This is an optimization exercise on Yosys and OpenROAD, whose aim is small area, not a production implementation. At most, simulation tests tie the RTL to the original design; equivalence was not proved. Some runs may be left out. An edit can pass the tests and still lose a function that they never use. The RTL of run 5 was laid out without a check of its function.

**Run 1: top view of the die**

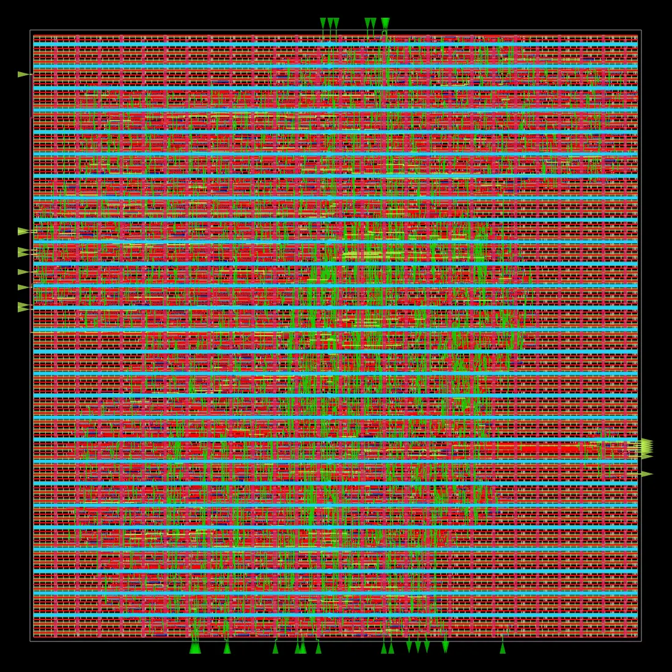
**Run 1: I/O pins on the die edge**

Bar = 100 um. Pins as bars across the die edge, other pins in gray.
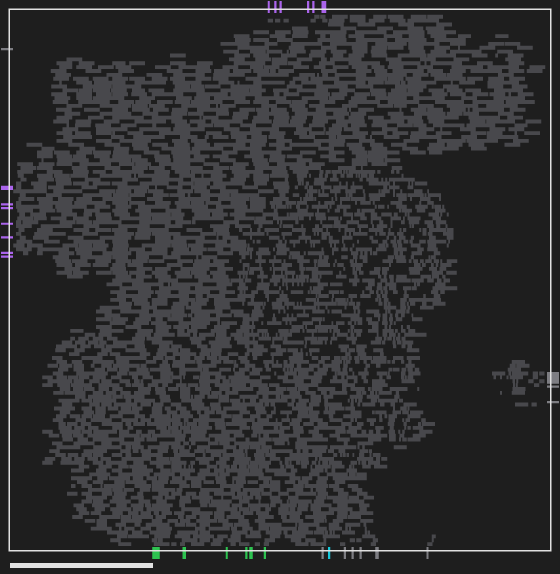
**Run 1: where the registers sit**

Bar = 100 um. Other sequential cells in the stronger gray, the rest of the logic in the fainter gray.
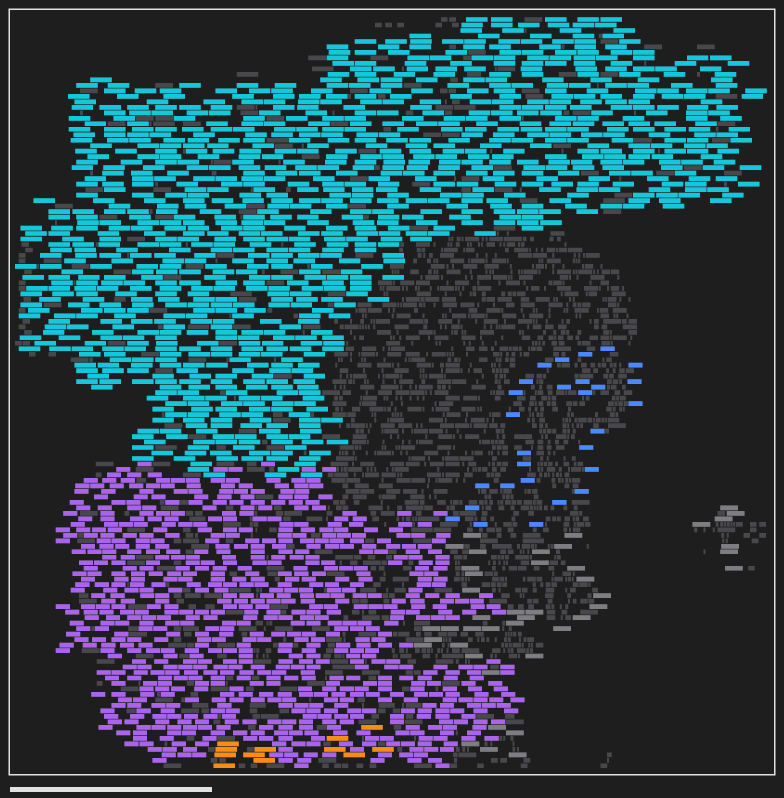
**Run 1: cell density map**

Bar = 100 um. 38 x 38 tiles, from white (low) to dark blue (high), 0 to 100% covered.
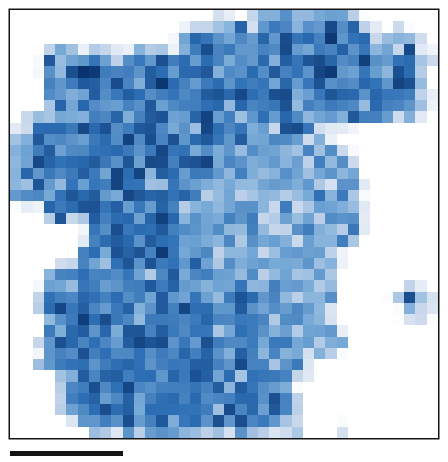
<file path="design/flow/design.v">
`timescale 1 ns / 1 ns
module filter(
  input                clk         ,
  input                reset       ,
  input                sample_en   ,
  input signed [11:0]  filter_in   ,
  input [15:0]         coefdata    ,
  input                coefdata_en ,
  output signed [11:0] filter_out  ,
  output               out_valid
  );
  localparam NT = 5;      
  localparam SP = 12;     
  wire start = sample_en & ~coefdata_en;
  reg        busy;       
  reg        run;        
  reg  [5:0] step;       
  reg  [2:0] tsel;       
  reg  [3:0] lo;         
  reg  [2:0] hi;
  reg  [5:0] ncoef;      
  reg  [5:0] nsamp;      
  reg [11:0] out_reg;
  reg        valid_reg;
  wire       go    = busy & ~run & (lo == 4'd0);   
  wire       mac   = run | go;
  wire [2:0] tap   = run ? tsel : hi;
  wire       last  = mac & (step == 6'd58);
  reg [15:0] c [0:58];    
  wire cshift = coefdata_en | mac;
  integer i;
  always @(posedge clk) begin
    if (cshift) begin
      for (i = 0; i < 58; i = i + 1) c[i] <= c[i+1];
      c[58] <= coefdata_en ? coefdata : c[0];
    end
  end
  reg [11:0] d [0:59];
  reg [11:0] xb;          
  integer j;
  always @(posedge clk) begin
    for (j = 0; j < 60; j = j + 1) begin
      if ((j % SP) == SP - 1 && last && tap == (j + 1) / SP % NT)
        d[j] <= xb;
      else
        d[j] <= d[(j + 1) % 60];
    end
    if (start) xb <= filter_in;
  end
  reg [11:0] dtap;
  always @(*) begin
    case (tap)
      3'd0: dtap = d[0];
      3'd1: dtap = d[SP];
      3'd2: dtap = d[2*SP];
      3'd3: dtap = d[3*SP];
      default: dtap = d[4*SP];
    endcase
  end
  wire dval = ({1'b0, step} + 7'd1) < {1'b0, nsamp};
  wire cval = ({1'b0, step} + {1'b0, ncoef}) >= 7'd59;
  wire signed [11:0] xa = dval ? dtap : 12'd0;
  wire signed [15:0] cb = cval ? c[0] : 16'd0;
  wire signed [27:0] m  = xa * cb;
  reg  [27:0] acc;        
  wire [27:0] sum = acc + {m[26], m[26:0]};
  always @(posedge clk) acc <= (mac & ~last) ? sum : 28'd0;
  wire        rnd = sum[15] & (sum[16] | (|sum[14:0]));
  wire [11:0] y   = sum[27:16] + {11'd0, rnd};
  always @(posedge clk or posedge reset) begin
    if (reset) begin
      busy <= 1'b0; run <= 1'b0; step <= 6'd0; tsel <= 3'd0;
      lo <= 4'd0; hi <= 3'd0; ncoef <= 6'd0; nsamp <= 6'd0;
      out_reg <= 12'd0; valid_reg <= 1'b0;
    end else begin
      if (last) begin
        if (lo >= 4'd2) lo <= lo - 4'd2;
        else begin lo <= lo + SP - 2; hi <= (hi == 3'd0) ? NT - 1 : hi - 3'd1; end
      end else begin
        if (lo != 4'd0) lo <= lo - 4'd1;
        else begin lo <= SP - 1; hi <= (hi == 3'd0) ? NT - 1 : hi - 3'd1; end
      end
      if (start) busy <= 1'b1;
      if (go) begin run <= 1'b1; tsel <= hi; end
      if (mac) step <= step + 6'd1;
      if (last) begin
        busy <= 1'b0; run <= 1'b0; step <= 6'd0;
        out_reg <= y;
        if (nsamp != 6'd60) nsamp <= nsamp + 6'd1;
      end
      valid_reg <= last;
      if (coefdata_en && ncoef != 6'd59) ncoef <= ncoef + 6'd1;
    end
  end
  assign filter_out = out_reg;
  assign out_valid  = valid_reg;
endmodule
</file>
<file path="design/flow/constraint.sdc">
create_clock -name core_clock -period 50.0 [get_ports {clk}]
set_input_delay 10.0000 -clock core_clock [delete_from_list [all_inputs] [get_ports {clk}]]
set_output_delay 10.0000 -clock core_clock [all_outputs]
set_load 0.01 [all_outputs]
</file>
<file path="design/flow/config.mk">
export PLATFORM = sky130hd
export DESIGN_NAME = filter
export DESIGN_NICKNAME = filter
export VERILOG_FILES = /design/flow/design.v
export SDC_FILE = /design/flow/constraint.sdc
export NUM_CORES = 4
export LEC_CHECK = 0
export CAP_MARGIN = 20
export CORE_MARGIN = 2
export CORE_UTILIZATION = 40
export SLEW_MARGIN = 20
</file>
<file path="design/flow/run.sh">
#!/bin/bash
# synth_recipe.tcl (not shown) runs the flow's synth.tcl, then flattens the netlist and writes it again
# the make line also repeats each setting of config.mk as NAME=value (left out here)
make -C /OpenROAD-flow-scripts/flow DESIGN_CONFIG=/design/flow/config.mk WORK_HOME=/design/flow/orfs CLKGATE_MAP_FILE= SYNTH_SCRIPT=/design/flow/synth_recipe.tcl finish
</file>
==> flow_summary_export.csv, run 1 <==
group,metric,value,unit
outcome,status,"finished clean",
logic_synthesis,ys_seq_area_share,79.7,%
setup_path,rr_startpoint,"step[0]$_DFFE_PP0P_",
setup_path,worstPathArrival,14100,ps
placement,dp.cells,5060,
setup_path,startpoint,"coefdata_en",
clocking,post_cts_resized,0,
logic_synthesis,synth_area_leaders,"edfxtp_1 (51%), dfxtp_1 (27%), fa_1 (6.3%)",
logic_synthesis,ys.flop_type,"edfxtp_1",
logic_synthesis,synthesis.area,56200,sq um
min_path,hold_path_class,"reg -> reg",
logic_synthesis,syn_area_per_cell,17.7,sq um
grt,antenna_found_initial,4,
logic_synthesis,synthAdderAreaFrac,8.66,%
timing,timing.slew.headroom,31.6,%
setup_path,crit_type,"in -> reg",
cells_and_area,syn_to_final_growth,14.9,%
timing,hold_viol,0,
placement,postPlaceCellArea,59000,sq um
detailed_routing,totalWireLength,84000,um
grt,grt_max_degree,172,
setup_path,regToRegSetupSlack,39280,ps
run,max_cap_viol_count,0,
placement,hpwl,50800,um
logic_synthesis,synth_top_family_by_area,"adder cells",
timing,rsz0062_at_grt,"no",
logic_synthesis,yosys_warnings,3,
setup_path,end_kind,"flop",
min_path,holdCritStartpoint,"d[31][10]$_DFF_P_",
die,core-area,139000,sq um
clocking,cts_tree,"built",
cells_and_area,reg_top3,"c (944), d (720), acc (28)",
clocking,cts.sink_count,1747,
min_path,hold_depth,0,
logic_synthesis,synth_most_common_cell,"edfxtp_1",
cells_and_area,layout.nets,3666,
timing,setup_ws,36280,ps
cells_and_area,utilization,46.3,%
cells_and_area,postLayoutCellArea,64500,sq um
detailed_routing,drt_pass1_iterations,5,
clocking,clk_latency,800,ps
detailed_routing,wl_per_cell,15.7,um
clocking,numCtsBuffers,165,
## Picture notes: 'top view of the die'
Die Height: 379 um
Die X: 379 um
Cell Rows: 137

## Picture notes: 'I/O pins on the die edge'
port	color	pins	direction	edge
coefdata_en	cyan	1	input	south
filter_in	green	12	input	south
coefdata	purple	16	input	8 west, 8 north

## Picture notes: 'where the registers sit'
signal	color	flops
acc	blue	28
c	cyan	944
d	purple	720
xb	orange	12
not colored	43

## Picture notes: 'cell density map'
emptiest ninth of the die	south-east
fullest tile	99%
mean over tiles	43%
tiles over 75% full	16%
nearly empty tiles	26%

run 1: kinds of logic (layout without fill, tap and decap cells):
family | Yosys count | in the layout
AOI/OAI and AO/OA | 184 | 184
xor gates and xnor gates | 86 | 86
adders and majority gates | 283 | 283
buffers and inverters | 312 | 627
DFF | 1747 | 1747
muxes | 100 | 100
other | 0 | 1
and+or+nand+nor | 456 | 456
run 1: cell type report:
| type | instances | area, sq um | share of cell area (%) |
|---|---|---|---|
| Clock inverter | 82 | 900 | 1.39 |
| Inverter | 253 | 950 | 1.47 |
| Sequential cell | 1747 | 44800 | 69.4 |
| Clock buffer | 217 | 4570 | 7.08 |
| Multi-Input combinational cell | 1109 | 10300 | 16.0 |
| Tap cell | 1876 | 2350 | 3.64 |
| Timing Repair Buffer | 75 | 684 | 1.06 |
| Antenna cell | 1 | 2.50 | 0.00388 |
run 1: layer usage:
| layer | track usage, % | wire length, um | up-vias |
|---|---|---|---|
| met5 | 0 | 0 | - |
| met4 | 4.41 | 2120 | 0 |
| met3 | 2.87 | 3620 | 152 |
| met2 | 16.9 | 35800 | 349 |
| met1 | 18.1 | 42400 | 11797 |
| li1 | - | - | 11366 |
run 1: critical path: stages:
cell      delay (ps)
buf_2             80
buf_4            350
nand2b_4         870
buf_4            820
buf_4            910
buf_4            880
run 1: cell usage in the layout (no fill, tap or decap), types with 7 or more instances in the layout:
cell / synthesis / final
a21oi_1: 60 / 57
edfxtp_1: 956 / 956
clkdlybuf4s50_1: 0 / 43
xor2_1: 26 / 26
and3_1: 49 / 49
clkbuf_8: 0 / 16
mux2_2: 83 / 83
a2111oi_0: 7 / 7
buf_4: 1 / 29
clkinv_1: 1 / 19
o21ai_0: 36 / 36
o21bai_1: 8 / 8
clkbuf_1: 48 / 32
dfrtp_1: 43 / 43
nand2b_1: 9 / 8
dfxtp_1: 748 / 748
clkbuf_16: 0 / 169
nand3_1: 17 / 17
and2_1: 27 / 27
inv_1: 251 / 253
nand2_1: 204 / 204
nor3_1: 23 / 20
clkinv_2: 0 / 25
clkinv_16: 0 / 11
xnor2_1: 58 / 58
fa_1: 176 / 176
mux4_2: 12 / 12
ha_1: 107 / 107
a21o_1: 18 / 18
nand4_1: 11 / 11
nor2_1: 82 / 82
**Run 1: selected gate families**

Bar = 100 um.
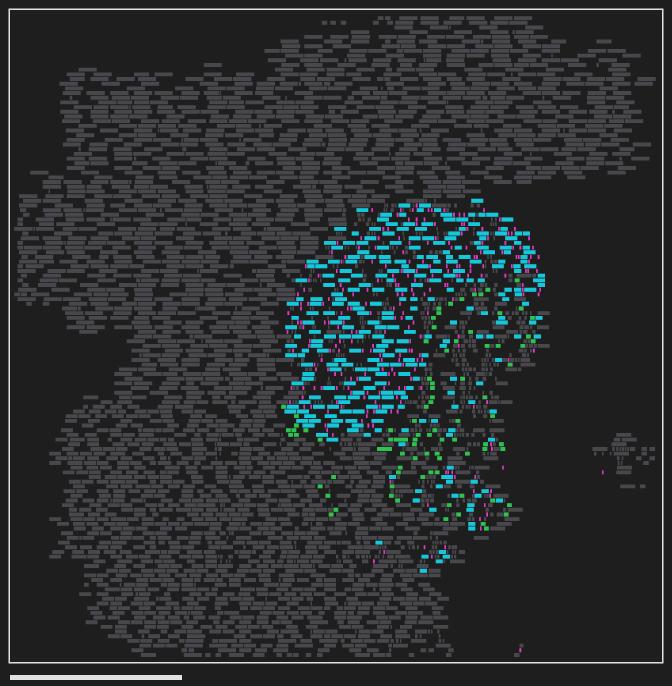

--- run 2 (diff from run 1) ---
--- a/design/flow/config.mk
+++ b/design/flow/config.mk
@@ -7,5 +7,7 @@
 export LEC_CHECK = 0
 export CAP_MARGIN = 20
 export CORE_MARGIN = 2
-export CORE_UTILIZATION = 40
+export CORE_UTILIZATION = 60
+export CTS_BUF_LIST = sky130_fd_sc_hd__clkbuf_8
+export CTS_CLUSTER_SIZE = 20
 export SLEW_MARGIN = 20
**Run 2: selected gate families**

Bar = 100 um.
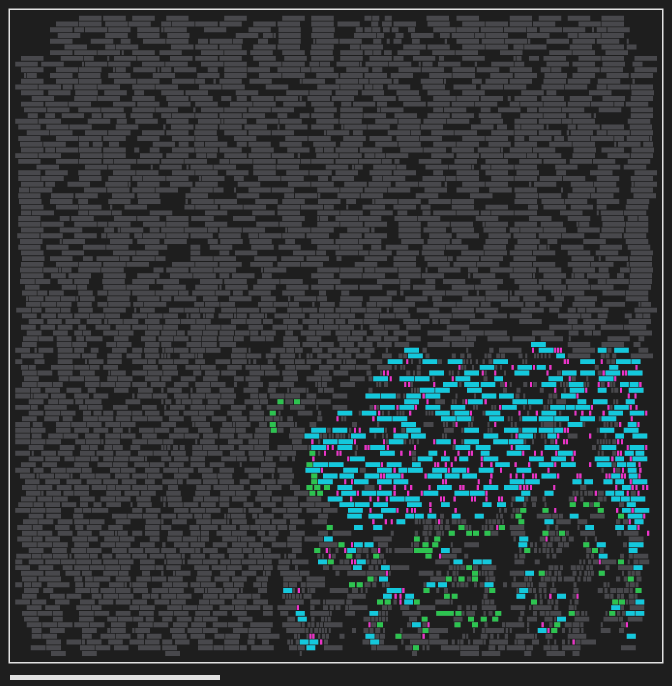
family	color	cells	most used
inverters	magenta	253	inv_1
XOR/XNOR gates	green	86	xnor2_1
adder and majority cells	cyan	283	fa_1

==> run 2 against run 1 <==
  * Worst hold slack gained 22 ps
  * Critical path depth unchanged
  * Register-to-register slack lost 200 ps
  * Via count increased by 4.1%
  * Clock skew grew 15 ps
  * Setup slack better by 180 ps
  * Core utilization increased by 22 points
  * Wire length up 1.4%
  * First-iteration DRC count decreased by 20%
  * Final area shrank 2.0%
  * Clock-buffer cell count is 98 higher
  * Sequential cell count unchanged
  * Critical path type unchanged
  * Critical endpoint is now c[25][10]$_DFFE_PP_
  * Highest routed layer is now met5
==> flow_summary_export.csv, run 2 <==
group,metric,value,unit
outcome,status,"finished clean",
detailed_routing,totalWireLength,85100,um
grt,antenna_found_initial,2,
die,core-area,93000,sq um
timing,timing.slew.headroom,28.1,%
cells_and_area,layout.nets,3780,
run,max_cap_viol_count,0,
detailed_routing,final_antenna_net_count,0,
clocking,numCtsBuffers,278,
min_path,hold_path_class,"reg -> reg",
die,num_rows,112,
logic_synthesis,ys_types,66,
timing,rsz0062_at_grt,"no",
setup_path,crit_type,"in -> reg",
logic_synthesis,yosys_warnings,3,
timing,setup_tns,0,ps
placement,hpwl,49600,um
timing,fin_skew,61.6,ps
logic_synthesis,synth_most_common_cell,"edfxtp_1",
grt,grt_max_degree,105,
timing,setup_ws,36460,ps
setup_path,regToRegSetupSlack,39080,ps
logic_synthesis,synth_area_leaders,"edfxtp_1 (51%), dfxtp_1 (27%), fa_1 (6.3%)",
clocking,clk_latency,880,ps
detailed_routing,wl_met1,40900,um
cells_and_area,mostFrequentLayoutCell,"edfxtp_1",
detailed_routing,topRoutingLayerUsed,"met5",
logic_synthesis,synthesis.area,56200,sq um
detailed_routing,dr_wl_met3,3620,um
timing,max_clock_freq,0.0739,GHz
detailed_routing,drt_pass1_iterations,5,
timing,hold_viol,0,
detailed_routing,wl_met2,37800,um
logic_synthesis,ys_seq_area_share,79.7,%
grt,grt_pass1_wl,135000,um
logic_synthesis,ys.flop_type,"edfxtp_1",
detailed_routing,drcViolationCount,0,
timing,setup_viol,0,
clocking,cts.sink_count,1747,
clocking,clockBufferDepth,4,
cells_and_area,final_cell_mix,"edfxtp_1 (956), dfxtp_1 (748), inv_1 (333), clkbuf_8 (315), nand2_1 (204)",
cells_and_area,syn_to_final_growth,12.6,%
setup_path,worstPathArrival,13990,ps
detailed_routing,wl_per_cell,17.4,um
setup_path,end_kind,"flop",
cells_and_area,postLayoutCellArea,63200,sq um
logic_synthesis,syn_inst,3168,
cells_and_area,largest_reg_flops,944,
clocking,post_cts_resized,0,
logic_synthesis,syn_area_per_cell,17.7,sq um
logic_synthesis,yosysTopAreaCellShare,51.1,%
cells_and_area,utilization,68.0,%
logic_synthesis,synth-edff-count,956,
cells_and_area,reg_top3,"c (944), d (720), acc (28)",
placement,postPlaceCellArea,58200,sq um
clocking,cts_tree,"built",
clocking,htreeDepth,5,
logic_synthesis,synthArstFlopShare,2.46,%
**Run 2: I/O pins on the die edge**

Bar = 100 um. Pins as bars across the die edge, other pins in gray.
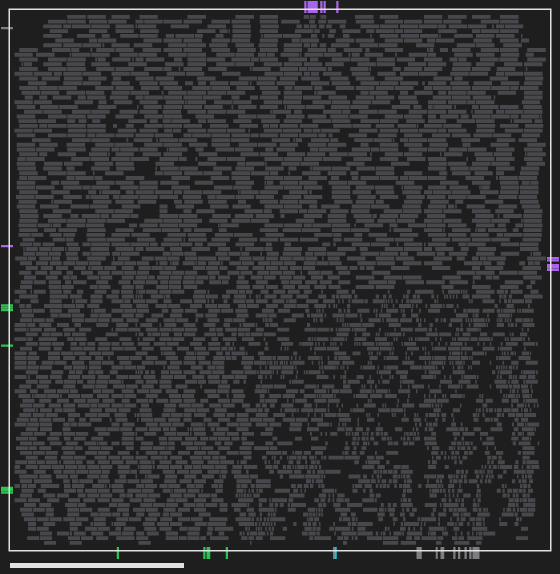
Die Height: 310 um
Die X: 310 um
I/O Buffers: 44

-- run 2: cell counts after synthesis --
Identical to the previous run, type by type.
-- run 2: final timing paths --
kind	from	depth (start not counted)	endpoint
min reg2reg	d[13][1]$_DFF_P_	0	d[12][1]$_DFF_P_
max	coefdata_en	6	c[25][10]$_DFFE_PP_
min	d[13][1]$_DFF_P_	0	d[12][1]$_DFF_P_
min in group asynchronous	reset	3	step[0]$_DFFE_PP0P_
max reg2reg	step[0]$_DFFE_PP0P_	38	out_reg[11]$_DFFE_PP0P_
max in group asynchronous	reset	3	nsamp[3]$_DFFE_PP0P_
-- run 2: per-stage QoR --
| step | hold WS (ps) | instances |
|---|---|---|
| floorplan | 310 | 3168 |
| global placement | 310 | 4438 |
| detailed placement | 312 | 4438 |
| CTS | 304 | 4902 |
| global route | 312 | 4905 |
| finish | 304 | 4906 |
-- run 2: cell families after synthesis --
kind of cell,synth area share [%]
multiplexers,2.26
AO/OA/AOI/OAI,2.10
AND/OR/NAND/NOR,3.78
flip-flops,79.7
adder cells (fa/ha/maj),8.66
buffers and inverters,2.12
XOR/XNOR,1.40
-- run 2: layer usage --
layer  vias to the layer above  track usage [%]
met4                         2             8.56
met5                         -                0
met1                     12319             27.1
met3                       209             4.12
met2                       477             26.0
li1                      11635                -
-- run 2: worst max-delay path, cell delays in order --
cell and delay [ps]:
clkdlybuf4s50_1 450, buf_4 340, nand2b_4 790, buf_4 770, buf_6 700, buf_6 740
-- run 2: cell type report --
class / instances / area, sq um
clock inverter: 149 / 614
inverter: 253 / 950
timing repair buffer: 76 / 703
multi-input combinational: 1109 / 10300
clock buffer: 315 / 4340
sequential: 1747 / 44800
antenna: 3 / 7.51
tap: 1254 / 1570
fill: 6329 / 29800
**Run 2: cell density map**

Bar = 100 um. 31 x 31 tiles, from white (low) to dark blue (high), 0 to 100% covered.
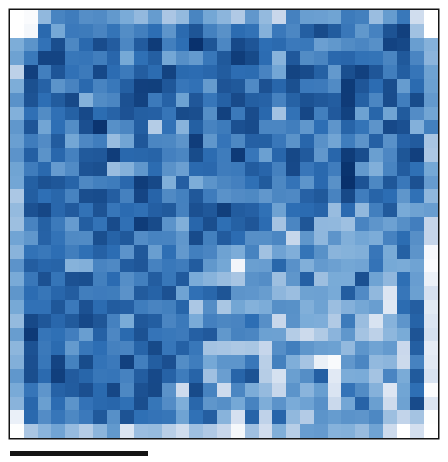

--- run 3 (diff from run 2) ---
--- a/design/flow/config.mk
+++ b/design/flow/config.mk
@@ -8,6 +8,5 @@
 export CAP_MARGIN = 20
 export CORE_MARGIN = 2
 export CORE_UTILIZATION = 60
-export CTS_BUF_LIST = sky130_fd_sc_hd__clkbuf_8
-export CTS_CLUSTER_SIZE = 20
+export CTS_BUF_LIST = sky130_fd_sc_hd__clkbuf_4
 export SLEW_MARGIN = 20
**Run 3: cell density map**

Bar = 100 um. 31 x 31 tiles, from white (low) to dark blue (high), 0 to 100% covered.
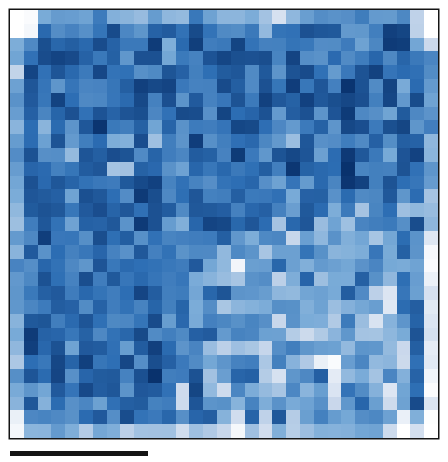
Core Footprint: 93000 sq um
Initial Util: 60.4%
post-layout util: 68.1%

==> run 3 against run 2 <==
  * Worst hold slack worse by 50 ps
  * Still clean on timing, DRC and antenna
  * Critical endpoint is now c[16][10]$_DFFE_PP_
  * Maximum frequency up 1.9%
  * Global-route usage up 0.26 points
==> flow_summary_export.csv, run 3 <==
group,metric,value,unit
grt,grt_pass1_wl,137000,um
logic_synthesis,synth_area_leaders,"edfxtp_1 (51%), dfxtp_1 (27%), fa_1 (6.3%)",
timing,hold_viol,0,
setup_path,worstPathArrival,13970,ps
cells_and_area,final_cell_mix,"edfxtp_1 (956), dfxtp_1 (748), clkbuf_4 (617), inv_1 (250), nand2_1 (204)",
cells_and_area,num-fill-cells,6520,
placement,hpwl,49600,um
clocking,cts_root_buf,"clkbuf_4",
detailed_routing,final_antenna_net_count,0,
timing,rsz0062_at_grt,"no",
clocking,post_cts_resized,0,
placement,io_buffers,44,
clocking,clk_latency,1170,ps
timing,setup_viol,0,
setup_path,crit_type,"in -> reg",
logic_synthesis,synthArstFlopShare,2.46,%
grt,antenna_found_initial,3,
logic_synthesis,synth_compound_area_share,2.10,%
logic_synthesis,ys_seq_area_share,79.7,%
cells_and_area,largest_reg_flops,944,
clocking,cts.sink_count,1747,
timing,max_clock_freq,0.0753,GHz
cells_and_area,reg_top3,"c (944), d (720), acc (28)",
logic_synthesis,syn_inst,3168,
min_path,hold_path_class,"reg -> reg",
clocking,htreeDepth,5,
logic_synthesis,synthesis.area,56200,sq um
cells_and_area,layout.nets,3915,
setup_path,end_kind,"flop",
logic_synthesis,yosysTopAreaCellShare,51.1,%
die,die_w,310,um
logic_synthesis,syn_area_per_cell,17.7,sq um
grt,grt_max_degree,105,
logic_synthesis,yosys.area.top_type,"edfxtp_1",
detailed_routing,wl_per_cell,16.7,um
setup_path,regToRegSetupSlack,39140,ps
logic_synthesis,synth_top_family_by_area,"adder cells",
logic_synthesis,synth_most_common_cell,"edfxtp_1",
timing,timing.slew.headroom,27.6,%
clocking,clockBufferDepth,4,
clocking,numCtsBuffers,413,
logic_synthesis,synthAdderAreaFrac,8.66,%
logic_synthesis,ys_types,66,
run,max_cap_viol_count,0,
outcome,status,"finished clean",
logic_synthesis,synthSimpleGateAreaFrac,3.78,%
logic_synthesis,synthMuxAreaShare,2.26,%
**Run 3: where the registers sit**

Bar = 100 um. Other sequential cells in the stronger gray, the rest of the logic in the fainter gray.
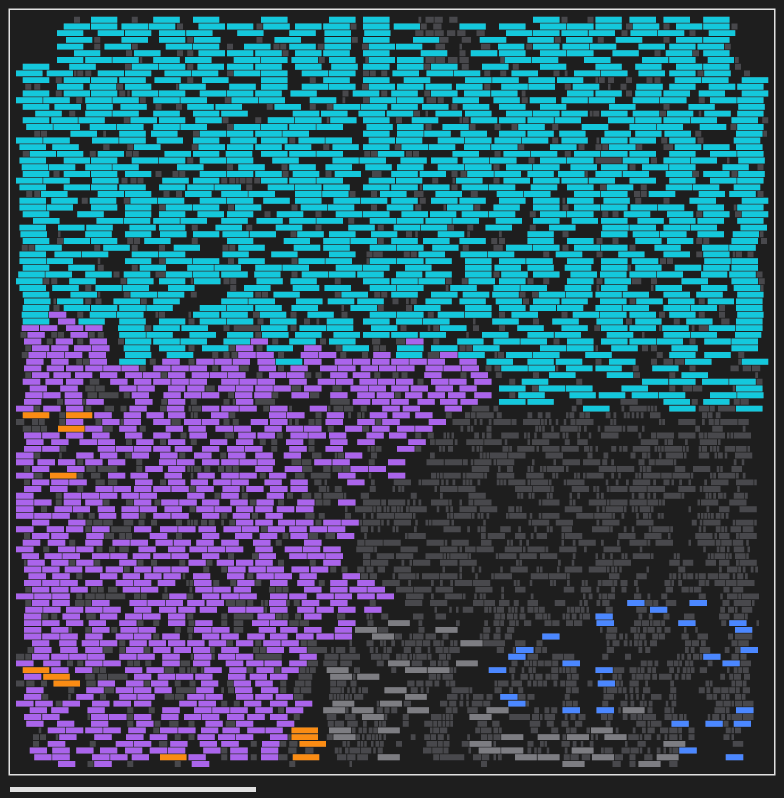
storage element area: 44800 sq um
Seq area share: 70.6%

==> run 3: per-stage QoR <==
step / area (sq um) / setup WS, ps / utilization (%) / hold WS [ps] / std cells
2_1_floorplan: 56200 / 15770 / - / 310 / 3168
3_3_place_gp: 58200 / 35190 / 62.6 / 310 / 4438
3_5_place_dp: 58200 / 34950 / 62.6 / 312 / 4438
4_1_cts: 63300 / 36290 / 68.1 / 250 / 5151
5_1_grt: 63400 / 36510 / 68.1 / 225 / 5159
6_report: 63400 / 36710 / 68.1 / 254 / 5160
==> run 3: path summary, 6_finish.rpt <==
check | from | endpoint | cells past startpoint
max | coefdata_en | c[16][10]$_DFFE_PP_ | 6
min | d[51][9]$_DFF_P_ | d[50][9]$_DFF_P_ | 0
max reg2reg | step[0]$_DFFE_PP0P_ | out_reg[11]$_DFFE_PP0P_ | 40
min reg2reg | d[51][9]$_DFF_P_ | d[50][9]$_DFF_P_ | 0
max in group asynchronous | reset | ncoef[0]$_DFFE_PP0P_ | 3
min in group asynchronous | reset | step[2]$_DFFE_PP0P_ | 3
==> run 3: layout make-up <==
type / count / area share [%]
Antenna cell: 8 / 0.0316
Clock buffer: 616 / 7.30
Clock inverter: 97 / 0.740
Inverter: 253 / 1.50
Multi-Input combinational cell: 1109 / 16.2
Sequential cell: 1747 / 70.6
Tap cell: 1254 / 2.48
Timing Repair Buffer: 76 / 1.11
==> run 3: logic make-up after synthesis <==
family	count (synthesis)
compound gates	184
flops	1747
simple gates	456
mux	100
buf+inv	312
xor+xnor	86
fa+ha+maj	283
==> run 3: layer usage <==
metal	global-route usage [%]	vias up	part of all wire [%]
li1	-	12139	-
met1	26.8	12685	48
met2	26.6	522	45
met3	4.83	155	4.4
met4	8.71	2	2.4
met5	0	-	0.015
==> run 3: worst max-delay path, cell delays in order <==
cell             delay (ps)
clkdlybuf4s50_1         450
buf_4                   340
nand2b_4                790
buf_4                   740
buf_6                   730
buf_6                   730
**Run 3: top view of the die**

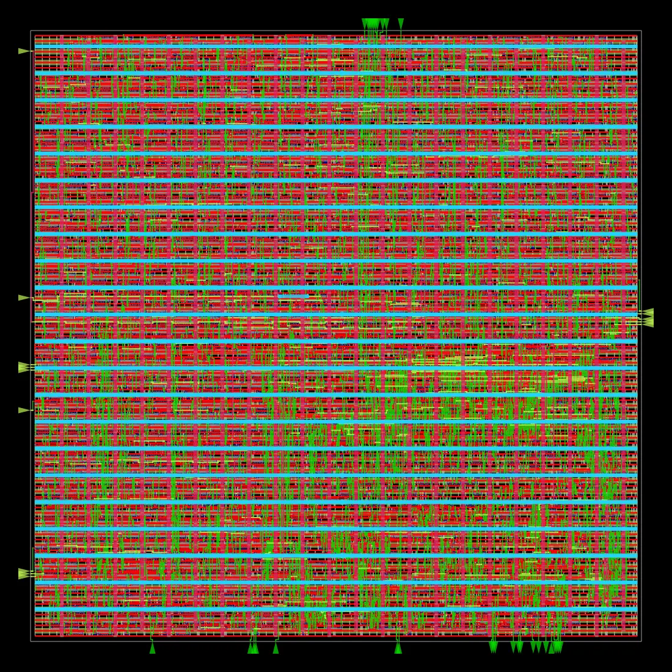

--- run 4 (diff from run 3) ---
--- a/design/flow/config.mk
+++ b/design/flow/config.mk
@@ -7,6 +7,8 @@
 export LEC_CHECK = 0
 export CAP_MARGIN = 20
 export CORE_MARGIN = 2
-export CORE_UTILIZATION = 60
-export CTS_BUF_LIST = sky130_fd_sc_hd__clkbuf_4
+export CORE_UTILIZATION = 65
+export CTS_BUF_LIST = sky130_fd_sc_hd__clkbuf_16
+export CTS_CLUSTER_DIAMETER = 100
+export CTS_CLUSTER_SIZE = 30
 export SLEW_MARGIN = 20
**Run 4: top view of the die**

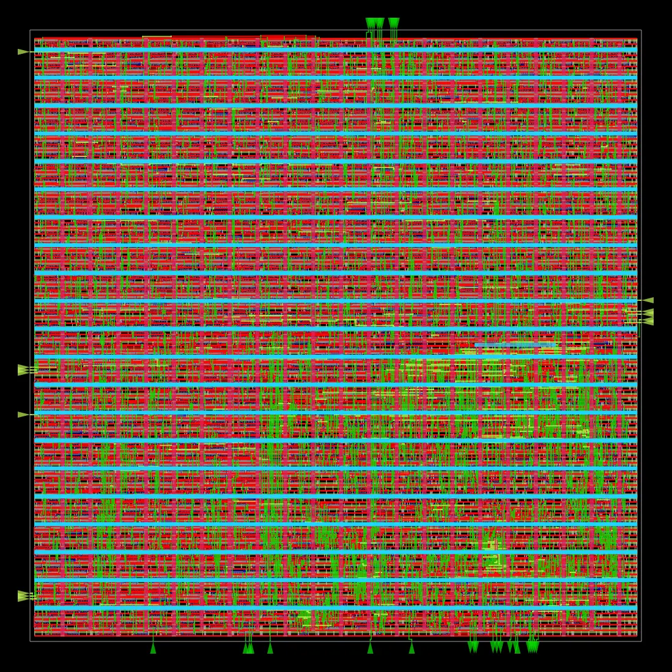
Design Area, Final: 60300 sq um
Cell Rows: 107
final WL: 81500 um
die footprint: 88800 sq um

==> run 4 against run 3 <==
  * Clock skew is 85 ps lower
  * Via count is 8.3% lower
  * First-iteration DRC count is 1.7% lower
  * Largest cell class unchanged
  * Sequential share of layout area is 3.6 points higher
  * Sequential cell count stayed put
  * Cell count is 14% lower
  * Non-clock buffer count is 2 lower
==> flow_summary_export.csv, run 4 <==
group,metric,value,unit
logic_synthesis,ys_types,66,
logic_synthesis,synthesis.area,56200,sq um
setup_path,crit_type,"in -> reg",
cells_and_area,largest_reg_flops,944,
die,core-area,85400,sq um
timing,rsz0062_at_grt,"no",
logic_synthesis,yosys.area.top_type,"edfxtp_1",
setup_path,reg2reg_depth,40,
cells_and_area,layoutNonFillerInstCount,4435,
setup_path,regToRegSetupSlack,39430,ps
detailed_routing,wl_met2,37400,um
logic_synthesis,yosys_warnings,3,
min_path,hold_depth,0,
logic_synthesis,ys.flop_type,"edfxtp_1",
clocking,post_cts_resized,0,
clocking,clockBufferDepth,3,
cells_and_area,mostFrequentLayoutCell,"edfxtp_1",
cells_and_area,syn_to_final_growth,7.32,%
detailed_routing,wl_per_cell,18.4,um
detailed_routing,drcViolationCount,0,
setup_path,cpLargestDelayFamily,"buffers and inverters",
clocking,numCtsBuffers,70,
outcome,status,"finished clean",
placement,io_buffers,44,
grt,grt_max_degree,212,
clocking,cts_tree,"built",
min_path,holdCritStartpoint,"d[50][9]$_DFF_P_",
cells_and_area,layout.nets,3570,
timing,setup_tns,0,ps
clocking,cts_root_buf,"clkbuf_16",
clocking,htreeDepth,3,
detailed_routing,final_antenna_net_count,0,
setup_path,cp_cell_sequence,"clkdlybuf4s50_1, buf_4, nand2b_4, buf_12, buf_12, buf_6, buf_6",
die,die_w,298,um
timing,timing.slew.headroom,23.0,%
detailed_routing,dr_wl_met3,2890,um
logic_synthesis,ys_seq_area_share,79.7,%
setup_path,max_stage_delay,730,ps
grt,antenna_found_initial,3,
detailed_routing,drt_pass1_iterations,8,
logic_synthesis,syn_area_per_cell,17.7,sq um
setup_path,critPathSlowestCell,"buf_6",
clocking,cts.sink_count,1747,
detailed_routing,topRoutingLayerUsed,"met5",
**Run 4: cell density map**

Bar = 100 um. 30 x 30 tiles, from white (low) to dark blue (high), 0 to 100% covered.
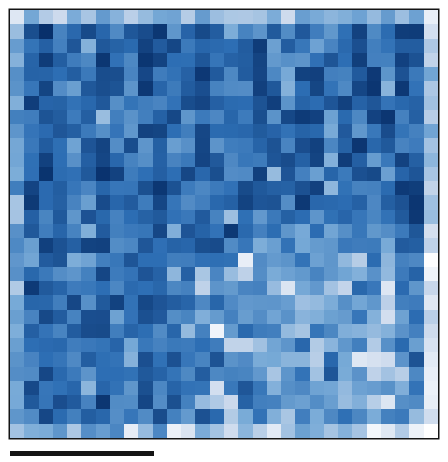
fullest tile	100%
tiles over 75% full	37%
mean over tiles	66%

run 4: changes by cell type in the layout (fill, tap and decap cells not counted), moves of 3 or more:
cell / before / now
clkinv_4: 3 / 0
clkinv_16: 0 / 5
clkbuf_4: 617 / 0
inv_1: 250 / 275
clkbuf_16: 0 / 70
diode_2: 8 / 0
buf_12: 0 / 3
inv_2: 7 / 1
clkinv_1: 80 / 3
inv_16: 0 / 4
clkinv_2: 6 / 0
run 4: routing by layer:
layer,GRT usage (%),vias up
met3,2.37,104
met1,29.0,11816
met2,28.5,419
met4,4.81,2
li1,-,11055
met5,0,-
run 4: kinds of logic after synthesis:
group                    share of synthesized area [%]
flip-flops                                        79.7
multiplexers                                      2.26
buffers and inverters                             2.12
adder cells (fa/ha/maj)                           8.66
XOR/XNOR                                          1.40
AND/OR/NAND/NOR                                   3.78
AO/OA/AOI/OAI                                     2.10
run 4: area by class of cell:
| cell class | count | area [sq um] |
|---|---|---|
| Tap cell | 1144 | 1430 |
| Fill cell | 5495 | 25100 |
| Clock inverter | 38 | 383 |
| Multi-Input combinational cell | 1109 | 10300 |
| Inverter | 253 | 950 |
| Timing Repair Buffer | 74 | 718 |
| Sequential cell | 1747 | 44800 |
| Clock buffer | 70 | 1750 |
run 4: worst register-to-register path, delay by kind of cell, from the launching register on:
family,cells,cell delay (ps)
compound gates,16,3560
xor+xnor,3,750
fa+ha+maj,9,3600
buf+inv,7,800
flops,1,450
simple gates,5,1360
run 4: through the flow:
step	area [sq um]	utilization, %
2_1_floorplan	56200	-
3_3_place_gp	58100	68.0
3_5_place_dp	58100	68.0
4_1_cts	60200	70.5
5_1_grt	60300	70.6
6_report	60300	70.6
run 4: how the worst max path moves through the flow:
stage,start,endpoint,cells after the start
detailed placement,coefdata_en,c[38][8]$_DFFE_PP_,6
global placement,coefdata_en,c[39][8]$_DFFE_PP_,6
floorplan,coefdata_en,c[0][0]$_DFFE_PP_,2
CTS,coefdata_en,c[16][8]$_DFFE_PP_,6
global route,coefdata_en,c[16][8]$_DFFE_PP_,7
finish,coefdata_en,c[46][5]$_DFFE_PP_,7
**Run 4: selected gate families**

Bar = 100 um.
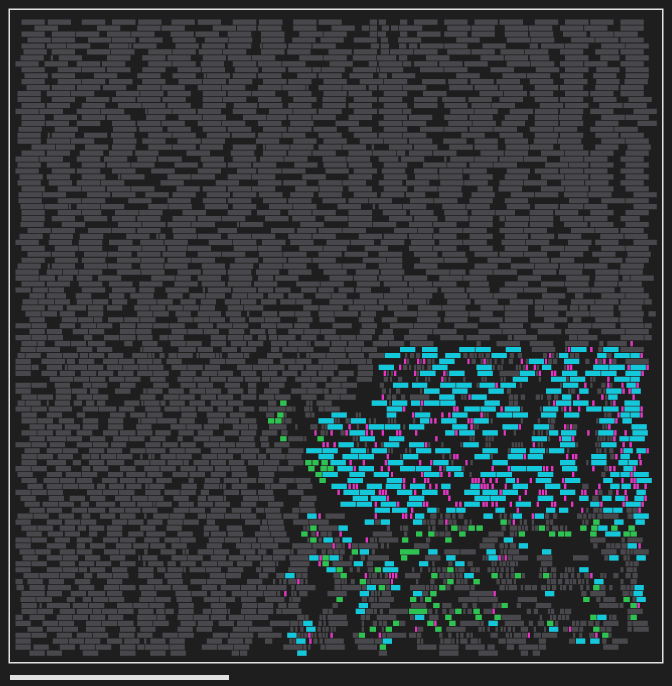

## Run 5: files that changed since run 4, shown whole
removed: design/flow/run.sh
==> design/flow/design.v <==
`timescale 1 ns / 1 ns
module filter(
  input                clk         ,
  input                reset       ,
  input                sample_en   ,
  input signed [11:0]  filter_in   ,
  input [15:0]         coefdata    ,
  input                coefdata_en ,
  output signed [11:0] filter_out  ,
  output               out_valid
  );
  wire start = sample_en & ~coefdata_en;
  reg        busy;       
  reg        run;        
  reg  [5:0] s;          
  reg  [5:0] kk;         
  reg  [5:0] gd;         
  reg  [3:0] tj;         
  reg  [2:0] ta;
  reg  [5:0] f;          
  reg  [5:0] nsamp;      
  reg        pend;       
  reg  [2:0] v;          
  reg [11:0] out_reg;
  reg        valid_reg;
  reg [15:0] cr [0:60];
  reg [15:0] e  [0:2];
  wire       vany  = |v;
  wire       gapok = (kk == 6'd0) | (kk == 6'd4) | (kk == 6'd8) | (kk == 6'd12) | (kk == 6'd16) | (kk == 6'd20) | (kk == 6'd24) | (kk == 6'd28) | (kk == 6'd32) | (kk == 6'd36) | (kk == 6'd40) | (kk == 6'd44) | (kk == 6'd48) | (kk == 6'd52) | (kk == 6'd56) | (kk == 6'd60);
  wire       insc  = gapok & (vany | coefdata_en);
  wire [15:0] newc = v[2] ? e[2] : v[1] ? e[1] : v[0] ? e[0] : coefdata;
  integer i;
  always @(posedge clk) begin
    for (i = 0; i < 60; i = i + 1) cr[i] <= cr[i+1];
    cr[60] <= cr[0];
    if (insc) begin
      if (kk == 6'd0) cr[59] <= newc;
      if (kk == 6'd4) cr[55] <= newc;
      if (kk == 6'd8) cr[51] <= newc;
      if (kk == 6'd12) cr[47] <= newc;
      if (kk == 6'd16) cr[43] <= newc;
      if (kk == 6'd20) cr[39] <= newc;
      if (kk == 6'd24) cr[35] <= newc;
      if (kk == 6'd28) cr[31] <= newc;
      if (kk == 6'd32) cr[27] <= newc;
      if (kk == 6'd36) cr[23] <= newc;
      if (kk == 6'd40) cr[19] <= newc;
      if (kk == 6'd44) cr[15] <= newc;
      if (kk == 6'd48) cr[11] <= newc;
      if (kk == 6'd52) cr[7] <= newc;
      if (kk == 6'd56) cr[3] <= newc;
      if (kk == 6'd60) cr[60] <= newc;
    end
    e[0] <= coefdata; e[1] <= e[0]; e[2] <= e[1];
  end
  reg [11:0] dr [0:60];
  reg [11:0] xb;
  wire insd = pend & (gd == 6'd0);
  always @(posedge clk) begin
    for (i = 0; i < 60; i = i + 1) dr[i] <= dr[i+1];
    dr[60] <= insd ? xb : dr[0];
    if (start) xb <= filter_in;
  end
  reg [15:0] ctap;
  always @(*) begin
    case (ta)
      3'd0: ctap = cr[0];
      3'd1: ctap = cr[1];
      3'd2: ctap = cr[2];
      3'd3: ctap = cr[3];
      3'd4: ctap = cr[4];
      3'd5: ctap = cr[5];
      default: ctap = cr[6];
    endcase
  end
  reg [11:0] dtap;
  always @(*) begin
    case (tj)
      4'd0: dtap = dr[0];
      4'd1: dtap = dr[7];
      4'd2: dtap = dr[14];
      4'd3: dtap = dr[21];
      4'd4: dtap = dr[28];
      4'd5: dtap = dr[35];
      4'd6: dtap = dr[42];
      4'd7: dtap = dr[49];
      default: dtap = dr[56];
    endcase
  end
  wire       go   = busy & ~run & ~vany;
  wire       mac  = run | go;
  wire       last = run & (s == 6'd60);
  wire [6:0] kr   = {1'b0, kk} + {4'd0, ta} + 7'd1;       
  wire [5:0] k    = (kr >= 7'd61) ? kr - 7'd61 : kr[5:0];
  wire       val  = (k >= f) & (k < nsamp);               
  wire [11:0] xa  = val ? dtap : 12'd0;
  wire [15:0] cb  = ctap;
  reg  [27:0] accn;       
  wire [27:0] s0n;
  wire bo0 = xa[0] ^ 1'b0;
  wire bt0 = (xa[1] & ~xa[0] & ~1'b0) | (~xa[1] & xa[0] & 1'b0);
  wire bn0 = xa[1];
  wire bp0_0;
  fir_bsn ub0_0 (.one(bo0), .two(bt0), .neg(bn0), .a(cb[0]), .b(1'b0), .y(bp0_0));
  wire bp0_1;
  fir_bsn ub0_1 (.one(bo0), .two(bt0), .neg(bn0), .a(cb[1]), .b(cb[0]), .y(bp0_1));
  wire bp0_2;
  fir_bsn ub0_2 (.one(bo0), .two(bt0), .neg(bn0), .a(cb[2]), .b(cb[1]), .y(bp0_2));
  wire bp0_3;
  fir_bsn ub0_3 (.one(bo0), .two(bt0), .neg(bn0), .a(cb[3]), .b(cb[2]), .y(bp0_3));
  wire bp0_4;
  fir_bsn ub0_4 (.one(bo0), .two(bt0), .neg(bn0), .a(cb[4]), .b(cb[3]), .y(bp0_4));
  wire bp0_5;
  fir_bsn ub0_5 (.one(bo0), .two(bt0), .neg(bn0), .a(cb[5]), .b(cb[4]), .y(bp0_5));
  wire bp0_6;
  fir_bsn ub0_6 (.one(bo0), .two(bt0), .neg(bn0), .a(cb[6]), .b(cb[5]), .y(bp0_6));
  wire bp0_7;
  fir_bsn ub0_7 (.one(bo0), .two(bt0), .neg(bn0), .a(cb[7]), .b(cb[6]), .y(bp0_7));
  wire bp0_8;
  fir_bsn ub0_8 (.one(bo0), .two(bt0), .neg(bn0), .a(cb[8]), .b(cb[7]), .y(bp0_8));
  wire bp0_9;
  fir_bsn ub0_9 (.one(bo0), .two(bt0), .neg(bn0), .a(cb[9]), .b(cb[8]), .y(bp0_9));
  wire bp0_10;
  fir_bsn ub0_10 (.one(bo0), .two(bt0), .neg(bn0), .a(cb[10]), .b(cb[9]), .y(bp0_10));
  wire bp0_11;
  fir_bsn ub0_11 (.one(bo0), .two(bt0), .neg(bn0), .a(cb[11]), .b(cb[10]), .y(bp0_11));
  wire bp0_12;
  fir_bsn ub0_12 (.one(bo0), .two(bt0), .neg(bn0), .a(cb[12]), .b(cb[11]), .y(bp0_12));
  wire bp0_13;
  fir_bsn ub0_13 (.one(bo0), .two(bt0), .neg(bn0), .a(cb[13]), .b(cb[12]), .y(bp0_13));
  wire bp0_14;
  fir_bsn ub0_14 (.one(bo0), .two(bt0), .neg(bn0), .a(cb[14]), .b(cb[13]), .y(bp0_14));
  wire bp0_15;
  fir_bsn ub0_15 (.one(bo0), .two(bt0), .neg(bn0), .a(cb[15]), .b(cb[14]), .y(bp0_15));
  wire bp0_16;
  fir_bs ub0_16 (.one(bo0), .two(bt0), .neg(bn0), .a(cb[15]), .b(cb[15]), .y(bp0_16));
  wire bq0 = ~bn0;
  wire bo1 = xa[2] ^ xa[1];
  wire bt1 = (xa[3] & ~xa[2] & ~xa[1]) | (~xa[3] & xa[2] & xa[1]);
  wire bn1 = xa[3];
  wire bp1_0;
  fir_bsn ub1_0 (.one(bo1), .two(bt1), .neg(bn1), .a(cb[0]), .b(1'b0), .y(bp1_0));
  wire bp1_1;
  fir_bsn ub1_1 (.one(bo1), .two(bt1), .neg(bn1), .a(cb[1]), .b(cb[0]), .y(bp1_1));
  wire bp1_2;
  fir_bsn ub1_2 (.one(bo1), .two(bt1), .neg(bn1), .a(cb[2]), .b(cb[1]), .y(bp1_2));
  wire bp1_3;
  fir_bsn ub1_3 (.one(bo1), .two(bt1), .neg(bn1), .a(cb[3]), .b(cb[2]), .y(bp1_3));
  wire bp1_4;
  fir_bsn ub1_4 (.one(bo1), .two(bt1), .neg(bn1), .a(cb[4]), .b(cb[3]), .y(bp1_4));
  wire bp1_5;
  fir_bsn ub1_5 (.one(bo1), .two(bt1), .neg(bn1), .a(cb[5]), .b(cb[4]), .y(bp1_5));
  wire bp1_6;
  fir_bsn ub1_6 (.one(bo1), .two(bt1), .neg(bn1), .a(cb[6]), .b(cb[5]), .y(bp1_6));
  wire bp1_7;
  fir_bsn ub1_7 (.one(bo1), .two(bt1), .neg(bn1), .a(cb[7]), .b(cb[6]), .y(bp1_7));
  wire bp1_8;
  fir_bsn ub1_8 (.one(bo1), .two(bt1), .neg(bn1), .a(cb[8]), .b(cb[7]), .y(bp1_8));
  wire bp1_9;
  fir_bsn ub1_9 (.one(bo1), .two(bt1), .neg(bn1), .a(cb[9]), .b(cb[8]), .y(bp1_9));
  wire bp1_10;
  fir_bsn ub1_10 (.one(bo1), .two(bt1), .neg(bn1), .a(cb[10]), .b(cb[9]), .y(bp1_10));
  wire bp1_11;
  fir_bsn ub1_11 (.one(bo1), .two(bt1), .neg(bn1), .a(cb[11]), .b(cb[10]), .y(bp1_11));
  wire bp1_12;
  fir_bsn ub1_12 (.one(bo1), .two(bt1), .neg(bn1), .a(cb[12]), .b(cb[11]), .y(bp1_12));
  wire bp1_13;
  fir_bsn ub1_13 (.one(bo1), .two(bt1), .neg(bn1), .a(cb[13]), .b(cb[12]), .y(bp1_13));
  wire bp1_14;
  fir_bsn ub1_14 (.one(bo1), .two(bt1), .neg(bn1), .a(cb[14]), .b(cb[13]), .y(bp1_14));
  wire bp1_15;
  fir_bsn ub1_15 (.one(bo1), .two(bt1), .neg(bn1), .a(cb[15]), .b(cb[14]), .y(bp1_15));
  wire bp1_16;
  fir_bs ub1_16 (.one(bo1), .two(bt1), .neg(bn1), .a(cb[15]), .b(cb[15]), .y(bp1_16));
  wire bq1 = ~bn1;
  wire bo2 = xa[4] ^ xa[3];
  wire bt2 = (xa[5] & ~xa[4] & ~xa[3]) | (~xa[5] & xa[4] & xa[3]);
  wire bn2 = xa[5];
  wire bp2_0;
  fir_bsn ub2_0 (.one(bo2), .two(bt2), .neg(bn2), .a(cb[0]), .b(1'b0), .y(bp2_0));
  wire bp2_1;
  fir_bsn ub2_1 (.one(bo2), .two(bt2), .neg(bn2), .a(cb[1]), .b(cb[0]), .y(bp2_1));
  wire bp2_2;
  fir_bsn ub2_2 (.one(bo2), .two(bt2), .neg(bn2), .a(cb[2]), .b(cb[1]), .y(bp2_2));
  wire bp2_3;
  fir_bsn ub2_3 (.one(bo2), .two(bt2), .neg(bn2), .a(cb[3]), .b(cb[2]), .y(bp2_3));
  wire bp2_4;
  fir_bsn ub2_4 (.one(bo2), .two(bt2), .neg(bn2), .a(cb[4]), .b(cb[3]), .y(bp2_4));
  wire bp2_5;
  fir_bsn ub2_5 (.one(bo2), .two(bt2), .neg(bn2), .a(cb[5]), .b(cb[4]), .y(bp2_5));
  wire bp2_6;
  fir_bsn ub2_6 (.one(bo2), .two(bt2), .neg(bn2), .a(cb[6]), .b(cb[5]), .y(bp2_6));
  wire bp2_7;
  fir_bsn ub2_7 (.one(bo2), .two(bt2), .neg(bn2), .a(cb[7]), .b(cb[6]), .y(bp2_7));
  wire bp2_8;
  fir_bsn ub2_8 (.one(bo2), .two(bt2), .neg(bn2), .a(cb[8]), .b(cb[7]), .y(bp2_8));
  wire bp2_9;
  fir_bsn ub2_9 (.one(bo2), .two(bt2), .neg(bn2), .a(cb[9]), .b(cb[8]), .y(bp2_9));
  wire bp2_10;
  fir_bsn ub2_10 (.one(bo2), .two(bt2), .neg(bn2), .a(cb[10]), .b(cb[9]), .y(bp2_10));
  wire bp2_11;
  fir_bsn ub2_11 (.one(bo2), .two(bt2), .neg(bn2), .a(cb[11]), .b(cb[10]), .y(bp2_11));
  wire bp2_12;
  fir_bsn ub2_12 (.one(bo2), .two(bt2), .neg(bn2), .a(cb[12]), .b(cb[11]), .y(bp2_12));
  wire bp2_13;
  fir_bsn ub2_13 (.one(bo2), .two(bt2), .neg(bn2), .a(cb[13]), .b(cb[12]), .y(bp2_13));
  wire bp2_14;
  fir_bsn ub2_14 (.one(bo2), .two(bt2), .neg(bn2), .a(cb[14]), .b(cb[13]), .y(bp2_14));
  wire bp2_15;
  fir_bsn ub2_15 (.one(bo2), .two(bt2), .neg(bn2), .a(cb[15]), .b(cb[14]), .y(bp2_15));
  wire bp2_16;
  fir_bs ub2_16 (.one(bo2), .two(bt2), .neg(bn2), .a(cb[15]), .b(cb[15]), .y(bp2_16));
  wire bq2 = ~bn2;
  wire bo3 = xa[6] ^ xa[5];
  wire bt3 = (xa[7] & ~xa[6] & ~xa[5]) | (~xa[7] & xa[6] & xa[5]);
  wire bn3 = xa[7];
  wire bp3_0;
  fir_bsn ub3_0 (.one(bo3), .two(bt3), .neg(bn3), .a(cb[0]), .b(1'b0), .y(bp3_0));
  wire bp3_1;
  fir_bsn ub3_1 (.one(bo3), .two(bt3), .neg(bn3), .a(cb[1]), .b(cb[0]), .y(bp3_1));
  wire bp3_2;
  fir_bsn ub3_2 (.one(bo3), .two(bt3), .neg(bn3), .a(cb[2]), .b(cb[1]), .y(bp3_2));
  wire bp3_3;
  fir_bsn ub3_3 (.one(bo3), .two(bt3), .neg(bn3), .a(cb[3]), .b(cb[2]), .y(bp3_3));
  wire bp3_4;
  fir_bsn ub3_4 (.one(bo3), .two(bt3), .neg(bn3), .a(cb[4]), .b(cb[3]), .y(bp3_4));
  wire bp3_5;
  fir_bsn ub3_5 (.one(bo3), .two(bt3), .neg(bn3), .a(cb[5]), .b(cb[4]), .y(bp3_5));
  wire bp3_6;
  fir_bsn ub3_6 (.one(bo3), .two(bt3), .neg(bn3), .a(cb[6]), .b(cb[5]), .y(bp3_6));
  wire bp3_7;
  fir_bsn ub3_7 (.one(bo3), .two(bt3), .neg(bn3), .a(cb[7]), .b(cb[6]), .y(bp3_7));
  wire bp3_8;
  fir_bsn ub3_8 (.one(bo3), .two(bt3), .neg(bn3), .a(cb[8]), .b(cb[7]), .y(bp3_8));
  wire bp3_9;
  fir_bsn ub3_9 (.one(bo3), .two(bt3), .neg(bn3), .a(cb[9]), .b(cb[8]), .y(bp3_9));
  wire bp3_10;
  fir_bsn ub3_10 (.one(bo3), .two(bt3), .neg(bn3), .a(cb[10]), .b(cb[9]), .y(bp3_10));
  wire bp3_11;
  fir_bsn ub3_11 (.one(bo3), .two(bt3), .neg(bn3), .a(cb[11]), .b(cb[10]), .y(bp3_11));
  wire bp3_12;
  fir_bsn ub3_12 (.one(bo3), .two(bt3), .neg(bn3), .a(cb[12]), .b(cb[11]), .y(bp3_12));
  wire bp3_13;
  fir_bsn ub3_13 (.one(bo3), .two(bt3), .neg(bn3), .a(cb[13]), .b(cb[12]), .y(bp3_13));
  wire bp3_14;
  fir_bsn ub3_14 (.one(bo3), .two(bt3), .neg(bn3), .a(cb[14]), .b(cb[13]), .y(bp3_14));
  wire bp3_15;
  fir_bsn ub3_15 (.one(bo3), .two(bt3), .neg(bn3), .a(cb[15]), .b(cb[14]), .y(bp3_15));
  wire bp3_16;
  fir_bs ub3_16 (.one(bo3), .two(bt3), .neg(bn3), .a(cb[15]), .b(cb[15]), .y(bp3_16));
  wire bq3 = ~bn3;
  wire bo4 = xa[8] ^ xa[7];
  wire bt4 = (xa[9] & ~xa[8] & ~xa[7]) | (~xa[9] & xa[8] & xa[7]);
  wire bn4 = xa[9];
  wire bp4_0;
  fir_bsn ub4_0 (.one(bo4), .two(bt4), .neg(bn4), .a(cb[0]), .b(1'b0), .y(bp4_0));
  wire bp4_1;
  fir_bsn ub4_1 (.one(bo4), .two(bt4), .neg(bn4), .a(cb[1]), .b(cb[0]), .y(bp4_1));
  wire bp4_2;
  fir_bsn ub4_2 (.one(bo4), .two(bt4), .neg(bn4), .a(cb[2]), .b(cb[1]), .y(bp4_2));
  wire bp4_3;
  fir_bsn ub4_3 (.one(bo4), .two(bt4), .neg(bn4), .a(cb[3]), .b(cb[2]), .y(bp4_3));
  wire bp4_4;
  fir_bsn ub4_4 (.one(bo4), .two(bt4), .neg(bn4), .a(cb[4]), .b(cb[3]), .y(bp4_4));
  wire bp4_5;
  fir_bsn ub4_5 (.one(bo4), .two(bt4), .neg(bn4), .a(cb[5]), .b(cb[4]), .y(bp4_5));
  wire bp4_6;
  fir_bsn ub4_6 (.one(bo4), .two(bt4), .neg(bn4), .a(cb[6]), .b(cb[5]), .y(bp4_6));
  wire bp4_7;
  fir_bsn ub4_7 (.one(bo4), .two(bt4), .neg(bn4), .a(cb[7]), .b(cb[6]), .y(bp4_7));
  wire bp4_8;
  fir_bsn ub4_8 (.one(bo4), .two(bt4), .neg(bn4), .a(cb[8]), .b(cb[7]), .y(bp4_8));
  wire bp4_9;
  fir_bsn ub4_9 (.one(bo4), .two(bt4), .neg(bn4), .a(cb[9]), .b(cb[8]), .y(bp4_9));
  wire bp4_10;
  fir_bsn ub4_10 (.one(bo4), .two(bt4), .neg(bn4), .a(cb[10]), .b(cb[9]), .y(bp4_10));
  wire bp4_11;
  fir_bsn ub4_11 (.one(bo4), .two(bt4), .neg(bn4), .a(cb[11]), .b(cb[10]), .y(bp4_11));
  wire bp4_12;
  fir_bsn ub4_12 (.one(bo4), .two(bt4), .neg(bn4), .a(cb[12]), .b(cb[11]), .y(bp4_12));
  wire bp4_13;
  fir_bsn ub4_13 (.one(bo4), .two(bt4), .neg(bn4), .a(cb[13]), .b(cb[12]), .y(bp4_13));
  wire bp4_14;
  fir_bsn ub4_14 (.one(bo4), .two(bt4), .neg(bn4), .a(cb[14]), .b(cb[13]), .y(bp4_14));
  wire bp4_15;
  fir_bsn ub4_15 (.one(bo4), .two(bt4), .neg(bn4), .a(cb[15]), .b(cb[14]), .y(bp4_15));
  wire bp4_16;
  fir_bs ub4_16 (.one(bo4), .two(bt4), .neg(bn4), .a(cb[15]), .b(cb[15]), .y(bp4_16));
  wire bq4 = ~bn4;
  wire bo5 = xa[10] ^ xa[9];
  wire bt5 = (xa[11] & ~xa[10] & ~xa[9]) | (~xa[11] & xa[10] & xa[9]);
  wire bn5 = xa[11];
  wire bp5_0;
  fir_bsn ub5_0 (.one(bo5), .two(bt5), .neg(bn5), .a(cb[0]), .b(1'b0), .y(bp5_0));
  wire bp5_1;
  fir_bsn ub5_1 (.one(bo5), .two(bt5), .neg(bn5), .a(cb[1]), .b(cb[0]), .y(bp5_1));
  wire bp5_2;
  fir_bsn ub5_2 (.one(bo5), .two(bt5), .neg(bn5), .a(cb[2]), .b(cb[1]), .y(bp5_2));
  wire bp5_3;
  fir_bsn ub5_3 (.one(bo5), .two(bt5), .neg(bn5), .a(cb[3]), .b(cb[2]), .y(bp5_3));
  wire bp5_4;
  fir_bsn ub5_4 (.one(bo5), .two(bt5), .neg(bn5), .a(cb[4]), .b(cb[3]), .y(bp5_4));
  wire bp5_5;
  fir_bsn ub5_5 (.one(bo5), .two(bt5), .neg(bn5), .a(cb[5]), .b(cb[4]), .y(bp5_5));
  wire bp5_6;
  fir_bsn ub5_6 (.one(bo5), .two(bt5), .neg(bn5), .a(cb[6]), .b(cb[5]), .y(bp5_6));
  wire bp5_7;
  fir_bsn ub5_7 (.one(bo5), .two(bt5), .neg(bn5), .a(cb[7]), .b(cb[6]), .y(bp5_7));
  wire bp5_8;
  fir_bsn ub5_8 (.one(bo5), .two(bt5), .neg(bn5), .a(cb[8]), .b(cb[7]), .y(bp5_8));
  wire bp5_9;
  fir_bsn ub5_9 (.one(bo5), .two(bt5), .neg(bn5), .a(cb[9]), .b(cb[8]), .y(bp5_9));
  wire bp5_10;
  fir_bsn ub5_10 (.one(bo5), .two(bt5), .neg(bn5), .a(cb[10]), .b(cb[9]), .y(bp5_10));
  wire bp5_11;
  fir_bsn ub5_11 (.one(bo5), .two(bt5), .neg(bn5), .a(cb[11]), .b(cb[10]), .y(bp5_11));
  wire bp5_12;
  fir_bsn ub5_12 (.one(bo5), .two(bt5), .neg(bn5), .a(cb[12]), .b(cb[11]), .y(bp5_12));
  wire bp5_13;
  fir_bsn ub5_13 (.one(bo5), .two(bt5), .neg(bn5), .a(cb[13]), .b(cb[12]), .y(bp5_13));
  wire bp5_14;
  fir_bsn ub5_14 (.one(bo5), .two(bt5), .neg(bn5), .a(cb[14]), .b(cb[13]), .y(bp5_14));
  wire bp5_15;
  fir_bsn ub5_15 (.one(bo5), .two(bt5), .neg(bn5), .a(cb[15]), .b(cb[14]), .y(bp5_15));
  wire bp5_16;
  fir_bs ub5_16 (.one(bo5), .two(bt5), .neg(bn5), .a(cb[15]), .b(cb[15]), .y(bp5_16));
  wire bq5 = ~bn5;
  wire s0, c0;
  fir_han u0 (.a(bp0_8), .b(bp1_6), .s(s0), .co(c0));
  wire s1, c1;
  fir_han u1 (.a(bp0_9), .b(bp1_7), .s(s1), .co(c1));
  wire s2, c2;
  fir_fa u2 (.a(bp0_10), .b(bp1_8), .c(bp2_6), .s(s2), .co(c2));
  wire s3, c3;
  fir_han u3 (.a(bp3_4), .b(bp4_2), .s(s3), .co(c3));
  wire s4, c4;
  fir_fa u4 (.a(bp0_11), .b(bp1_9), .c(bp2_7), .s(s4), .co(c4));
  wire s5, c5;
  fir_han u5 (.a(bp3_5), .b(bp4_3), .s(s5), .co(c5));
  wire s6, c6;
  fir_fa u6 (.a(bp0_12), .b(bp1_10), .c(bp2_8), .s(s6), .co(c6));
  wire s7, c7;
  fir_han u7 (.a(bp3_6), .b(bp4_4), .s(s7), .co(c7));
  wire s8, c8;
  fir_fa u8 (.a(bp0_13), .b(bp1_11), .c(bp2_9), .s(s8), .co(c8));
  wire s9, c9;
  fir_han u9 (.a(bp3_7), .b(bp4_5), .s(s9), .co(c9));
  wire s10, c10;
  fir_fa u10 (.a(bp0_14), .b(bp1_12), .c(bp2_10), .s(s10), .co(c10));
  wire s11, c11;
  fir_han u11 (.a(bp3_8), .b(bp4_6), .s(s11), .co(c11));
  wire s12, c12;
  fir_fa u12 (.a(bp0_15), .b(bp1_13), .c(bp2_11), .s(s12), .co(c12));
  wire s13, c13;
  fir_han u13 (.a(bp3_9), .b(bp4_7), .s(s13), .co(c13));
  wire s14, c14;
  fir_ha u14 (.a(bp0_16), .b(bp1_14), .s(s14), .co(c14));
  wire s15, c15;
  fir_fa u15 (.a(bp2_12), .b(bp3_10), .c(bp4_8), .s(s15), .co(c15));
  wire s16, c16;
  fir_ha u16 (.a(bp1_15), .b(bp2_13), .s(s16), .co(c16));
  wire s17, c17;
  fir_han u17 (.a(bp3_11), .b(bp4_9), .s(s17), .co(c17));
  wire s18, c18;
  fir_fa u18 (.a(bp1_16), .b(bp2_14), .c(bp3_12), .s(s18), .co(c18));
  wire s19, c19;
  fir_han u19 (.a(bp2_15), .b(bp3_13), .s(s19), .co(c19));
  wire s20, c20;
  fir_han u20 (.a(bp0_4), .b(bp1_2), .s(s20), .co(c20));
  wire s21, c21;
  fir_han u21 (.a(bp0_5), .b(bp1_3), .s(s21), .co(c21));
  wire s22, c22;
  fir_fa u22 (.a(bp0_6), .b(bp1_4), .c(bp2_2), .s(s22), .co(c22));
  wire s23, c23;
  fir_han u23 (.a(bp3_0), .b(bq3), .s(s23), .co(c23));
  wire s24, c24;
  fir_fa u24 (.a(bp0_7), .b(bp1_5), .c(bp2_3), .s(s24), .co(c24));
  wire s25, c25;
  fir_han u25 (.a(bp3_1), .b(accn[7]), .s(s25), .co(c25));
  wire s26, c26;
  fir_fa u26 (.a(s0), .b(bp2_4), .c(bp3_2), .s(s26), .co(c26));
  wire s27, c27;
  fir_fa u27 (.a(bp4_0), .b(bq4), .c(accn[8]), .s(s27), .co(c27));
  wire s28, c28;
  fir_fa u28 (.a(c0), .b(s1), .c(bp2_5), .s(s28), .co(c28));
  wire s29, c29;
  fir_fa u29 (.a(bp3_3), .b(bp4_1), .c(accn[9]), .s(s29), .co(c29));
  wire s30, c30;
  fir_fa u30 (.a(c1), .b(s2), .c(s3), .s(s30), .co(c30));
  wire s31, c31;
  fir_fa u31 (.a(bp5_0), .b(bq5), .c(accn[10]), .s(s31), .co(c31));
  wire s32, c32;
  fir_fa u32 (.a(c2), .b(c3), .c(s4), .s(s32), .co(c32));
  wire s33, c33;
  fir_fa u33 (.a(s5), .b(bp5_1), .c(accn[11]), .s(s33), .co(c33));
  wire s34, c34;
  fir_fa u34 (.a(c4), .b(c5), .c(s6), .s(s34), .co(c34));
  wire s35, c35;
  fir_fa u35 (.a(s7), .b(bp5_2), .c(accn[12]), .s(s35), .co(c35));
  wire s36, c36;
  fir_fa u36 (.a(c6), .b(c7), .c(s8), .s(s36), .co(c36));
  wire s37, c37;
  fir_fa u37 (.a(s9), .b(bp5_3), .c(accn[13]), .s(s37), .co(c37));
  wire s38, c38;
  fir_fa u38 (.a(c8), .b(c9), .c(s10), .s(s38), .co(c38));
  wire s39, c39;
  fir_fa u39 (.a(s11), .b(bp5_4), .c(accn[14]), .s(s39), .co(c39));
  wire s40, c40;
  fir_fa u40 (.a(c10), .b(c11), .c(s12), .s(s40), .co(c40));
  wire s41, c41;
  fir_fa u41 (.a(s13), .b(bp5_5), .c(accn[15]), .s(s41), .co(c41));
  wire s42, c42;
  fir_fa u42 (.a(c12), .b(c13), .c(s14), .s(s42), .co(c42));
  wire s43, c43;
  fir_fa u43 (.a(s15), .b(bp5_6), .c(accn[16]), .s(s43), .co(c43));
  wire s44, c44;
  fir_fa u44 (.a(c14), .b(c15), .c(s16), .s(s44), .co(c44));
  wire s45, c45;
  fir_fa u45 (.a(s17), .b(bp5_7), .c(accn[17]), .s(s45), .co(c45));
  wire s46, c46;
  fir_fa u46 (.a(c16), .b(c17), .c(s18), .s(s46), .co(c46));
  wire s47, c47;
  fir_fa u47 (.a(bp4_10), .b(bp5_8), .c(accn[18]), .s(s47), .co(c47));
  wire s48, c48;
  fir_ha u48 (.a(c18), .b(s19), .s(s48), .co(c48));
  wire s49, c49;
  fir_fa u49 (.a(bp4_11), .b(bp5_9), .c(accn[19]), .s(s49), .co(c49));
  wire s50, c50;
  fir_fa u50 (.a(c19), .b(bp2_16), .c(bp3_14), .s(s50), .co(c50));
  wire s51, c51;
  fir_fa u51 (.a(bp4_12), .b(bp5_10), .c(accn[20]), .s(s51), .co(c51));
  wire s52, c52;
  fir_ha u52 (.a(bp3_15), .b(bp4_13), .s(s52), .co(c52));
  wire s53, c53;
  fir_han u53 (.a(bp5_11), .b(accn[21]), .s(s53), .co(c53));
  wire s54, c54;
  fir_fa u54 (.a(bp3_16), .b(bp4_14), .c(bp5_12), .s(s54), .co(c54));
  wire s55, c55;
  fir_han u55 (.a(bp4_15), .b(bp5_13), .s(s55), .co(c55));
  wire s56, c56;
  fir_han u56 (.a(bp0_2), .b(bp1_0), .s(s56), .co(c56));
  wire s57, c57;
  fir_han u57 (.a(bp0_3), .b(bp1_1), .s(s57), .co(c57));
  wire s58, c58;
  fir_fa u58 (.a(s20), .b(bp2_0), .c(bq2), .s(s58), .co(c58));
  wire s59, c59;
  fir_fa u59 (.a(c20), .b(s21), .c(bp2_1), .s(s59), .co(c59));
  wire s60, c60;
  fir_fa u60 (.a(c21), .b(s22), .c(s23), .s(s60), .co(c60));
  wire s61, c61;
  fir_fa u61 (.a(c22), .b(c23), .c(s24), .s(s61), .co(c61));
  wire s62, c62;
  fir_fa u62 (.a(c24), .b(c25), .c(s26), .s(s62), .co(c62));
  wire s63, c63;
  fir_fa u63 (.a(c26), .b(c27), .c(s28), .s(s63), .co(c63));
  wire s64, c64;
  fir_fa u64 (.a(c28), .b(c29), .c(s30), .s(s64), .co(c64));
  wire s65, c65;
  fir_fa u65 (.a(c30), .b(c31), .c(s32), .s(s65), .co(c65));
  wire s66, c66;
  fir_fa u66 (.a(c32), .b(c33), .c(s34), .s(s66), .co(c66));
  wire s67, c67;
  fir_fa u67 (.a(c34), .b(c35), .c(s36), .s(s67), .co(c67));
  wire s68, c68;
  fir_fa u68 (.a(c36), .b(c37), .c(s38), .s(s68), .co(c68));
  wire s69, c69;
  fir_fa u69 (.a(c38), .b(c39), .c(s40), .s(s69), .co(c69));
  wire s70, c70;
  fir_fa u70 (.a(c40), .b(c41), .c(s42), .s(s70), .co(c70));
  wire s71, c71;
  fir_fa u71 (.a(c42), .b(c43), .c(s44), .s(s71), .co(c71));
  wire s72, c72;
  fir_fa u72 (.a(c44), .b(c45), .c(s46), .s(s72), .co(c72));
  wire s73, c73;
  fir_fa u73 (.a(c46), .b(c47), .c(s48), .s(s73), .co(c73));
  wire s74, c74;
  fir_fa u74 (.a(c48), .b(c49), .c(s50), .s(s74), .co(c74));
  wire s75, c75;
  fir_fa u75 (.a(c50), .b(c51), .c(s52), .s(s75), .co(c75));
  wire s76, c76;
  fir_fa u76 (.a(c52), .b(c53), .c(s54), .s(s76), .co(c76));
  wire s77, c77;
  fir_ha u77 (.a(c54), .b(s55), .s(s77), .co(c77));
  wire s78, c78;
  fir_fa u78 (.a(c55), .b(bp4_16), .c(bp5_14), .s(s78), .co(c78));
  wire s79, c79;
  fir_han u79 (.a(bp5_15), .b(accn[25]), .s(s79), .co(c79));
  wire s80, c80;
  fir_han u80 (.a(bp0_0), .b(bq0), .s(s80), .co(c80));
  wire s81, c81;
  fir_han u81 (.a(bp0_1), .b(accn[1]), .s(s81), .co(c81));
  wire s82, c82;
  fir_fa u82 (.a(s56), .b(bq1), .c(accn[2]), .s(s82), .co(c82));
  wire s83, c83;
  fir_fa u83 (.a(c56), .b(s57), .c(accn[3]), .s(s83), .co(c83));
  wire s84, c84;
  fir_fa u84 (.a(c57), .b(s58), .c(accn[4]), .s(s84), .co(c84));
  wire s85, c85;
  fir_fa u85 (.a(c58), .b(s59), .c(accn[5]), .s(s85), .co(c85));
  wire s86, c86;
  fir_fa u86 (.a(c59), .b(s60), .c(accn[6]), .s(s86), .co(c86));
  wire s87, c87;
  fir_fa u87 (.a(c60), .b(s61), .c(s25), .s(s87), .co(c87));
  wire s88, c88;
  fir_fa u88 (.a(c61), .b(s62), .c(s27), .s(s88), .co(c88));
  wire s89, c89;
  fir_fa u89 (.a(c62), .b(s63), .c(s29), .s(s89), .co(c89));
  wire s90, c90;
  fir_fa u90 (.a(c63), .b(s64), .c(s31), .s(s90), .co(c90));
  wire s91, c91;
  fir_fa u91 (.a(c64), .b(s65), .c(s33), .s(s91), .co(c91));
  wire s92, c92;
  fir_fa u92 (.a(c65), .b(s66), .c(s35), .s(s92), .co(c92));
  wire s93, c93;
  fir_fa u93 (.a(c66), .b(s67), .c(s37), .s(s93), .co(c93));
  wire s94, c94;
  fir_fa u94 (.a(c67), .b(s68), .c(s39), .s(s94), .co(c94));
  wire s95, c95;
  fir_fa u95 (.a(c68), .b(s69), .c(s41), .s(s95), .co(c95));
  wire s96, c96;
  fir_fa u96 (.a(c69), .b(s70), .c(s43), .s(s96), .co(c96));
  wire s97, c97;
  fir_fa u97 (.a(c70), .b(s71), .c(s45), .s(s97), .co(c97));
  wire s98, c98;
  fir_fa u98 (.a(c71), .b(s72), .c(s47), .s(s98), .co(c98));
  wire s99, c99;
  fir_fa u99 (.a(c72), .b(s73), .c(s49), .s(s99), .co(c99));
  wire s100, c100;
  fir_fa u100 (.a(c73), .b(s74), .c(s51), .s(s100), .co(c100));
  wire s101, c101;
  fir_fa u101 (.a(c74), .b(s75), .c(s53), .s(s101), .co(c101));
  wire s102, c102;
  fir_fa u102 (.a(c75), .b(s76), .c(accn[22]), .s(s102), .co(c102));
  wire s103, c103;
  fir_fa u103 (.a(c76), .b(s77), .c(accn[23]), .s(s103), .co(c103));
  wire s104, c104;
  fir_fa u104 (.a(c77), .b(s78), .c(accn[24]), .s(s104), .co(c104));
  wire s105, c105;
  fir_ha u105 (.a(c78), .b(s79), .s(s105), .co(c105));
  wire s106, c106;
  fir_fa u106 (.a(c79), .b(bp5_16), .c(accn[26]), .s(s106), .co(c106));
  wire s107, c107;
  fir_han u107 (.a(s80), .b(accn[0]), .s(s107), .co(c107));
  wire s108, c108;
  fir_fa u108 (.a(c80), .b(s81), .c(c107), .s(s108), .co(c108));
  wire s109, c109;
  fir_fa u109 (.a(c81), .b(s82), .c(c108), .s(s109), .co(c109));
  wire s110, c110;
  fir_fa u110 (.a(c82), .b(s83), .c(c109), .s(s110), .co(c110));
  wire s111, c111;
  fir_fa u111 (.a(c83), .b(s84), .c(c110), .s(s111), .co(c111));
  wire s112, c112;
  fir_fa u112 (.a(c84), .b(s85), .c(c111), .s(s112), .co(c112));
  wire s113, c113;
  fir_fa u113 (.a(c85), .b(s86), .c(c112), .s(s113), .co(c113));
  wire s114, c114;
  fir_fa u114 (.a(c86), .b(s87), .c(c113), .s(s114), .co(c114));
  wire s115, c115;
  fir_fa u115 (.a(c87), .b(s88), .c(c114), .s(s115), .co(c115));
  wire s116, c116;
  fir_fa u116 (.a(c88), .b(s89), .c(c115), .s(s116), .co(c116));
  wire s117, c117;
  fir_fa u117 (.a(c89), .b(s90), .c(c116), .s(s117), .co(c117));
  wire s118, c118;
  fir_fa u118 (.a(c90), .b(s91), .c(c117), .s(s118), .co(c118));
  wire s119, c119;
  fir_fa u119 (.a(c91), .b(s92), .c(c118), .s(s119), .co(c119));
  wire s120, c120;
  fir_fa u120 (.a(c92), .b(s93), .c(c119), .s(s120), .co(c120));
  wire s121, c121;
  fir_fa u121 (.a(c93), .b(s94), .c(c120), .s(s121), .co(c121));
  wire s122, c122;
  fir_fa u122 (.a(c94), .b(s95), .c(c121), .s(s122), .co(c122));
  wire s123, c123;
  fir_fa u123 (.a(c95), .b(s96), .c(c122), .s(s123), .co(c123));
  wire s124, c124;
  fir_fa u124 (.a(c96), .b(s97), .c(c123), .s(s124), .co(c124));
  wire s125, c125;
  fir_fa u125 (.a(c97), .b(s98), .c(c124), .s(s125), .co(c125));
  wire s126, c126;
  fir_fa u126 (.a(c98), .b(s99), .c(c125), .s(s126), .co(c126));
  wire s127, c127;
  fir_fa u127 (.a(c99), .b(s100), .c(c126), .s(s127), .co(c127));
  wire s128, c128;
  fir_fa u128 (.a(c100), .b(s101), .c(c127), .s(s128), .co(c128));
  wire s129, c129;
  fir_fa u129 (.a(c101), .b(s102), .c(c128), .s(s129), .co(c129));
  wire s130, c130;
  fir_fa u130 (.a(c102), .b(s103), .c(c129), .s(s130), .co(c130));
  wire s131, c131;
  fir_fa u131 (.a(c103), .b(s104), .c(c130), .s(s131), .co(c131));
  wire s132, c132;
  fir_fa u132 (.a(c104), .b(s105), .c(c131), .s(s132), .co(c132));
  wire s133, c133;
  fir_fa u133 (.a(c105), .b(s106), .c(c132), .s(s133), .co(c133));
  wire s134, c134;
  fir_fa u134 (.a(c106), .b(accn[27]), .c(c133), .s(s134), .co(c134));
  wire s135 = ~s134;
  assign s0n = {s135, s133, s132, s131, s130, s129, s128, s127, s126, s125, s124, s123, s122, s121, s120, s119, s118, s117, s116, s115, s114, s113, s112, s111, s110, s109, s108, s107};
  wire sp = (xa == 12'h800) & (cb == 16'h8000);    
  wire [27:0] sumn = {s0n[27] ^ sp, s0n[26:0]};
  always @(posedge clk) accn <= mac ? sumn : 28'hfffffff;
  wire [27:0] sum = ~sumn;
  wire        rnd = sum[15] & (sum[16] | (|sum[14:0]));
  wire [11:0] y;
  wire [12:0] yc;
  assign yc[0] = rnd;
  genvar g;
  generate for (g = 0; g < 12; g = g + 1) begin : yinc
    fir_ha u (.a(sum[16+g]), .b(yc[g]), .s(y[g]), .co(yc[g+1]));
  end endgenerate
  wire [1:0] de = {1'b0, insc} + {1'b0, start};    
  always @(posedge clk or posedge reset) begin
    if (reset) begin
      busy <= 1'b0; run <= 1'b0; s <= 6'd0; kk <= 6'd0; gd <= 6'd0;
      tj <= 4'd1; ta <= 3'd6; f <= 6'd61; nsamp <= 6'd0; pend <= 1'b0;
      v <= 3'd0; out_reg <= 12'd0; valid_reg <= 1'b0;
    end else begin
      if (!insc) kk <= (kk == 6'd60) ? 6'd0 : kk + 6'd1;
      v[0] <= coefdata_en & ~(insc & ~vany);
      v[1] <= v[0] & ~(insc & v[0] & ~v[1] & ~v[2]);
      v[2] <= v[1] & ~(insc & v[1] & ~v[2]);
      if (start) gd <= (gd == 6'd0) ? 6'd59 : (gd == 6'd1) ? 6'd60 : gd - 6'd2;
      else       gd <= (gd == 6'd0) ? 6'd60 : gd - 6'd1;
      if (start) pend <= 1'b1;
      else if (insd) pend <= 1'b0;
      if (de == 2'd1) begin
        if (ta != 3'd6) ta <= ta + 3'd1;
        else if (tj != 4'd0) begin tj <= tj - 4'd1; ta <= 3'd0; end
        else begin tj <= 4'd8; ta <= 3'd2; end
      end else if (de == 2'd2) begin
        if (ta <= 3'd4) ta <= ta + 3'd2;
        else if (tj != 4'd0) begin tj <= tj - 4'd1; ta <= ta - 3'd5; end
        else begin tj <= 4'd8; ta <= ta - 3'd3; end
      end
      if (start) begin
        busy <= 1'b1;
        if (nsamp != 6'd61) nsamp <= nsamp + 6'd1;
      end
      if (go) run <= 1'b1;
      if (mac) s <= s + 6'd1;
      if (last) begin
        busy <= 1'b0; run <= 1'b0; s <= 6'd0;
        out_reg <= y;
      end
      valid_reg <= last;
      if (coefdata_en && f != 6'd2) f <= f - 6'd1;
    end
  end
  assign filter_out = out_reg;
  assign out_valid  = valid_reg;
endmodule
module fir_fa(input a, input b, input c, output s, output co);
  assign s  = a ^ b ^ c;
  assign co = (a & b) | (a & c) | (b & c);
endmodule
module fir_ha(input a, input b, output s, output co);
  assign s  = a ^ b;
  assign co = a & b;
endmodule
module fir_han(input a, input b, output s, output co);
  fir_xnor ux (.a(a), .b(b), .y(s));
  fir_or   uo (.a(a), .b(b), .y(co));
endmodule
module fir_xnor(input a, input b, output y);
  assign y = ~(a ^ b);
endmodule
module fir_or(input a, input b, output y);
  assign y = a | b;
endmodule
module fir_bs(input one, input two, input neg, input a, input b, output y);
  assign y = ((one & a) | (two & b)) ^ neg;
endmodule
module fir_bsn(input one, input two, input neg, input a, input b, output y);
  assign y = ~(((one & a) | (two & b)) ^ neg);
endmodule
==> design/flow/flow/run.sh <==
#!/bin/bash
# Layout flow: the standard flow (standard.sh, ORFS) with three ORFS settings
# changed; its output goes to standard.log, ORFS's own logs to orfs/logs/.
#  - REMOVE_ABC_BUFFERS=1: drop the buffers that ABC put on high-fanout nets
#    (the clock period is long; repair_design adds back any that are needed)
#  - port buffers of the smallest buffer cell
#  - clock tree without dummy loads
set -eo pipefail
bash standard.sh \
  REMOVE_ABC_BUFFERS=1 \
  "BUFFER_PORTS_ARGS=-buffer_cell sky130_fd_sc_hd__buf_1" \
  "CTS_ARGS=-sink_clustering_enable -repair_clock_nets -sink_clustering_size 18 -sink_clustering_max_diameter 70 -buf_list sky130_fd_sc_hd__clkbuf_8 -dont_use_dummy_load" \
  finish > standard.log 2>&1
==> design/flow/standard.sh <==
#!/bin/bash
# synth_recipe.tcl (not shown) runs the flow's synth.tcl, then flattens the netlist and writes it again
# the make line also repeats each setting of config.mk as NAME=value (left out here)
make -C /OpenROAD-flow-scripts/flow DESIGN_CONFIG=/design/flow/config.mk WORK_HOME=/design/flow/orfs CLKGATE_MAP_FILE= SYNTH_SCRIPT=/design/flow/synth_recipe.tcl "${@:-finish}"
==> design/flow/config.mk <==
export PLATFORM = sky130hd
export DESIGN_NAME = filter
export DESIGN_NICKNAME = filter
export VERILOG_FILES = /design/flow/design.v
export SDC_FILE = /design/flow/constraint.sdc
export NUM_CORES = 4
export LEC_CHECK = 0
export CAP_MARGIN = 10
export CORE_MARGIN = 2
export CORE_UTILIZATION = 65
export CTS_BUF_LIST = sky130_fd_sc_hd__clkbuf_16
export CTS_CLUSTER_DIAMETER = 100
export CTS_CLUSTER_SIZE = 30
export GPL_TIMING_DRIVEN = 0
export SLEW_MARGIN = 10
export SYNTH_HIERARCHICAL = 1
export SYNTH_MINIMUM_KEEP_SIZE = 0
**Run 5: selected gate families**

Bar = 100 um.
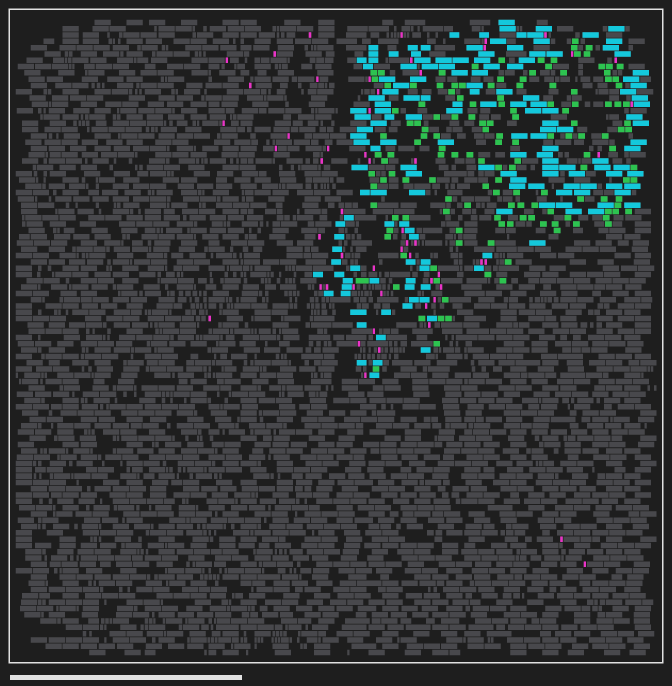
family	color	cells	most used
inverters	magenta	54	inv_1
XOR/XNOR gates	green	149	xor2_1
adder and majority cells	cyan	162	fa_1

==> run 5 against run 4 <==
  * Still clean on timing, DRC and antenna
  * Maximum frequency down 27%
  * Synthesized cell count up 13%
  * Core utilization down 0.28 points
  * Largest cell class unchanged
==> flow_summary_export.csv, run 5 <==
group,metric,value,unit
outcome,status,"finished clean",
run,max_cap_viol_count,0,
die,die_area,79200,sq um
timing,timing.slew.headroom,19.5,%
timing,max_clock_freq,0.0530,GHz
cells_and_area,final_cell_mix,"dfxtp_1 (1784), nor2_1 (198), nand2_1 (193), a21oi_1 (169), o21ai_0 (162)",
timing,fin_skew,88.8,ps
timing,rsz0062_at_grt,"no",
setup_path,end_kind,"flop",
detailed_routing,drt_pass1_iterations,5,
clocking,clockBufferDepth,3,
setup_path,reg2reg_depth,49,
clocking,cts_tree,"built",
logic_synthesis,synth-edff-count,12,
timing,hold_viol,0,
timing,setup_ws,31150,ps
cells_and_area,postLayoutCellArea,53500,sq um
grt,grt_pass1_vias,25965,
detailed_routing,wl_per_cell,19.0,um
logic_synthesis,ys_seq_area_share,74.9,%
cells_and_area,layout.nets,3845,
logic_synthesis,synthesis.area,50000,sq um
detailed_routing,totalWireLength,89100,um
clocking,numCtsBuffers,115,
cells_and_area,regArea,37500,sq um
placement,hpwl,56900,um
cells_and_area,syn_to_final_growth,6.86,%
cells_and_area,num-fill-cells,5289,
logic_synthesis,synth_area_leaders,"dfxtp_1 (71%), fa_1 (4.3%), a22oi_2 (2.6%)",
die,num_rows,101,
setup_path,worst_ep_required_time,50580,ps
setup_path,crit_type,"reg -> reg",
placement,io_buffers,44,
clocking,cts_root_buf,"clkbuf_8",
min_path,hold_depth,0,
die,core-area,76100,sq um
cells_and_area,mostFrequentLayoutCell,"dfxtp_1",
grt,overflow,0,
timing,setup_viol,0,
cells_and_area,layoutNonFillerInstCount,4681,
clocking,cts.sink_count,1852,
placement,dp.cells,4562,
cells_and_area,reg_top3,"cr (976), dr (732), e (48)",
logic_synthesis,ys_types,80,
placement,postPlaceCellArea,51800,sq um
min_path,hold_path_class,"reg -> reg",
grt,antenna_found_initial,3,
logic_synthesis,yosys.area.top_type,"dfxtp_1",
logic_synthesis,ys.flop_type,"dfxtp_1",
detailed_routing,final_antenna_net_count,0,
logic_synthesis,syn_inst,3570,
setup_path,start_kind,"flop",
logic_synthesis,synth_most_common_cell,"dfxtp_1",
timing,hold_ws,274,ps
grt,grt_max_degree,48,
grt,grt_pass1_wl,143000,um
clocking,post_cts_resized,0,
setup_path,worstPathArrival,19430,ps
grt,grt_use_total,23.2,%
detailed_routing,drcViolationCount,0,
die,die_w,281,um
detailed_routing,viasPerCell,5.26,
setup_path,max_stage_delay,1260,ps
die,die_y,281,um
clocking,clk_latency,770,ps
logic_synthesis,yosysTopAreaCellShare,71.4,%
logic_synthesis,syn_area_per_cell,14.0,sq um
cells_and_area,multi_input_area,12200,sq um
logic_synthesis,yosys_warnings,10,
cells_and_area,largest_reg_flops,976,
clocking,htreeDepth,3,
timing,setup_tns,0,ps
logic_synthesis,synthArstFlopShare,3.02,%
setup_path,crit_path_frequent_cell,"fa_1",
setup_path,critPathSlowestCell,"dfstp_2",
placement,pre_cts_ws,31090,ps
**Run 5: cell density map**

Bar = 100 um. 28 x 28 tiles, from white (low) to dark blue (high), 0 to 100% covered.
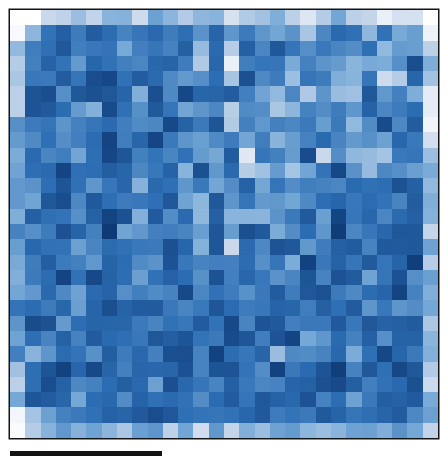
Initial Util: 65.8%
post-layout util: 70.3%

-- run 5: worst paths after layout --
kind	from	end	slack (ps)
max	ta[2]$_DFFE_PP1P_	out_reg[11]$_DFFE_PP0P_	31150
min	cr[57][7]$_DFF_P_	cr[56][7]$_DFF_P_	270
max reg2reg	ta[2]$_DFFE_PP1P_	out_reg[11]$_DFFE_PP0P_	31150
min reg2reg	cr[57][7]$_DFF_P_	cr[56][7]$_DFF_P_	270
max in group asynchronous	reset	f[3]$_DFFE_PP1P_	39910
min in group asynchronous	reset	kk[1]$_DFFE_PP0P_	9400
-- run 5: layer usage --
metal	up-vias	track usage, %	wire length (um)
li1	11866	-	-
met3	155	3.22	3020
met4	0	7.19	2390
met2	419	38.8	42400
met1	12200	31.6	41200
met5	-	0	0
-- run 5: worst max-delay path, delay by kind of cell (launching register included) --
family | cells | cell delay, ps
mux | 1 | 260
buf+inv | 1 | 230
simple gates | 5 | 2040
compound gates | 8 | 1920
xor+xnor | 4 | 880
flops | 1 | 1260
fa+ha+maj | 30 | 12060
-- run 5: logic make-up (layout without fill, tap and decap cells) --
family                   count (synthesis)  in the layout  share of synthesized area, %
buffers and inverters                  178            252                          1.42
flip-flops                            1852           1852                          74.9
XOR/XNOR                               149            149                          2.62
AO/OA/AOI/OAI                          571            571                          8.06
multiplexers                            96             96                          2.21
adder cells (fa/ha/maj)                162            162                          5.67
other                                    1              8                       0.00749
AND/OR/NAND/NOR                        561            561                          5.10
-- run 5: final cells by class --
| type | instances | area share [%] |
|---|---|---|
| multi-input combinational | 1545 | 22.9 |
| inverter | 54 | 0.379 |
| timing repair buffer | 83 | 1.27 |
| sequential | 1852 | 70.1 |
| antenna | 2 | 0.00936 |
| tap | 1030 | 2.41 |
| clock buffer | 115 | 2.96 |
-- run 5: modules after synthesis (local to each module, per instance), a selection --
module    flops+latches  cell area, sq um  cells
fir_fa                0              20.0      1
filter             1852             45200   3197
fir_bsn               0              21.3      2
fir_bs                0              21.3      2
fir_or                0              6.26      1
fir_xnor              0              8.76      1
fir_ha                0              12.5      1
**Run 5: top view of the die**

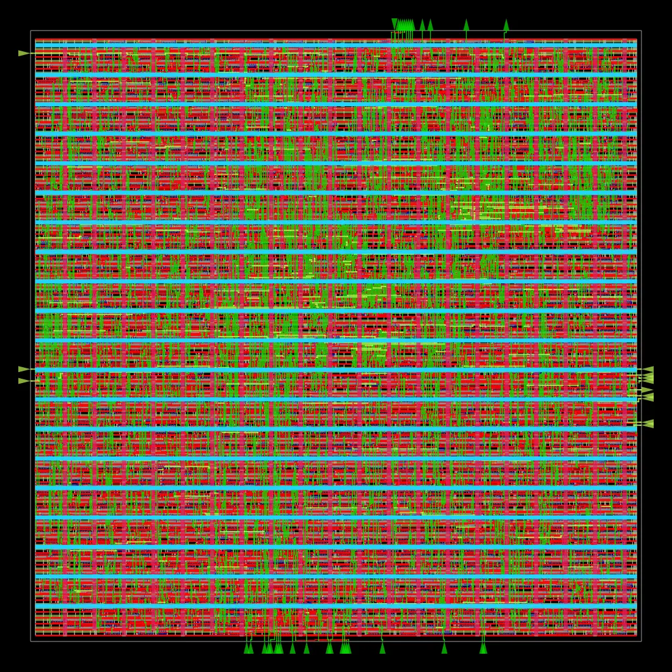

## Run 6: large edit since run 5, in outline
design/flow/design.v: 676 -> 743 lines; modules unchanged: 5
  filter: edited, 651 -> 724 lines
  removed: fir_bs, fir_bsn
==> design/flow/run.sh (new file) <==
#!/bin/bash
# synth_recipe.tcl (not shown) runs the flow's synth.tcl, then flattens the netlist and writes it again
# the make line also repeats each setting of config.mk as NAME=value (left out here)
make -C /OpenROAD-flow-scripts/flow DESIGN_CONFIG=/design/flow/config.mk WORK_HOME=/design/flow/orfs CLKGATE_MAP_FILE= SYNTH_SCRIPT=/design/flow/synth_recipe.tcl finish
--- a/design/flow/config.mk
+++ b/design/flow/config.mk
@@ -6,5 +6,5 @@
 export NUM_CORES = 4
 export LEC_CHECK = 0
-export CAP_MARGIN = 10
+export CAP_MARGIN = 20
 export CORE_MARGIN = 2
 export CORE_UTILIZATION = 65
@@ -12,6 +12,5 @@
 export CTS_CLUSTER_DIAMETER = 100
 export CTS_CLUSTER_SIZE = 30
-export GPL_TIMING_DRIVEN = 0
-export SLEW_MARGIN = 10
+export SLEW_MARGIN = 20
 export SYNTH_HIERARCHICAL = 1
 export SYNTH_MINIMUM_KEEP_SIZE = 0
removed: design/flow/flow/run.sh
removed: design/flow/standard.sh
**Run 6: top view of the die**

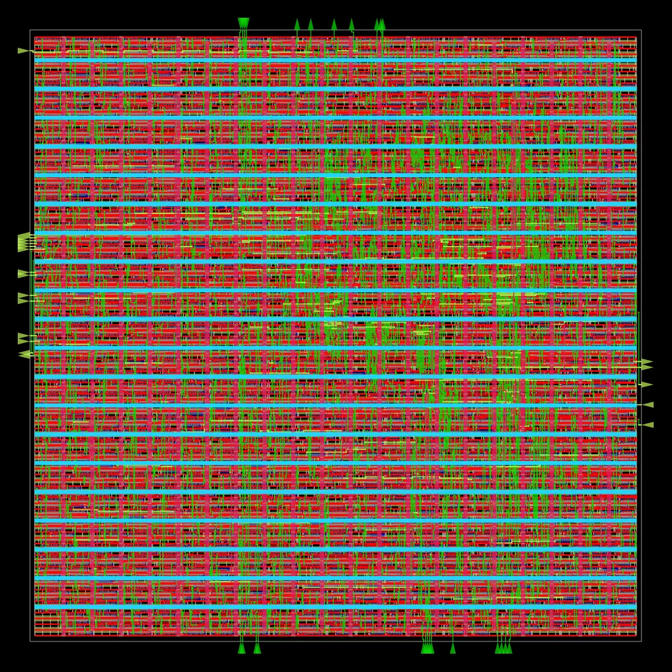
die footprint: 83500 sq um
Die Height: 289 um
Design Area, Final: 56400 sq um

**Run 6: where the registers sit**

Bar = 100 um. Other sequential cells in the stronger gray, the rest of the logic in the fainter gray.
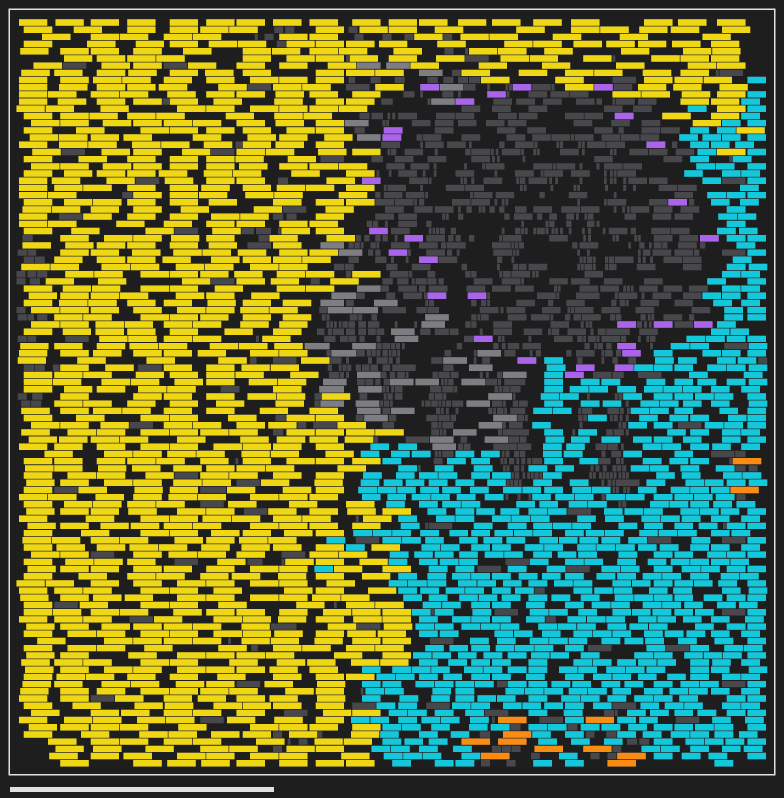
signal	color	flops
c	yellow	944
accn	purple	28
d	cyan	732
xb	orange	12
not colored	46

==> run 6 against run 5 <==
  * Still clean
  * Critical path depth is 13 lower
  * Setup slack better by 4100 ps
  * Clock-buffer cell count fell by 46
  * Core utilization down 0.18 points
  * Wire length fell by 18%
  * Critical endpoint unchanged
  * Highest routed layer unchanged
==> flow_summary_export.csv, run 6 <==
group,metric,value,unit
setup_path,crit_end,"out_reg[11]$_DFFE_PP0P_",
timing,tightest_slew,1060,ps
timing,setup_viol,0,
min_path,hold_path_class,"reg -> reg",
clocking,holdBufCountCts,0,
setup_path,regToRegSetupSlack,35200,ps
detailed_routing,drcViolationCount,0,
logic_synthesis,ys_seq_area_share,85.4,%
logic_synthesis,synth-edff-count,956,
detailed_routing,wl_per_cell,19.4,um
cells_and_area,n_antenna_cell,0,
timing,hold_viol,0,
cells_and_area,largest_reg_flops,944,
setup_path,max_stage_delay,710,ps
timing,timing.slew.headroom,29.6,%
grt,grt_use_total,17.9,%
detailed_routing,totalWireLength,72900,um
placement,io_buffers,44,
clocking,cts_tree,"built",
cells_and_area,reg_top3,"c (944), d (732), accn (28)",
outcome,status,"finished clean",
clocking,post_cts_resized,0,
placement,pre_cts_ws,35180,ps
timing,setup_tns,0,ps
setup_path,worstPathArrival,15330,ps
setup_path,r2r-end,"out_reg[11]$_DFFE_PP0P_",
logic_synthesis,synthTopCellsByCount,"edfxtp_1 (956), dfxtp_1 (760), nand2_1 (245), fa_1 (191), mux2_2 (44)",
min_path,holdCritStartpoint,"d[58][1]$_DFF_P_",
logic_synthesis,ys.flop_type,"edfxtp_1",
die,core-area,80400,sq um
setup_path,end_kind,"flop",
setup_path,critPathSlowestCell,"mux2i_4",
logic_synthesis,synthesis.area,52800,sq um
timing,setup_ws,35200,ps
logic_synthesis,synth_most_common_cell,"edfxtp_1",
cells_and_area,drive_gt1_share,6.58,%
cells_and_area,layout.nets,2930,
clocking,clockBufferDepth,3,
setup_path,crit_path_max_fanout,24,
grt,grt_max_degree,216,
timing,rsz0062_at_grt,"no",
clocking,htreeDepth,3,
logic_synthesis,syn_inst,2600,
cells_and_area,syn_to_final_growth,6.81,%
cells_and_area,layoutNonFillerInstCount,3766,
placement,gp_congestion,0.855,
cells_and_area,mostFrequentLayoutCell,"edfxtp_1",
grt,overflow,0,
setup_path,startpoint,"run$_DFFE_PP0P_",
timing,fin_skew,35.8,ps
placement,hpwl,44400,um
die,die_w,289,um
timing,fin_crit,14800,ps
setup_path,crit_path_frequent_cell,"fa_1",
timing,slew_violations,0,
min_path,hold_end,"d[57][1]$_DFF_P_",
logic_synthesis,synth_area_leaders,"edfxtp_1 (54%), dfxtp_1 (29%), fa_1 (7.2%)",
logic_synthesis,synthArstFlopShare,2.61,%
cells_and_area,multi_input_area,7360,sq um
die,io-pin-count,45,
setup_path,crit_type,"reg -> reg",
die,start_util,65.6,%
clocking,clk_latency,660,ps
logic_synthesis,yosys.area.top_type,"edfxtp_1",
placement,dp.cells,3666,
logic_synthesis,yosys_warnings,9,
grt,grt_pass1_wl,113000,um
cells_and_area,num-fill-cells,4969,
grt,grt_pass1_vias,19881,
detailed_routing,num_vias,19744,
logic_synthesis,syn_area_per_cell,20.3,sq um
grt,antenna_found_initial,3,
clocking,cts_setup_buffers,0,
setup_path,start_kind,"flop",
clocking,cts_root_buf,"clkbuf_16",
cells_and_area,final_cell_mix,"edfxtp_1 (956), dfxtp_1 (760), nand2_1 (245), fa_1 (191), clkbuf_16 (69)",
detailed_routing,final_antenna_net_count,0,
setup_path,rr_startpoint,"run$_DFFE_PP0P_",
min_path,hold_depth,0,
logic_synthesis,yosysTopAreaCellShare,54.4,%
clocking,numCtsBuffers,68,
detailed_routing,drt_iter0_markers,1529,
setup_path,reg2reg_depth,36,
clocking,path_clk_slew,110,ps
timing,max_clock_freq,0.0676,GHz
timing,period_share,29.6,%
run,max_cap_viol_count,0,
cells_and_area,largest_register,"c",
die,num_rows,104,
logic_synthesis,ys_ff_latch,1762,
setup_path,worst_ep_required_time,50530,ps
detailed_routing,viasPerCell,5.24,
clocking,cts.sink_count,1762,
cells_and_area,regArea,45100,sq um
detailed_routing,drt_pass1_iterations,7,
logic_synthesis,ys_types,57,
-- run 6: routing by layer --
layer	up-vias	routed length, um	GRT usage, %
li1	9166	-	-
met1	10158	34900	27.5
met2	305	33500	27.1
met3	115	2620	2.94
met4	0	1990	5.23
met5	-	0	0
-- run 6: cells by family (layout without fill, tap and decap cells) --
| family | count (synthesis) | after routing | share of synthesized area [%] |
|---|---|---|---|
| AOI/OAI and AO/OA | 47 | 47 | 0.754 |
| xor gates and xnor gates | 40 | 40 | 0.664 |
| adders and majority gates | 220 | 220 | 7.93 |
| buffers and inverters | 79 | 185 | 0.668 |
| DFF | 1762 | 1762 | 85.4 |
| muxes | 48 | 48 | 1.05 |
| and+or+nand+nor | 404 | 404 | 3.53 |
-- run 6: per-module statistics from Yosys, one instance, submodules excluded, a selection --
module	flip-flops and latches	times used	cells	cell area (sq um)
fir_xnor	0	16	1	8.76
fir_fa	0	191	1	20.0
fir_ha	0	14	1	12.5
filter	1762	1	2363	48500
fir_or	0	16	1	6.26
-- run 6: through the flow --
| stage | area [sq um] | util (%) | hold slack (ps) |
|---|---|---|---|
| 2_1_floorplan | 52800 | - | 310 |
| 3_3_place_gp | 54400 | 67.7 | 310 |
| 3_5_place_dp | 54400 | 67.7 | 312 |
| 4_1_cts | 56300 | 70.0 | 318 |
| 5_1_grt | 56400 | 70.1 | 332 |
| 6_report | 56400 | 70.1 | 314 |
-- run 6: cell type report --
class | count | share of cell area, %
flip-flops and latches | 1762 | 80.0
multi-input cells | 759 | 13.1
clock buffers | 69 | 3.06
well taps | 1060 | 2.35
repair buffers | 61 | 1.11
clock inverters | 29 | 0.284
inverters | 26 | 0.175
-- run 6: worst max-delay path, delay by kind of cell, from the launching register on --
kind | cells | cell delay [ps]
adder cells (fa/ha/maj) | 28 | 11530
multiplexers | 2 | 970
flip-flops | 1 | 690
AND/OR/NAND/NOR | 3 | 390
AO/OA/AOI/OAI | 1 | 670
XOR/XNOR | 2 | 400
**Run 6: selected gate families**

Bar = 100 um.
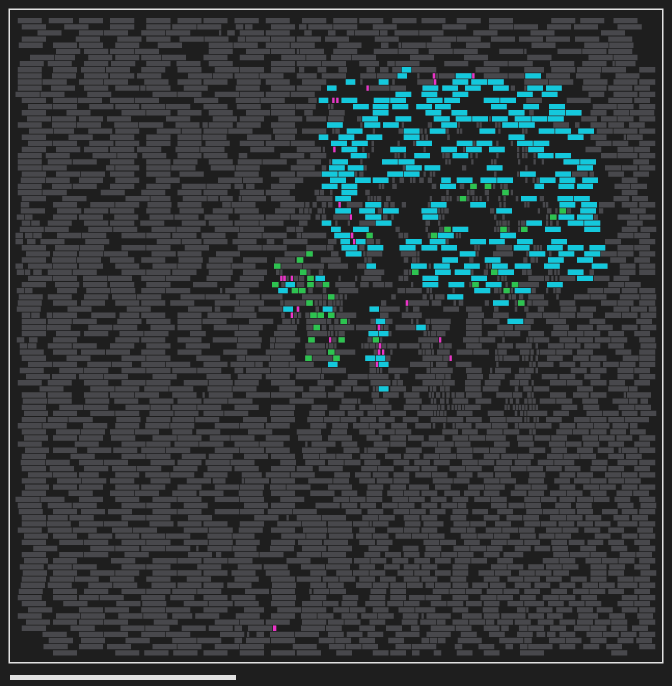

--- run 7 (diff from run 6) ---
--- a/design/flow/design.v
+++ b/design/flow/design.v
@@ -12,53 +12,79 @@
   wire start = sample_en & ~coefdata_en;
   reg        busy;       
   reg        run;        
-  reg  [5:0] k;          
-  reg  [2:0] tsel;       
-  reg  [3:0] lo;         
-  reg  [2:0] hi;
+  reg  [5:0] s;          
+  reg  [5:0] kk;         
+  reg  [5:0] gd;         
+  reg  [3:0] tj;         
+  reg  [2:0] ta;
   reg  [5:0] f;          
   reg  [5:0] nsamp;      
   reg        pend;       
-  reg        dv, cv;     
+  reg  [3:0] v;          
   reg [11:0] out_reg;
   reg        valid_reg;
-  wire       go    = busy & ~run & (lo == 4'd0);
-  wire       mac   = run | go;
-  wire [2:0] tap   = run ? tsel : hi;
-  wire       last  = mac & (k == 6'd60);
-  wire       ins   = pend & (hi == 3'd0) & (lo == 4'd3);
-  reg [15:0] c [0:58];    
-  wire cshift = coefdata_en | mac;
+  reg [15:0] cr [0:60];
+  reg [15:0] e  [0:3];
+  wire       vany  = |v;
+  wire       gapok = (kk == 6'd0)  | (kk == 6'd5)  | (kk == 6'd10) | (kk == 6'd15) |
+                     (kk == 6'd20) | (kk == 6'd25) | (kk == 6'd30) | (kk == 6'd35) |
+                     (kk == 6'd40) | (kk == 6'd45) | (kk == 6'd50) | (kk == 6'd55) |
+                     (kk == 6'd60);
+  wire       insc  = gapok & (vany | coefdata_en);
+  wire [15:0] newc = v[3] ? e[3] : v[2] ? e[2] : v[1] ? e[1] : v[0] ? e[0] : coefdata;
   integer i;
   always @(posedge clk) begin
-    if (cshift) begin
-      for (i = 0; i < 58; i = i + 1) c[i] <= c[i+1];
-      c[58] <= coefdata_en ? coefdata : c[0];
+    for (i = 0; i < 60; i = i + 1) cr[i] <= cr[i+1];
+    cr[60] <= cr[0];
+    if (insc) begin
+      for (i = 0; i < 12; i = i + 1)
+        if (kk == 5 * i) cr[59 - 5 * i] <= newc;
+      if (kk == 6'd60) cr[60] <= newc;
     end
+    e[0] <= coefdata; e[1] <= e[0]; e[2] <= e[1]; e[3] <= e[2];
   end
-  reg [11:0] d [0:60];
+  reg [11:0] dr [0:60];
   reg [11:0] xb;
-  integer j;
+  wire insd = pend & (gd == 6'd0);
   always @(posedge clk) begin
-    for (j = 0; j < 60; j = j + 1) d[j] <= d[j+1];
-    d[60] <= d[0];
-    if (ins) d[0] <= xb;
+    for (i = 0; i < 60; i = i + 1) dr[i] <= dr[i+1];
+    dr[60] <= insd ? xb : dr[0];
     if (start) xb <= filter_in;
   end
+  reg [15:0] ctap;
+  always @(*) begin
+    case (ta)
+      3'd0: ctap = cr[0];
+      3'd1: ctap = cr[1];
+      3'd2: ctap = cr[2];
+      3'd3: ctap = cr[3];
+      3'd4: ctap = cr[4];
+      3'd5: ctap = cr[5];
+      default: ctap = cr[6];
+    endcase
+  end
   reg [11:0] dtap;
   always @(*) begin
-    case (tap)
-      3'd0: dtap = d[0];
-      3'd1: dtap = d[12];
-      3'd2: dtap = d[24];
-      3'd3: dtap = d[36];
-      default: dtap = d[48];
+    case (tj)
+      4'd0: dtap = dr[0];
+      4'd1: dtap = dr[7];
+      4'd2: dtap = dr[14];
+      4'd3: dtap = dr[21];
+      4'd4: dtap = dr[28];
+      4'd5: dtap = dr[35];
+      4'd6: dtap = dr[42];
+      4'd7: dtap = dr[49];
+      default: dtap = dr[56];
     endcase
   end
-  wire dval = dv & (k != nsamp);
-  wire cval = cv | (k == f);
-  wire [11:0] xa = dval ? dtap : 12'd0;
-  wire [15:0] cb = cval ? c[0] : 16'd0;
+  wire       go   = busy & ~run & ~vany;
+  wire       mac  = run | go;
+  wire       last = run & (s == 6'd60);
+  wire [6:0] kr   = {1'b0, kk} + {4'd0, ta} + 7'd1;       
+  wire [5:0] k    = (kr >= 7'd61) ? kr - 7'd61 : kr[5:0];
+  wire       val  = (k >= f) & (k < nsamp);               
+  wire [11:0] xa  = val ? dtap : 12'd0;
+  wire [15:0] cb  = ctap;
   reg  [27:0] accn;       
   wire [27:0] s0n;
   wire ppn_0_0 = ~(xa[0] & cb[0]);
@@ -684,36 +710,39 @@
   generate for (g = 0; g < 12; g = g + 1) begin : yinc
     fir_ha u (.a(sum[16+g]), .b(yc[g]), .s(y[g]), .co(yc[g+1]));
   end endgenerate
+  wire [1:0] de = {1'b0, insc} + {1'b0, start};    
   always @(posedge clk or posedge reset) begin
     if (reset) begin
-      busy <= 1'b0; run <= 1'b0; k <= 6'd2; tsel <= 3'd0;
-      lo <= 4'd0; hi <= 3'd0; f <= 6'd61; nsamp <= 6'd0; pend <= 1'b0;
-      dv <= 1'b0; cv <= 1'b0;
-      out_reg <= 12'd0; valid_reg <= 1'b0;
+      busy <= 1'b0; run <= 1'b0; s <= 6'd0; kk <= 6'd0; gd <= 6'd0;
+      tj <= 4'd1; ta <= 3'd6; f <= 6'd61; nsamp <= 6'd0; pend <= 1'b0;
+      v <= 4'd0; out_reg <= 12'd0; valid_reg <= 1'b0;
     end else begin
-      if (start) begin
-        if (lo >= 4'd2) lo <= lo - 4'd2;
-        else begin
-          lo <= (hi == 3'd0) ? lo + 4'd11 : lo + 4'd10;
-          hi <= (hi == 3'd0) ? 3'd4 : hi - 3'd1;
-        end
-      end else begin
-        if (lo != 4'd0) lo <= lo - 4'd1;
-        else begin
-          lo <= (hi == 3'd0) ? 4'd12 : 4'd11;
-          hi <= (hi == 3'd0) ? 3'd4 : hi - 3'd1;
-        end
+      if (!insc) kk <= (kk == 6'd60) ? 6'd0 : kk + 6'd1;
+      v[0] <= coefdata_en & ~(insc & ~vany);
+      v[1] <= v[0] & ~(insc & v[0] & ~v[1] & ~v[2] & ~v[3]);
+      v[2] <= v[1] & ~(insc & v[1] & ~v[2] & ~v[3]);
+      v[3] <= v[2] & ~(insc & v[2] & ~v[3]);
+      if (start) gd <= (gd == 6'd0) ? 6'd59 : (gd == 6'd1) ? 6'd60 : gd - 6'd2;
+      else       gd <= (gd == 6'd0) ? 6'd60 : gd - 6'd1;
+      if (start) pend <= 1'b1;
+      else if (insd) pend <= 1'b0;
+      if (de == 2'd1) begin
+        if (ta != 3'd6) ta <= ta + 3'd1;
+        else if (tj != 4'd0) begin tj <= tj - 4'd1; ta <= 3'd0; end
+        else begin tj <= 4'd8; ta <= 3'd2; end
+      end else if (de == 2'd2) begin
+        if (ta <= 3'd4) ta <= ta + 3'd2;
+        else if (tj != 4'd0) begin tj <= tj - 4'd1; ta <= ta - 3'd5; end
+        else begin tj <= 4'd8; ta <= ta - 3'd3; end
       end
       if (start) begin
-        busy <= 1'b1; pend <= 1'b1;
+        busy <= 1'b1;
         if (nsamp != 6'd61) nsamp <= nsamp + 6'd1;
       end
-      if (ins) pend <= 1'b0;
-      if (go) begin run <= 1'b1; tsel <= hi; end
-      if (mac) begin k <= k + 6'd1; dv <= dval; cv <= cval; end
-      else begin dv <= |nsamp[5:1]; cv <= 1'b0; end
+      if (go) run <= 1'b1;
+      if (mac) s <= s + 6'd1;
       if (last) begin
-        busy <= 1'b0; run <= 1'b0; k <= 6'd2;
+        busy <= 1'b0; run <= 1'b0; s <= 6'd0;
         out_reg <= y;
       end
       valid_reg <= last;
==> design/flow/config.mk (replaced) <==
export PLATFORM = sky130hd
export DESIGN_NAME = filter
export DESIGN_NICKNAME = filter
export VERILOG_FILES = /design/flow/design.v
export SDC_FILE = /design/flow/constraint.sdc
export NUM_CORES = 4
export LEC_CHECK = 0
export CAP_MARGIN = 0
export CORE_MARGIN = 2
export CORE_UTILIZATION = 65
export CTS_BUF_LIST = sky130_fd_sc_hd__clkbuf_16
export CTS_CLUSTER_DIAMETER = 90
export CTS_CLUSTER_SIZE = 28
export GPL_TIMING_DRIVEN = 0
export SLEW_MARGIN = 0
export SYNTH_HIERARCHICAL = 1
export SYNTH_MINIMUM_KEEP_SIZE = 0
**Run 7: selected gate families**

Bar = 100 um.
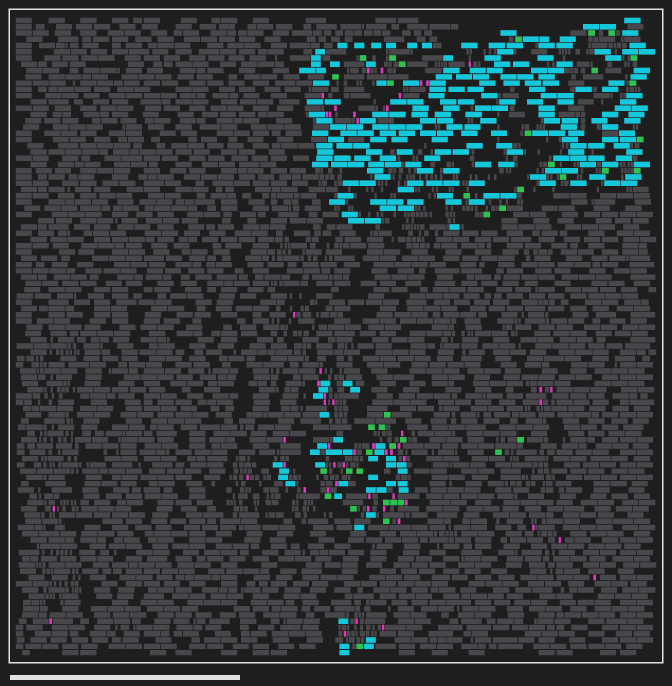
multi-input gate share of the layout cell area: 22.3%
fin cells: 4574
most common cell after layout, fill and taps aside: dfxtp_1

==> run 7 against run 6 <==
  * Worst hold slack improved by 5.6 ps
  * Clock skew decreased by 13 ps
  * First-iteration DRC count down 32%
  * Area after synthesis down 3.9%
  * Via count rose by 20%
  * Register-to-register slack got worse by 3200 ps
  * Critical path depth up 16
  * Die area decreased by 3.8%
  * Cell count increased by 21%
==> flow_summary_export.csv, run 7 <==
group,metric,value,unit
outcome,status,"finished clean",
cells_and_area,num-fill-cells,5213,
detailed_routing,num_vias,23630,
grt,antenna_found_initial,1,
logic_synthesis,synthTopCellsByCount,"dfxtp_1 (1800), mux2_2 (246), nand2_1 (241), fa_1 (192), clkbuf_1 (108)",
grt,grt.busiest_layer,"met2",
detailed_routing,viasPerCell,5.17,
timing,fin_crit,17960,ps
min_path,holdCritStartpoint,"cr[19][4]$_DFF_P_",
clocking,holdBufCountCts,0,
cells_and_area,drive_gt1_share,10.6,%
grt,grt_pass1_vias,25343,
placement,gp_congestion,0.842,
detailed_routing,final_antenna_net_count,0,
timing,setup_tns,0,ps
setup_path,path_buf_inv,5,
logic_synthesis,synthArstFlopShare,3.05,%
cells_and_area,syn_to_final_growth,7.76,%
placement,io_buffers,44,
timing,fin_skew,22.8,ps
setup_path,crit_path_max_fanout,10,
clocking,post_cts_resized,0,
clocking,cts_setup_buffers,0,
grt,grt_pass1_wl,140000,um
min_path,hold_path_class,"reg -> reg",
setup_path,max_stage_delay,510,ps
setup_path,critPathSlowestCell,"clkbuf_1",
setup_path,start_kind,"flop",
die,die_w,283,um
timing,setup_viol,0,
setup_path,reg2reg_depth,52,
detailed_routing,drt_iter0_markers,1044,
logic_synthesis,synth-edff-count,12,
setup_path,crit_type,"reg -> reg",
setup_path,startpoint,"ta[0]$_DFFE_PP0P_",
grt,met2_usage,38.0,%
clocking,cts.sink_count,1869,
setup_path,worstPathArrival,18510,ps
logic_synthesis,ys_ff_latch,1869,
logic_synthesis,synth_most_common_cell,"dfxtp_1",
clocking,clk_latency,660,ps
setup_path,crit_path_frequent_cell,"fa_1",
clocking,htreeDepth,3,
placement,hpwl,59000,um
grt,gr-usage-met1,29.8,%
detailed_routing,drt_pass1_iterations,5,
**Run 7: top view of the die**

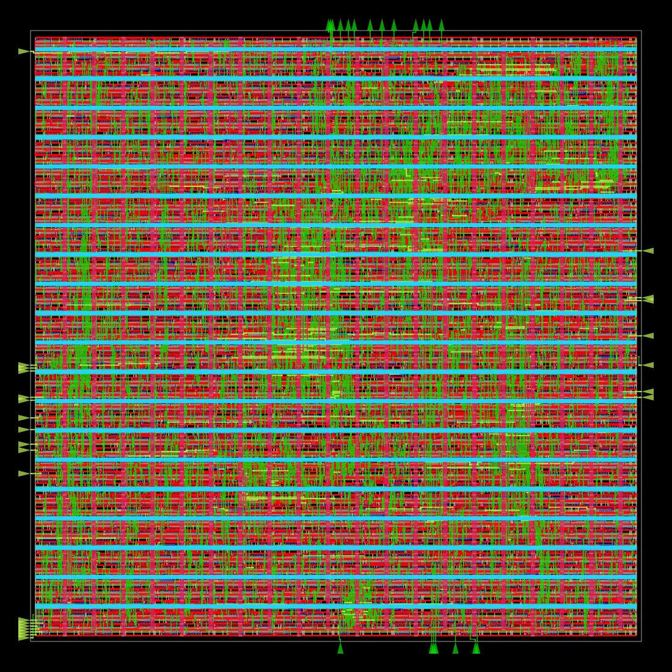
die footprint: 80300 sq um
post-layout util: 70.7%
Cell Rows: 102

run 7: worst max-delay path by stage:
stage / endpoint / slack, ps / cells past startpoint
after floorplan: out_reg[11]$_DFFE_PP0P_ / 33800 / 52
after global placement: out_reg[11]$_DFFE_PP0P_ / 32360 / 51
after detailed placement: out_reg[11]$_DFFE_PP0P_ / 31960 / 52
after CTS: out_reg[11]$_DFFE_PP0P_ / 32000 / 52
after global routing: out_reg[11]$_DFFE_PP0P_ / 31150 / 52
final: out_reg[11]$_DFFE_PP0P_ / 32040 / 52
run 7: kinds of logic (layout without fill, tap and decap cells):
group	after synthesis	after routing	share of synthesized area [%]
buffers and inverters	185	334	1.43
and+or+nand+nor	513	513	4.74
adders and majority gates	245	245	8.88
muxes	308	308	6.75
DFF	1869	1869	74.6
AOI/OAI and AO/OA	226	226	2.95
xor gates and xnor gates	39	39	0.673
run 7: layout make-up:
class	instances	area [sq um]	share of cell area, %
plain buffers	133	531	0.970
clock buffers	78	1950	3.57
clock inverters	25	200	0.366
inverters	52	195	0.357
multi-input cells	1331	12200	22.3
flip-flops and latches	1869	37800	69.2
well taps	1040	1300	2.38
repair buffers	46	468	0.856
run 7: metrics by stage:
step	utilization, %	setup slack, ps	hold slack, ps	instances
final	70.7	32040	319	4574
after global routing	70.7	31150	322	4574
after CTS	70.7	32000	315	4574
after detailed placement	67.9	31960	312	4471
after global placement	67.9	32360	310	4469
after floorplan	-	33800	310	3385
run 7: metal layers:
metal / routed length, um / vias to the layer above
met1: 39000 / 11764
met5: 0 / -
met3: 2860 / 160
met4: 2490 / 0
li1: - / 11249
met2: 42700 / 457
run 7: worst reg2reg max path, delay by kind of cell (launching register included):
| family | cells | cell delay (ps) |
|---|---|---|
| compound gates | 5 | 1320 |
| flops | 1 | 440 |
| mux | 1 | 260 |
| fa+ha+maj | 33 | 12860 |
| buf+inv | 5 | 1070 |
| xor+xnor | 2 | 470 |
| simple gates | 6 | 1440 |
**Run 7: where the registers sit**

Bar = 100 um. Other sequential cells in the stronger gray, the rest of the logic in the fainter gray.
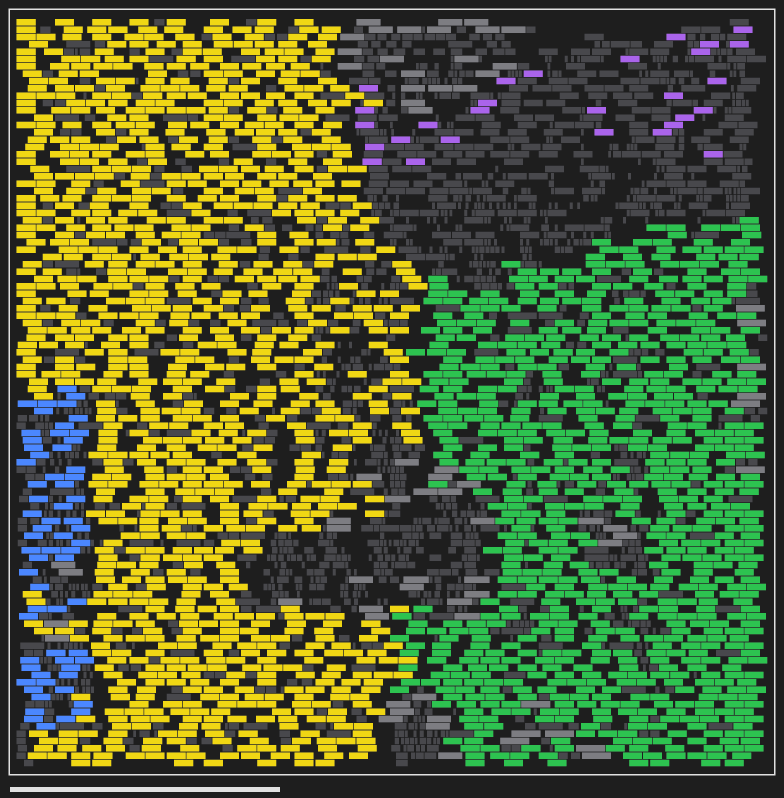

--- run 8 (diff from run 7) ---
--- a/design/flow/config.mk
+++ b/design/flow/config.mk
@@ -7,7 +7,7 @@
 export LEC_CHECK = 0
 export CAP_MARGIN = 0
 export CORE_MARGIN = 2
-export CORE_UTILIZATION = 65
+export CORE_UTILIZATION = 75
 export CTS_BUF_LIST = sky130_fd_sc_hd__clkbuf_16
 export CTS_CLUSTER_DIAMETER = 90
 export CTS_CLUSTER_SIZE = 28
**Run 8: where the registers sit**

Bar = 100 um. Other sequential cells in the stronger gray, the rest of the logic in the fainter gray.
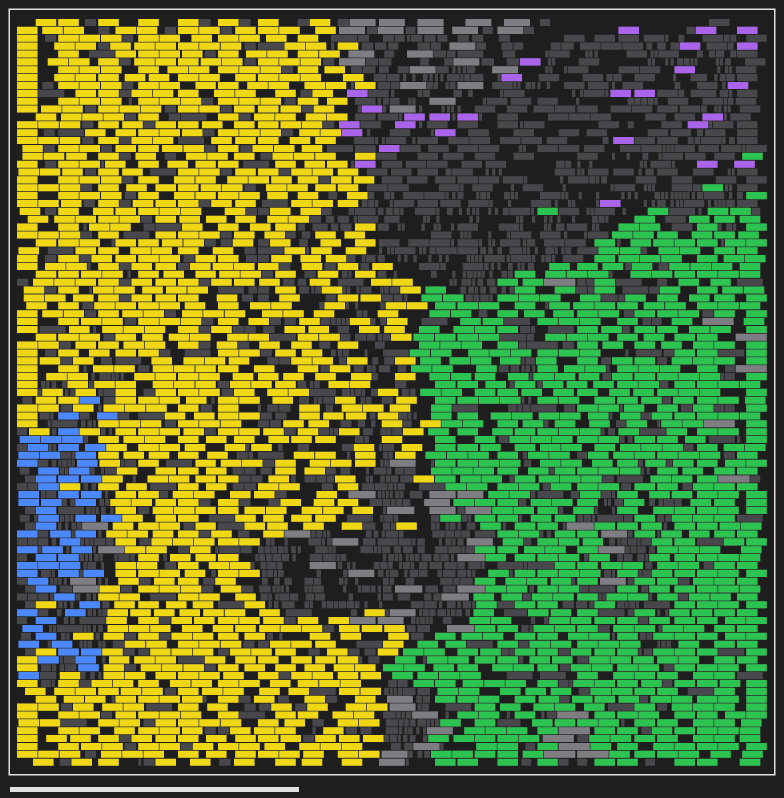
signal	color	flops
dr	green	732
e	blue	64
cr	yellow	976
accn	purple	28
not colored	69

**Run 8: cell density map**

Bar = 100 um. 26 x 26 tiles, from white (low) to dark blue (high), 0 to 100% covered.
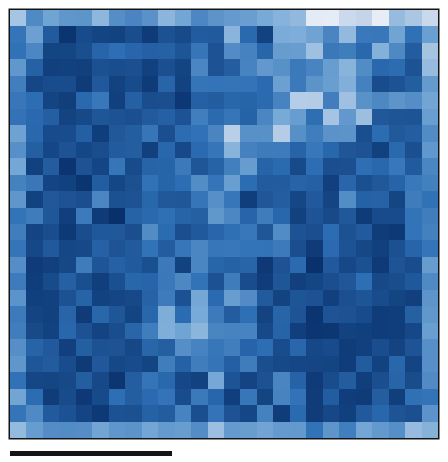
emptiest ninth of the die	north-east
mean over tiles	77%
fullest tile	100%

==> run 8 against run 7 <==
  * Sequential cell count did not move
  * Via count rose by 2.4%
  * Clock-buffer cell count did not move
  * Critical path depth did not move
  * Core utilization rose by 11 points
  * First-iteration DRC count rose by 48%
  * Die area fell by 13%
  * Maximum frequency fell by 0.57%
  * Still clean
  * Critical path type unchanged
  * Register-to-register slack got worse by 100 ps
==> flow_summary_export.csv, run 8 <==
group,metric,value,unit
die,num_rows,95,
clocking,cts_tree,"built",
timing,hold_ws,319,ps
grt,overflow,0,
min_path,hold_path_class,"reg -> reg",
logic_synthesis,synthesis.area,50700,sq um
min_path,hold_end,"dr[0][5]$_DFF_P_",
cells_and_area,largest_register,"cr",
clocking,clk_latency,670,ps
timing,slew_violations,0,
grt,grt_pass1_wl,151000,um
setup_path,rr_startpoint,"ta[0]$_DFFE_PP0P_",
cells_and_area,postLayoutCellArea,54500,sq um
logic_synthesis,synth-edff-count,12,
die,die_w,264,um
detailed_routing,drcViolationCount,0,
timing,setup_ws,31930,ps
cells_and_area,syn_to_final_growth,7.36,%
grt,grt.busiest_layer,"met2",
logic_synthesis,ys.flop_type,"dfxtp_1",
cells_and_area,drive_gt1_share,10.6,%
placement,dp.cells,4305,
die,die_y,264,um
cells_and_area,reg_top3,"cr (976), dr (732), e (64)",
cells_and_area,final_cell_mix,"dfxtp_1 (1800), mux2_2 (246), nand2_1 (241), fa_1 (192), clkbuf_1 (108)",
setup_path,r2r-end,"out_reg[11]$_DFFE_PP0P_",
logic_synthesis,synthMuxAreaShare,6.75,%
logic_synthesis,synthAdderAreaFrac,8.88,%
clocking,numCtsBuffers,77,
setup_path,critPathSlowestCell,"fa_1",
logic_synthesis,synthTopCellsByCount,"dfxtp_1 (1800), mux2_2 (246), nand2_1 (241), fa_1 (192), clkbuf_1 (108)",
setup_path,cpLargestDelayFamily,"adder cells",
clocking,post_cts_resized,0,
timing,fin_skew,26.3,ps
setup_path,crit_path_max_fanout,10,
timing,tightest_slew,1370,ps
logic_synthesis,synth-xor-area-share,0.673,%
clocking,cts_root_buf,"clkbuf_16",
cells_and_area,layoutNonFillerInstCount,4410,
cells_and_area,utilization,81.2,%
logic_synthesis,ys_types,72,
placement,gp_congestion,0.856,
cells_and_area,largest_reg_flops,976,
logic_synthesis,synth_top_family_by_area,"adder cells",
detailed_routing,final_antenna_net_count,0,
logic_synthesis,yosysTopAreaCellShare,71.0,%
detailed_routing,drt_pass1_iterations,5,
logic_synthesis,synth_area_leaders,"dfxtp_1 (71%), fa_1 (7.6%), mux2_2 (5.5%)",
setup_path,start_kind,"flop",
clocking,cts.sink_count,1869,
logic_synthesis,yosys_warnings,10,
timing,timing.slew.headroom,7.95,%
die,io-pin-count,45,
placement,pre_cts_ws,32010,ps
placement,hpwl,60800,um
min_path,hold_depth,0,
setup_path,regToRegSetupSlack,31930,ps
grt,grt_max_degree,37,
clocking,holdBufCountCts,0,
timing,setup_viol,0,
timing,hold_viol,0,
timing,setup_tns,0,ps
logic_synthesis,syn_area_per_cell,15.0,sq um
cells_and_area,n_antenna_cell,0,
grt,use_met3,3.65,%
logic_synthesis,synthSimpleGateAreaFrac,4.74,%
outcome,status,"finished clean",
setup_path,crit_type,"reg -> reg",
detailed_routing,totalWireLength,96200,um
timing,rsz0062_at_grt,"no",
clocking,path_clk_slew,100,ps
placement,io_buffers,44,
setup_path,worstPathArrival,18620,ps
setup_path,worst_ep_required_time,50550,ps
setup_path,reg2reg_depth,52,
timing,period_share,36.1,%
logic_synthesis,yosys.area.top_type,"dfxtp_1",
setup_path,max_stage_delay,570,ps
detailed_routing,wl_per_cell,21.8,um
run,max_cap_viol_count,0,
logic_synthesis,syn_inst,3385,
grt,gr-usage-met1,36.1,%
clocking,htreeDepth,3,
setup_path,crit_path_frequent_cell,"fa_1",
detailed_routing,viasPerCell,5.49,
logic_synthesis,synth_compound_area_share,2.95,%
timing,max_clock_freq,0.0554,GHz
clocking,cts_setup_buffers,0,
die,start_util,75.7,%
die,core-area,67000,sq um
clocking,clockBufferDepth,3,
min_path,holdCritStartpoint,"dr[1][5]$_DFF_P_",
setup_path,end_kind,"flop",
[run 8: cell counts after synthesis]
No cell type changed its count.
[run 8: routing by layer]
metal / part of all wire (%) / routed length, um
met1: 41 / 39900
met2: 51 / 49200
met3: 4.0 / 3810
met4: 3.4 / 3320
met5: 0.014 / 13
[run 8: worst max path at each step]
stage	from	end	slack, ps	cells after the start
2_1_floorplan	ta[0]$_DFFE_PP0P_	out_reg[11]$_DFFE_PP0P_	33800	52
3_3_place_gp	ta[0]$_DFFE_PP0P_	out_reg[11]$_DFFE_PP0P_	32360	52
3_5_place_dp	ta[0]$_DFFE_PP0P_	out_reg[11]$_DFFE_PP0P_	32010	52
4_1_cts	ta[0]$_DFFE_PP0P_	out_reg[11]$_DFFE_PP0P_	32000	52
5_1_grt	ta[0]$_DFFE_PP0P_	out_reg[11]$_DFFE_PP0P_	31110	52
6_report	ta[0]$_DFFE_PP0P_	out_reg[11]$_DFFE_PP0P_	31930	52
[run 8: cell type report]
| type | count | area [sq um] |
|---|---|---|
| Clock buffer | 78 | 1950 |
| Buffer | 133 | 531 |
| Fill cell | 3411 | 12600 |
| Tap cell | 873 | 1090 |
| Inverter | 52 | 195 |
| Clock inverter | 27 | 209 |
| Sequential cell | 1869 | 37800 |
| Multi-Input combinational cell | 1331 | 12200 |
| Timing Repair Buffer | 47 | 473 |
[run 8: worst reg2reg max path: cells and delay by family (launching register included)]
family,cells,cell delay (ps)
adders and majority gates,33,12880
and+or+nand+nor,6,1530
AOI/OAI and AO/OA,5,1330
buffers and inverters,5,1130
DFF,1,460
xor gates and xnor gates,2,380
muxes,1,260
[run 8: kinds of logic (layout without fill, tap and decap cells)]
logic type	count (synthesis)	count (layout)
flip-flops	1869	1869
AND/OR/NAND/NOR	513	513
multiplexers	308	308
adder cells (fa/ha/maj)	245	245
AO/OA/AOI/OAI	226	226
buffers and inverters	185	337
XOR/XNOR	39	39

[re-timing with driven ports]
The flow's constraints put no driver on any port. The routed layouts listed below were extracted and timed again, unchanged, in two steps. Step 1, drivers: a clkbuf_16 drives clk and a buf_2 each remaining input, both assumed. Step 2 adds t to the input delays and takes it off the output delays; t is the mean of the earliest and latest rising clock arrival at the registers after step 1. Input paths then give back, and output paths get back, about the clock's delay inside the block. Three values: ideal ports, drivers, drivers and shift; two values: the first two.
| run | t, ns | setup slack, ns | worst register clock-pin slew, ns | pins driven straight from the clock port |
|---|---|---|---|---|
| run 1 | 0.841 | 36.282 / 36.327 / 35.486 | 0.07 / 0.07 | 1 |
| run 2 | 0.922 | 36.461 / 36.501 / 35.579 | 0.07 / 0.07 | 1 |
| run 3 | 1.161 | 36.715 / 36.750 / 35.588 | 0.08 / 0.08 | 1 |
| run 4 | 0.710 | 36.232 / 36.272 / 35.562 | 0.12 / 0.12 | 1 |
| run 5 | 0.790 | 31.149 / 31.149 / 31.149 | 0.11 / 0.11 | 1 |
| run 6 | 0.710 | 35.200 / 35.200 / 35.200 | 0.11 / 0.11 | 1 |
| run 7 | 0.714 | 32.039 / 32.039 / 32.039 | 0.11 / 0.11 | 1 |
| run 8 | 0.718 | 31.935 / 31.935 / 31.935 | 0.11 / 0.11 | 1 |
After both steps every run listed still meets setup and hold. For run 3, which loses most, drivers alone change the setup slack by +0.035 ns; drivers and shift together by -1.127 ns.
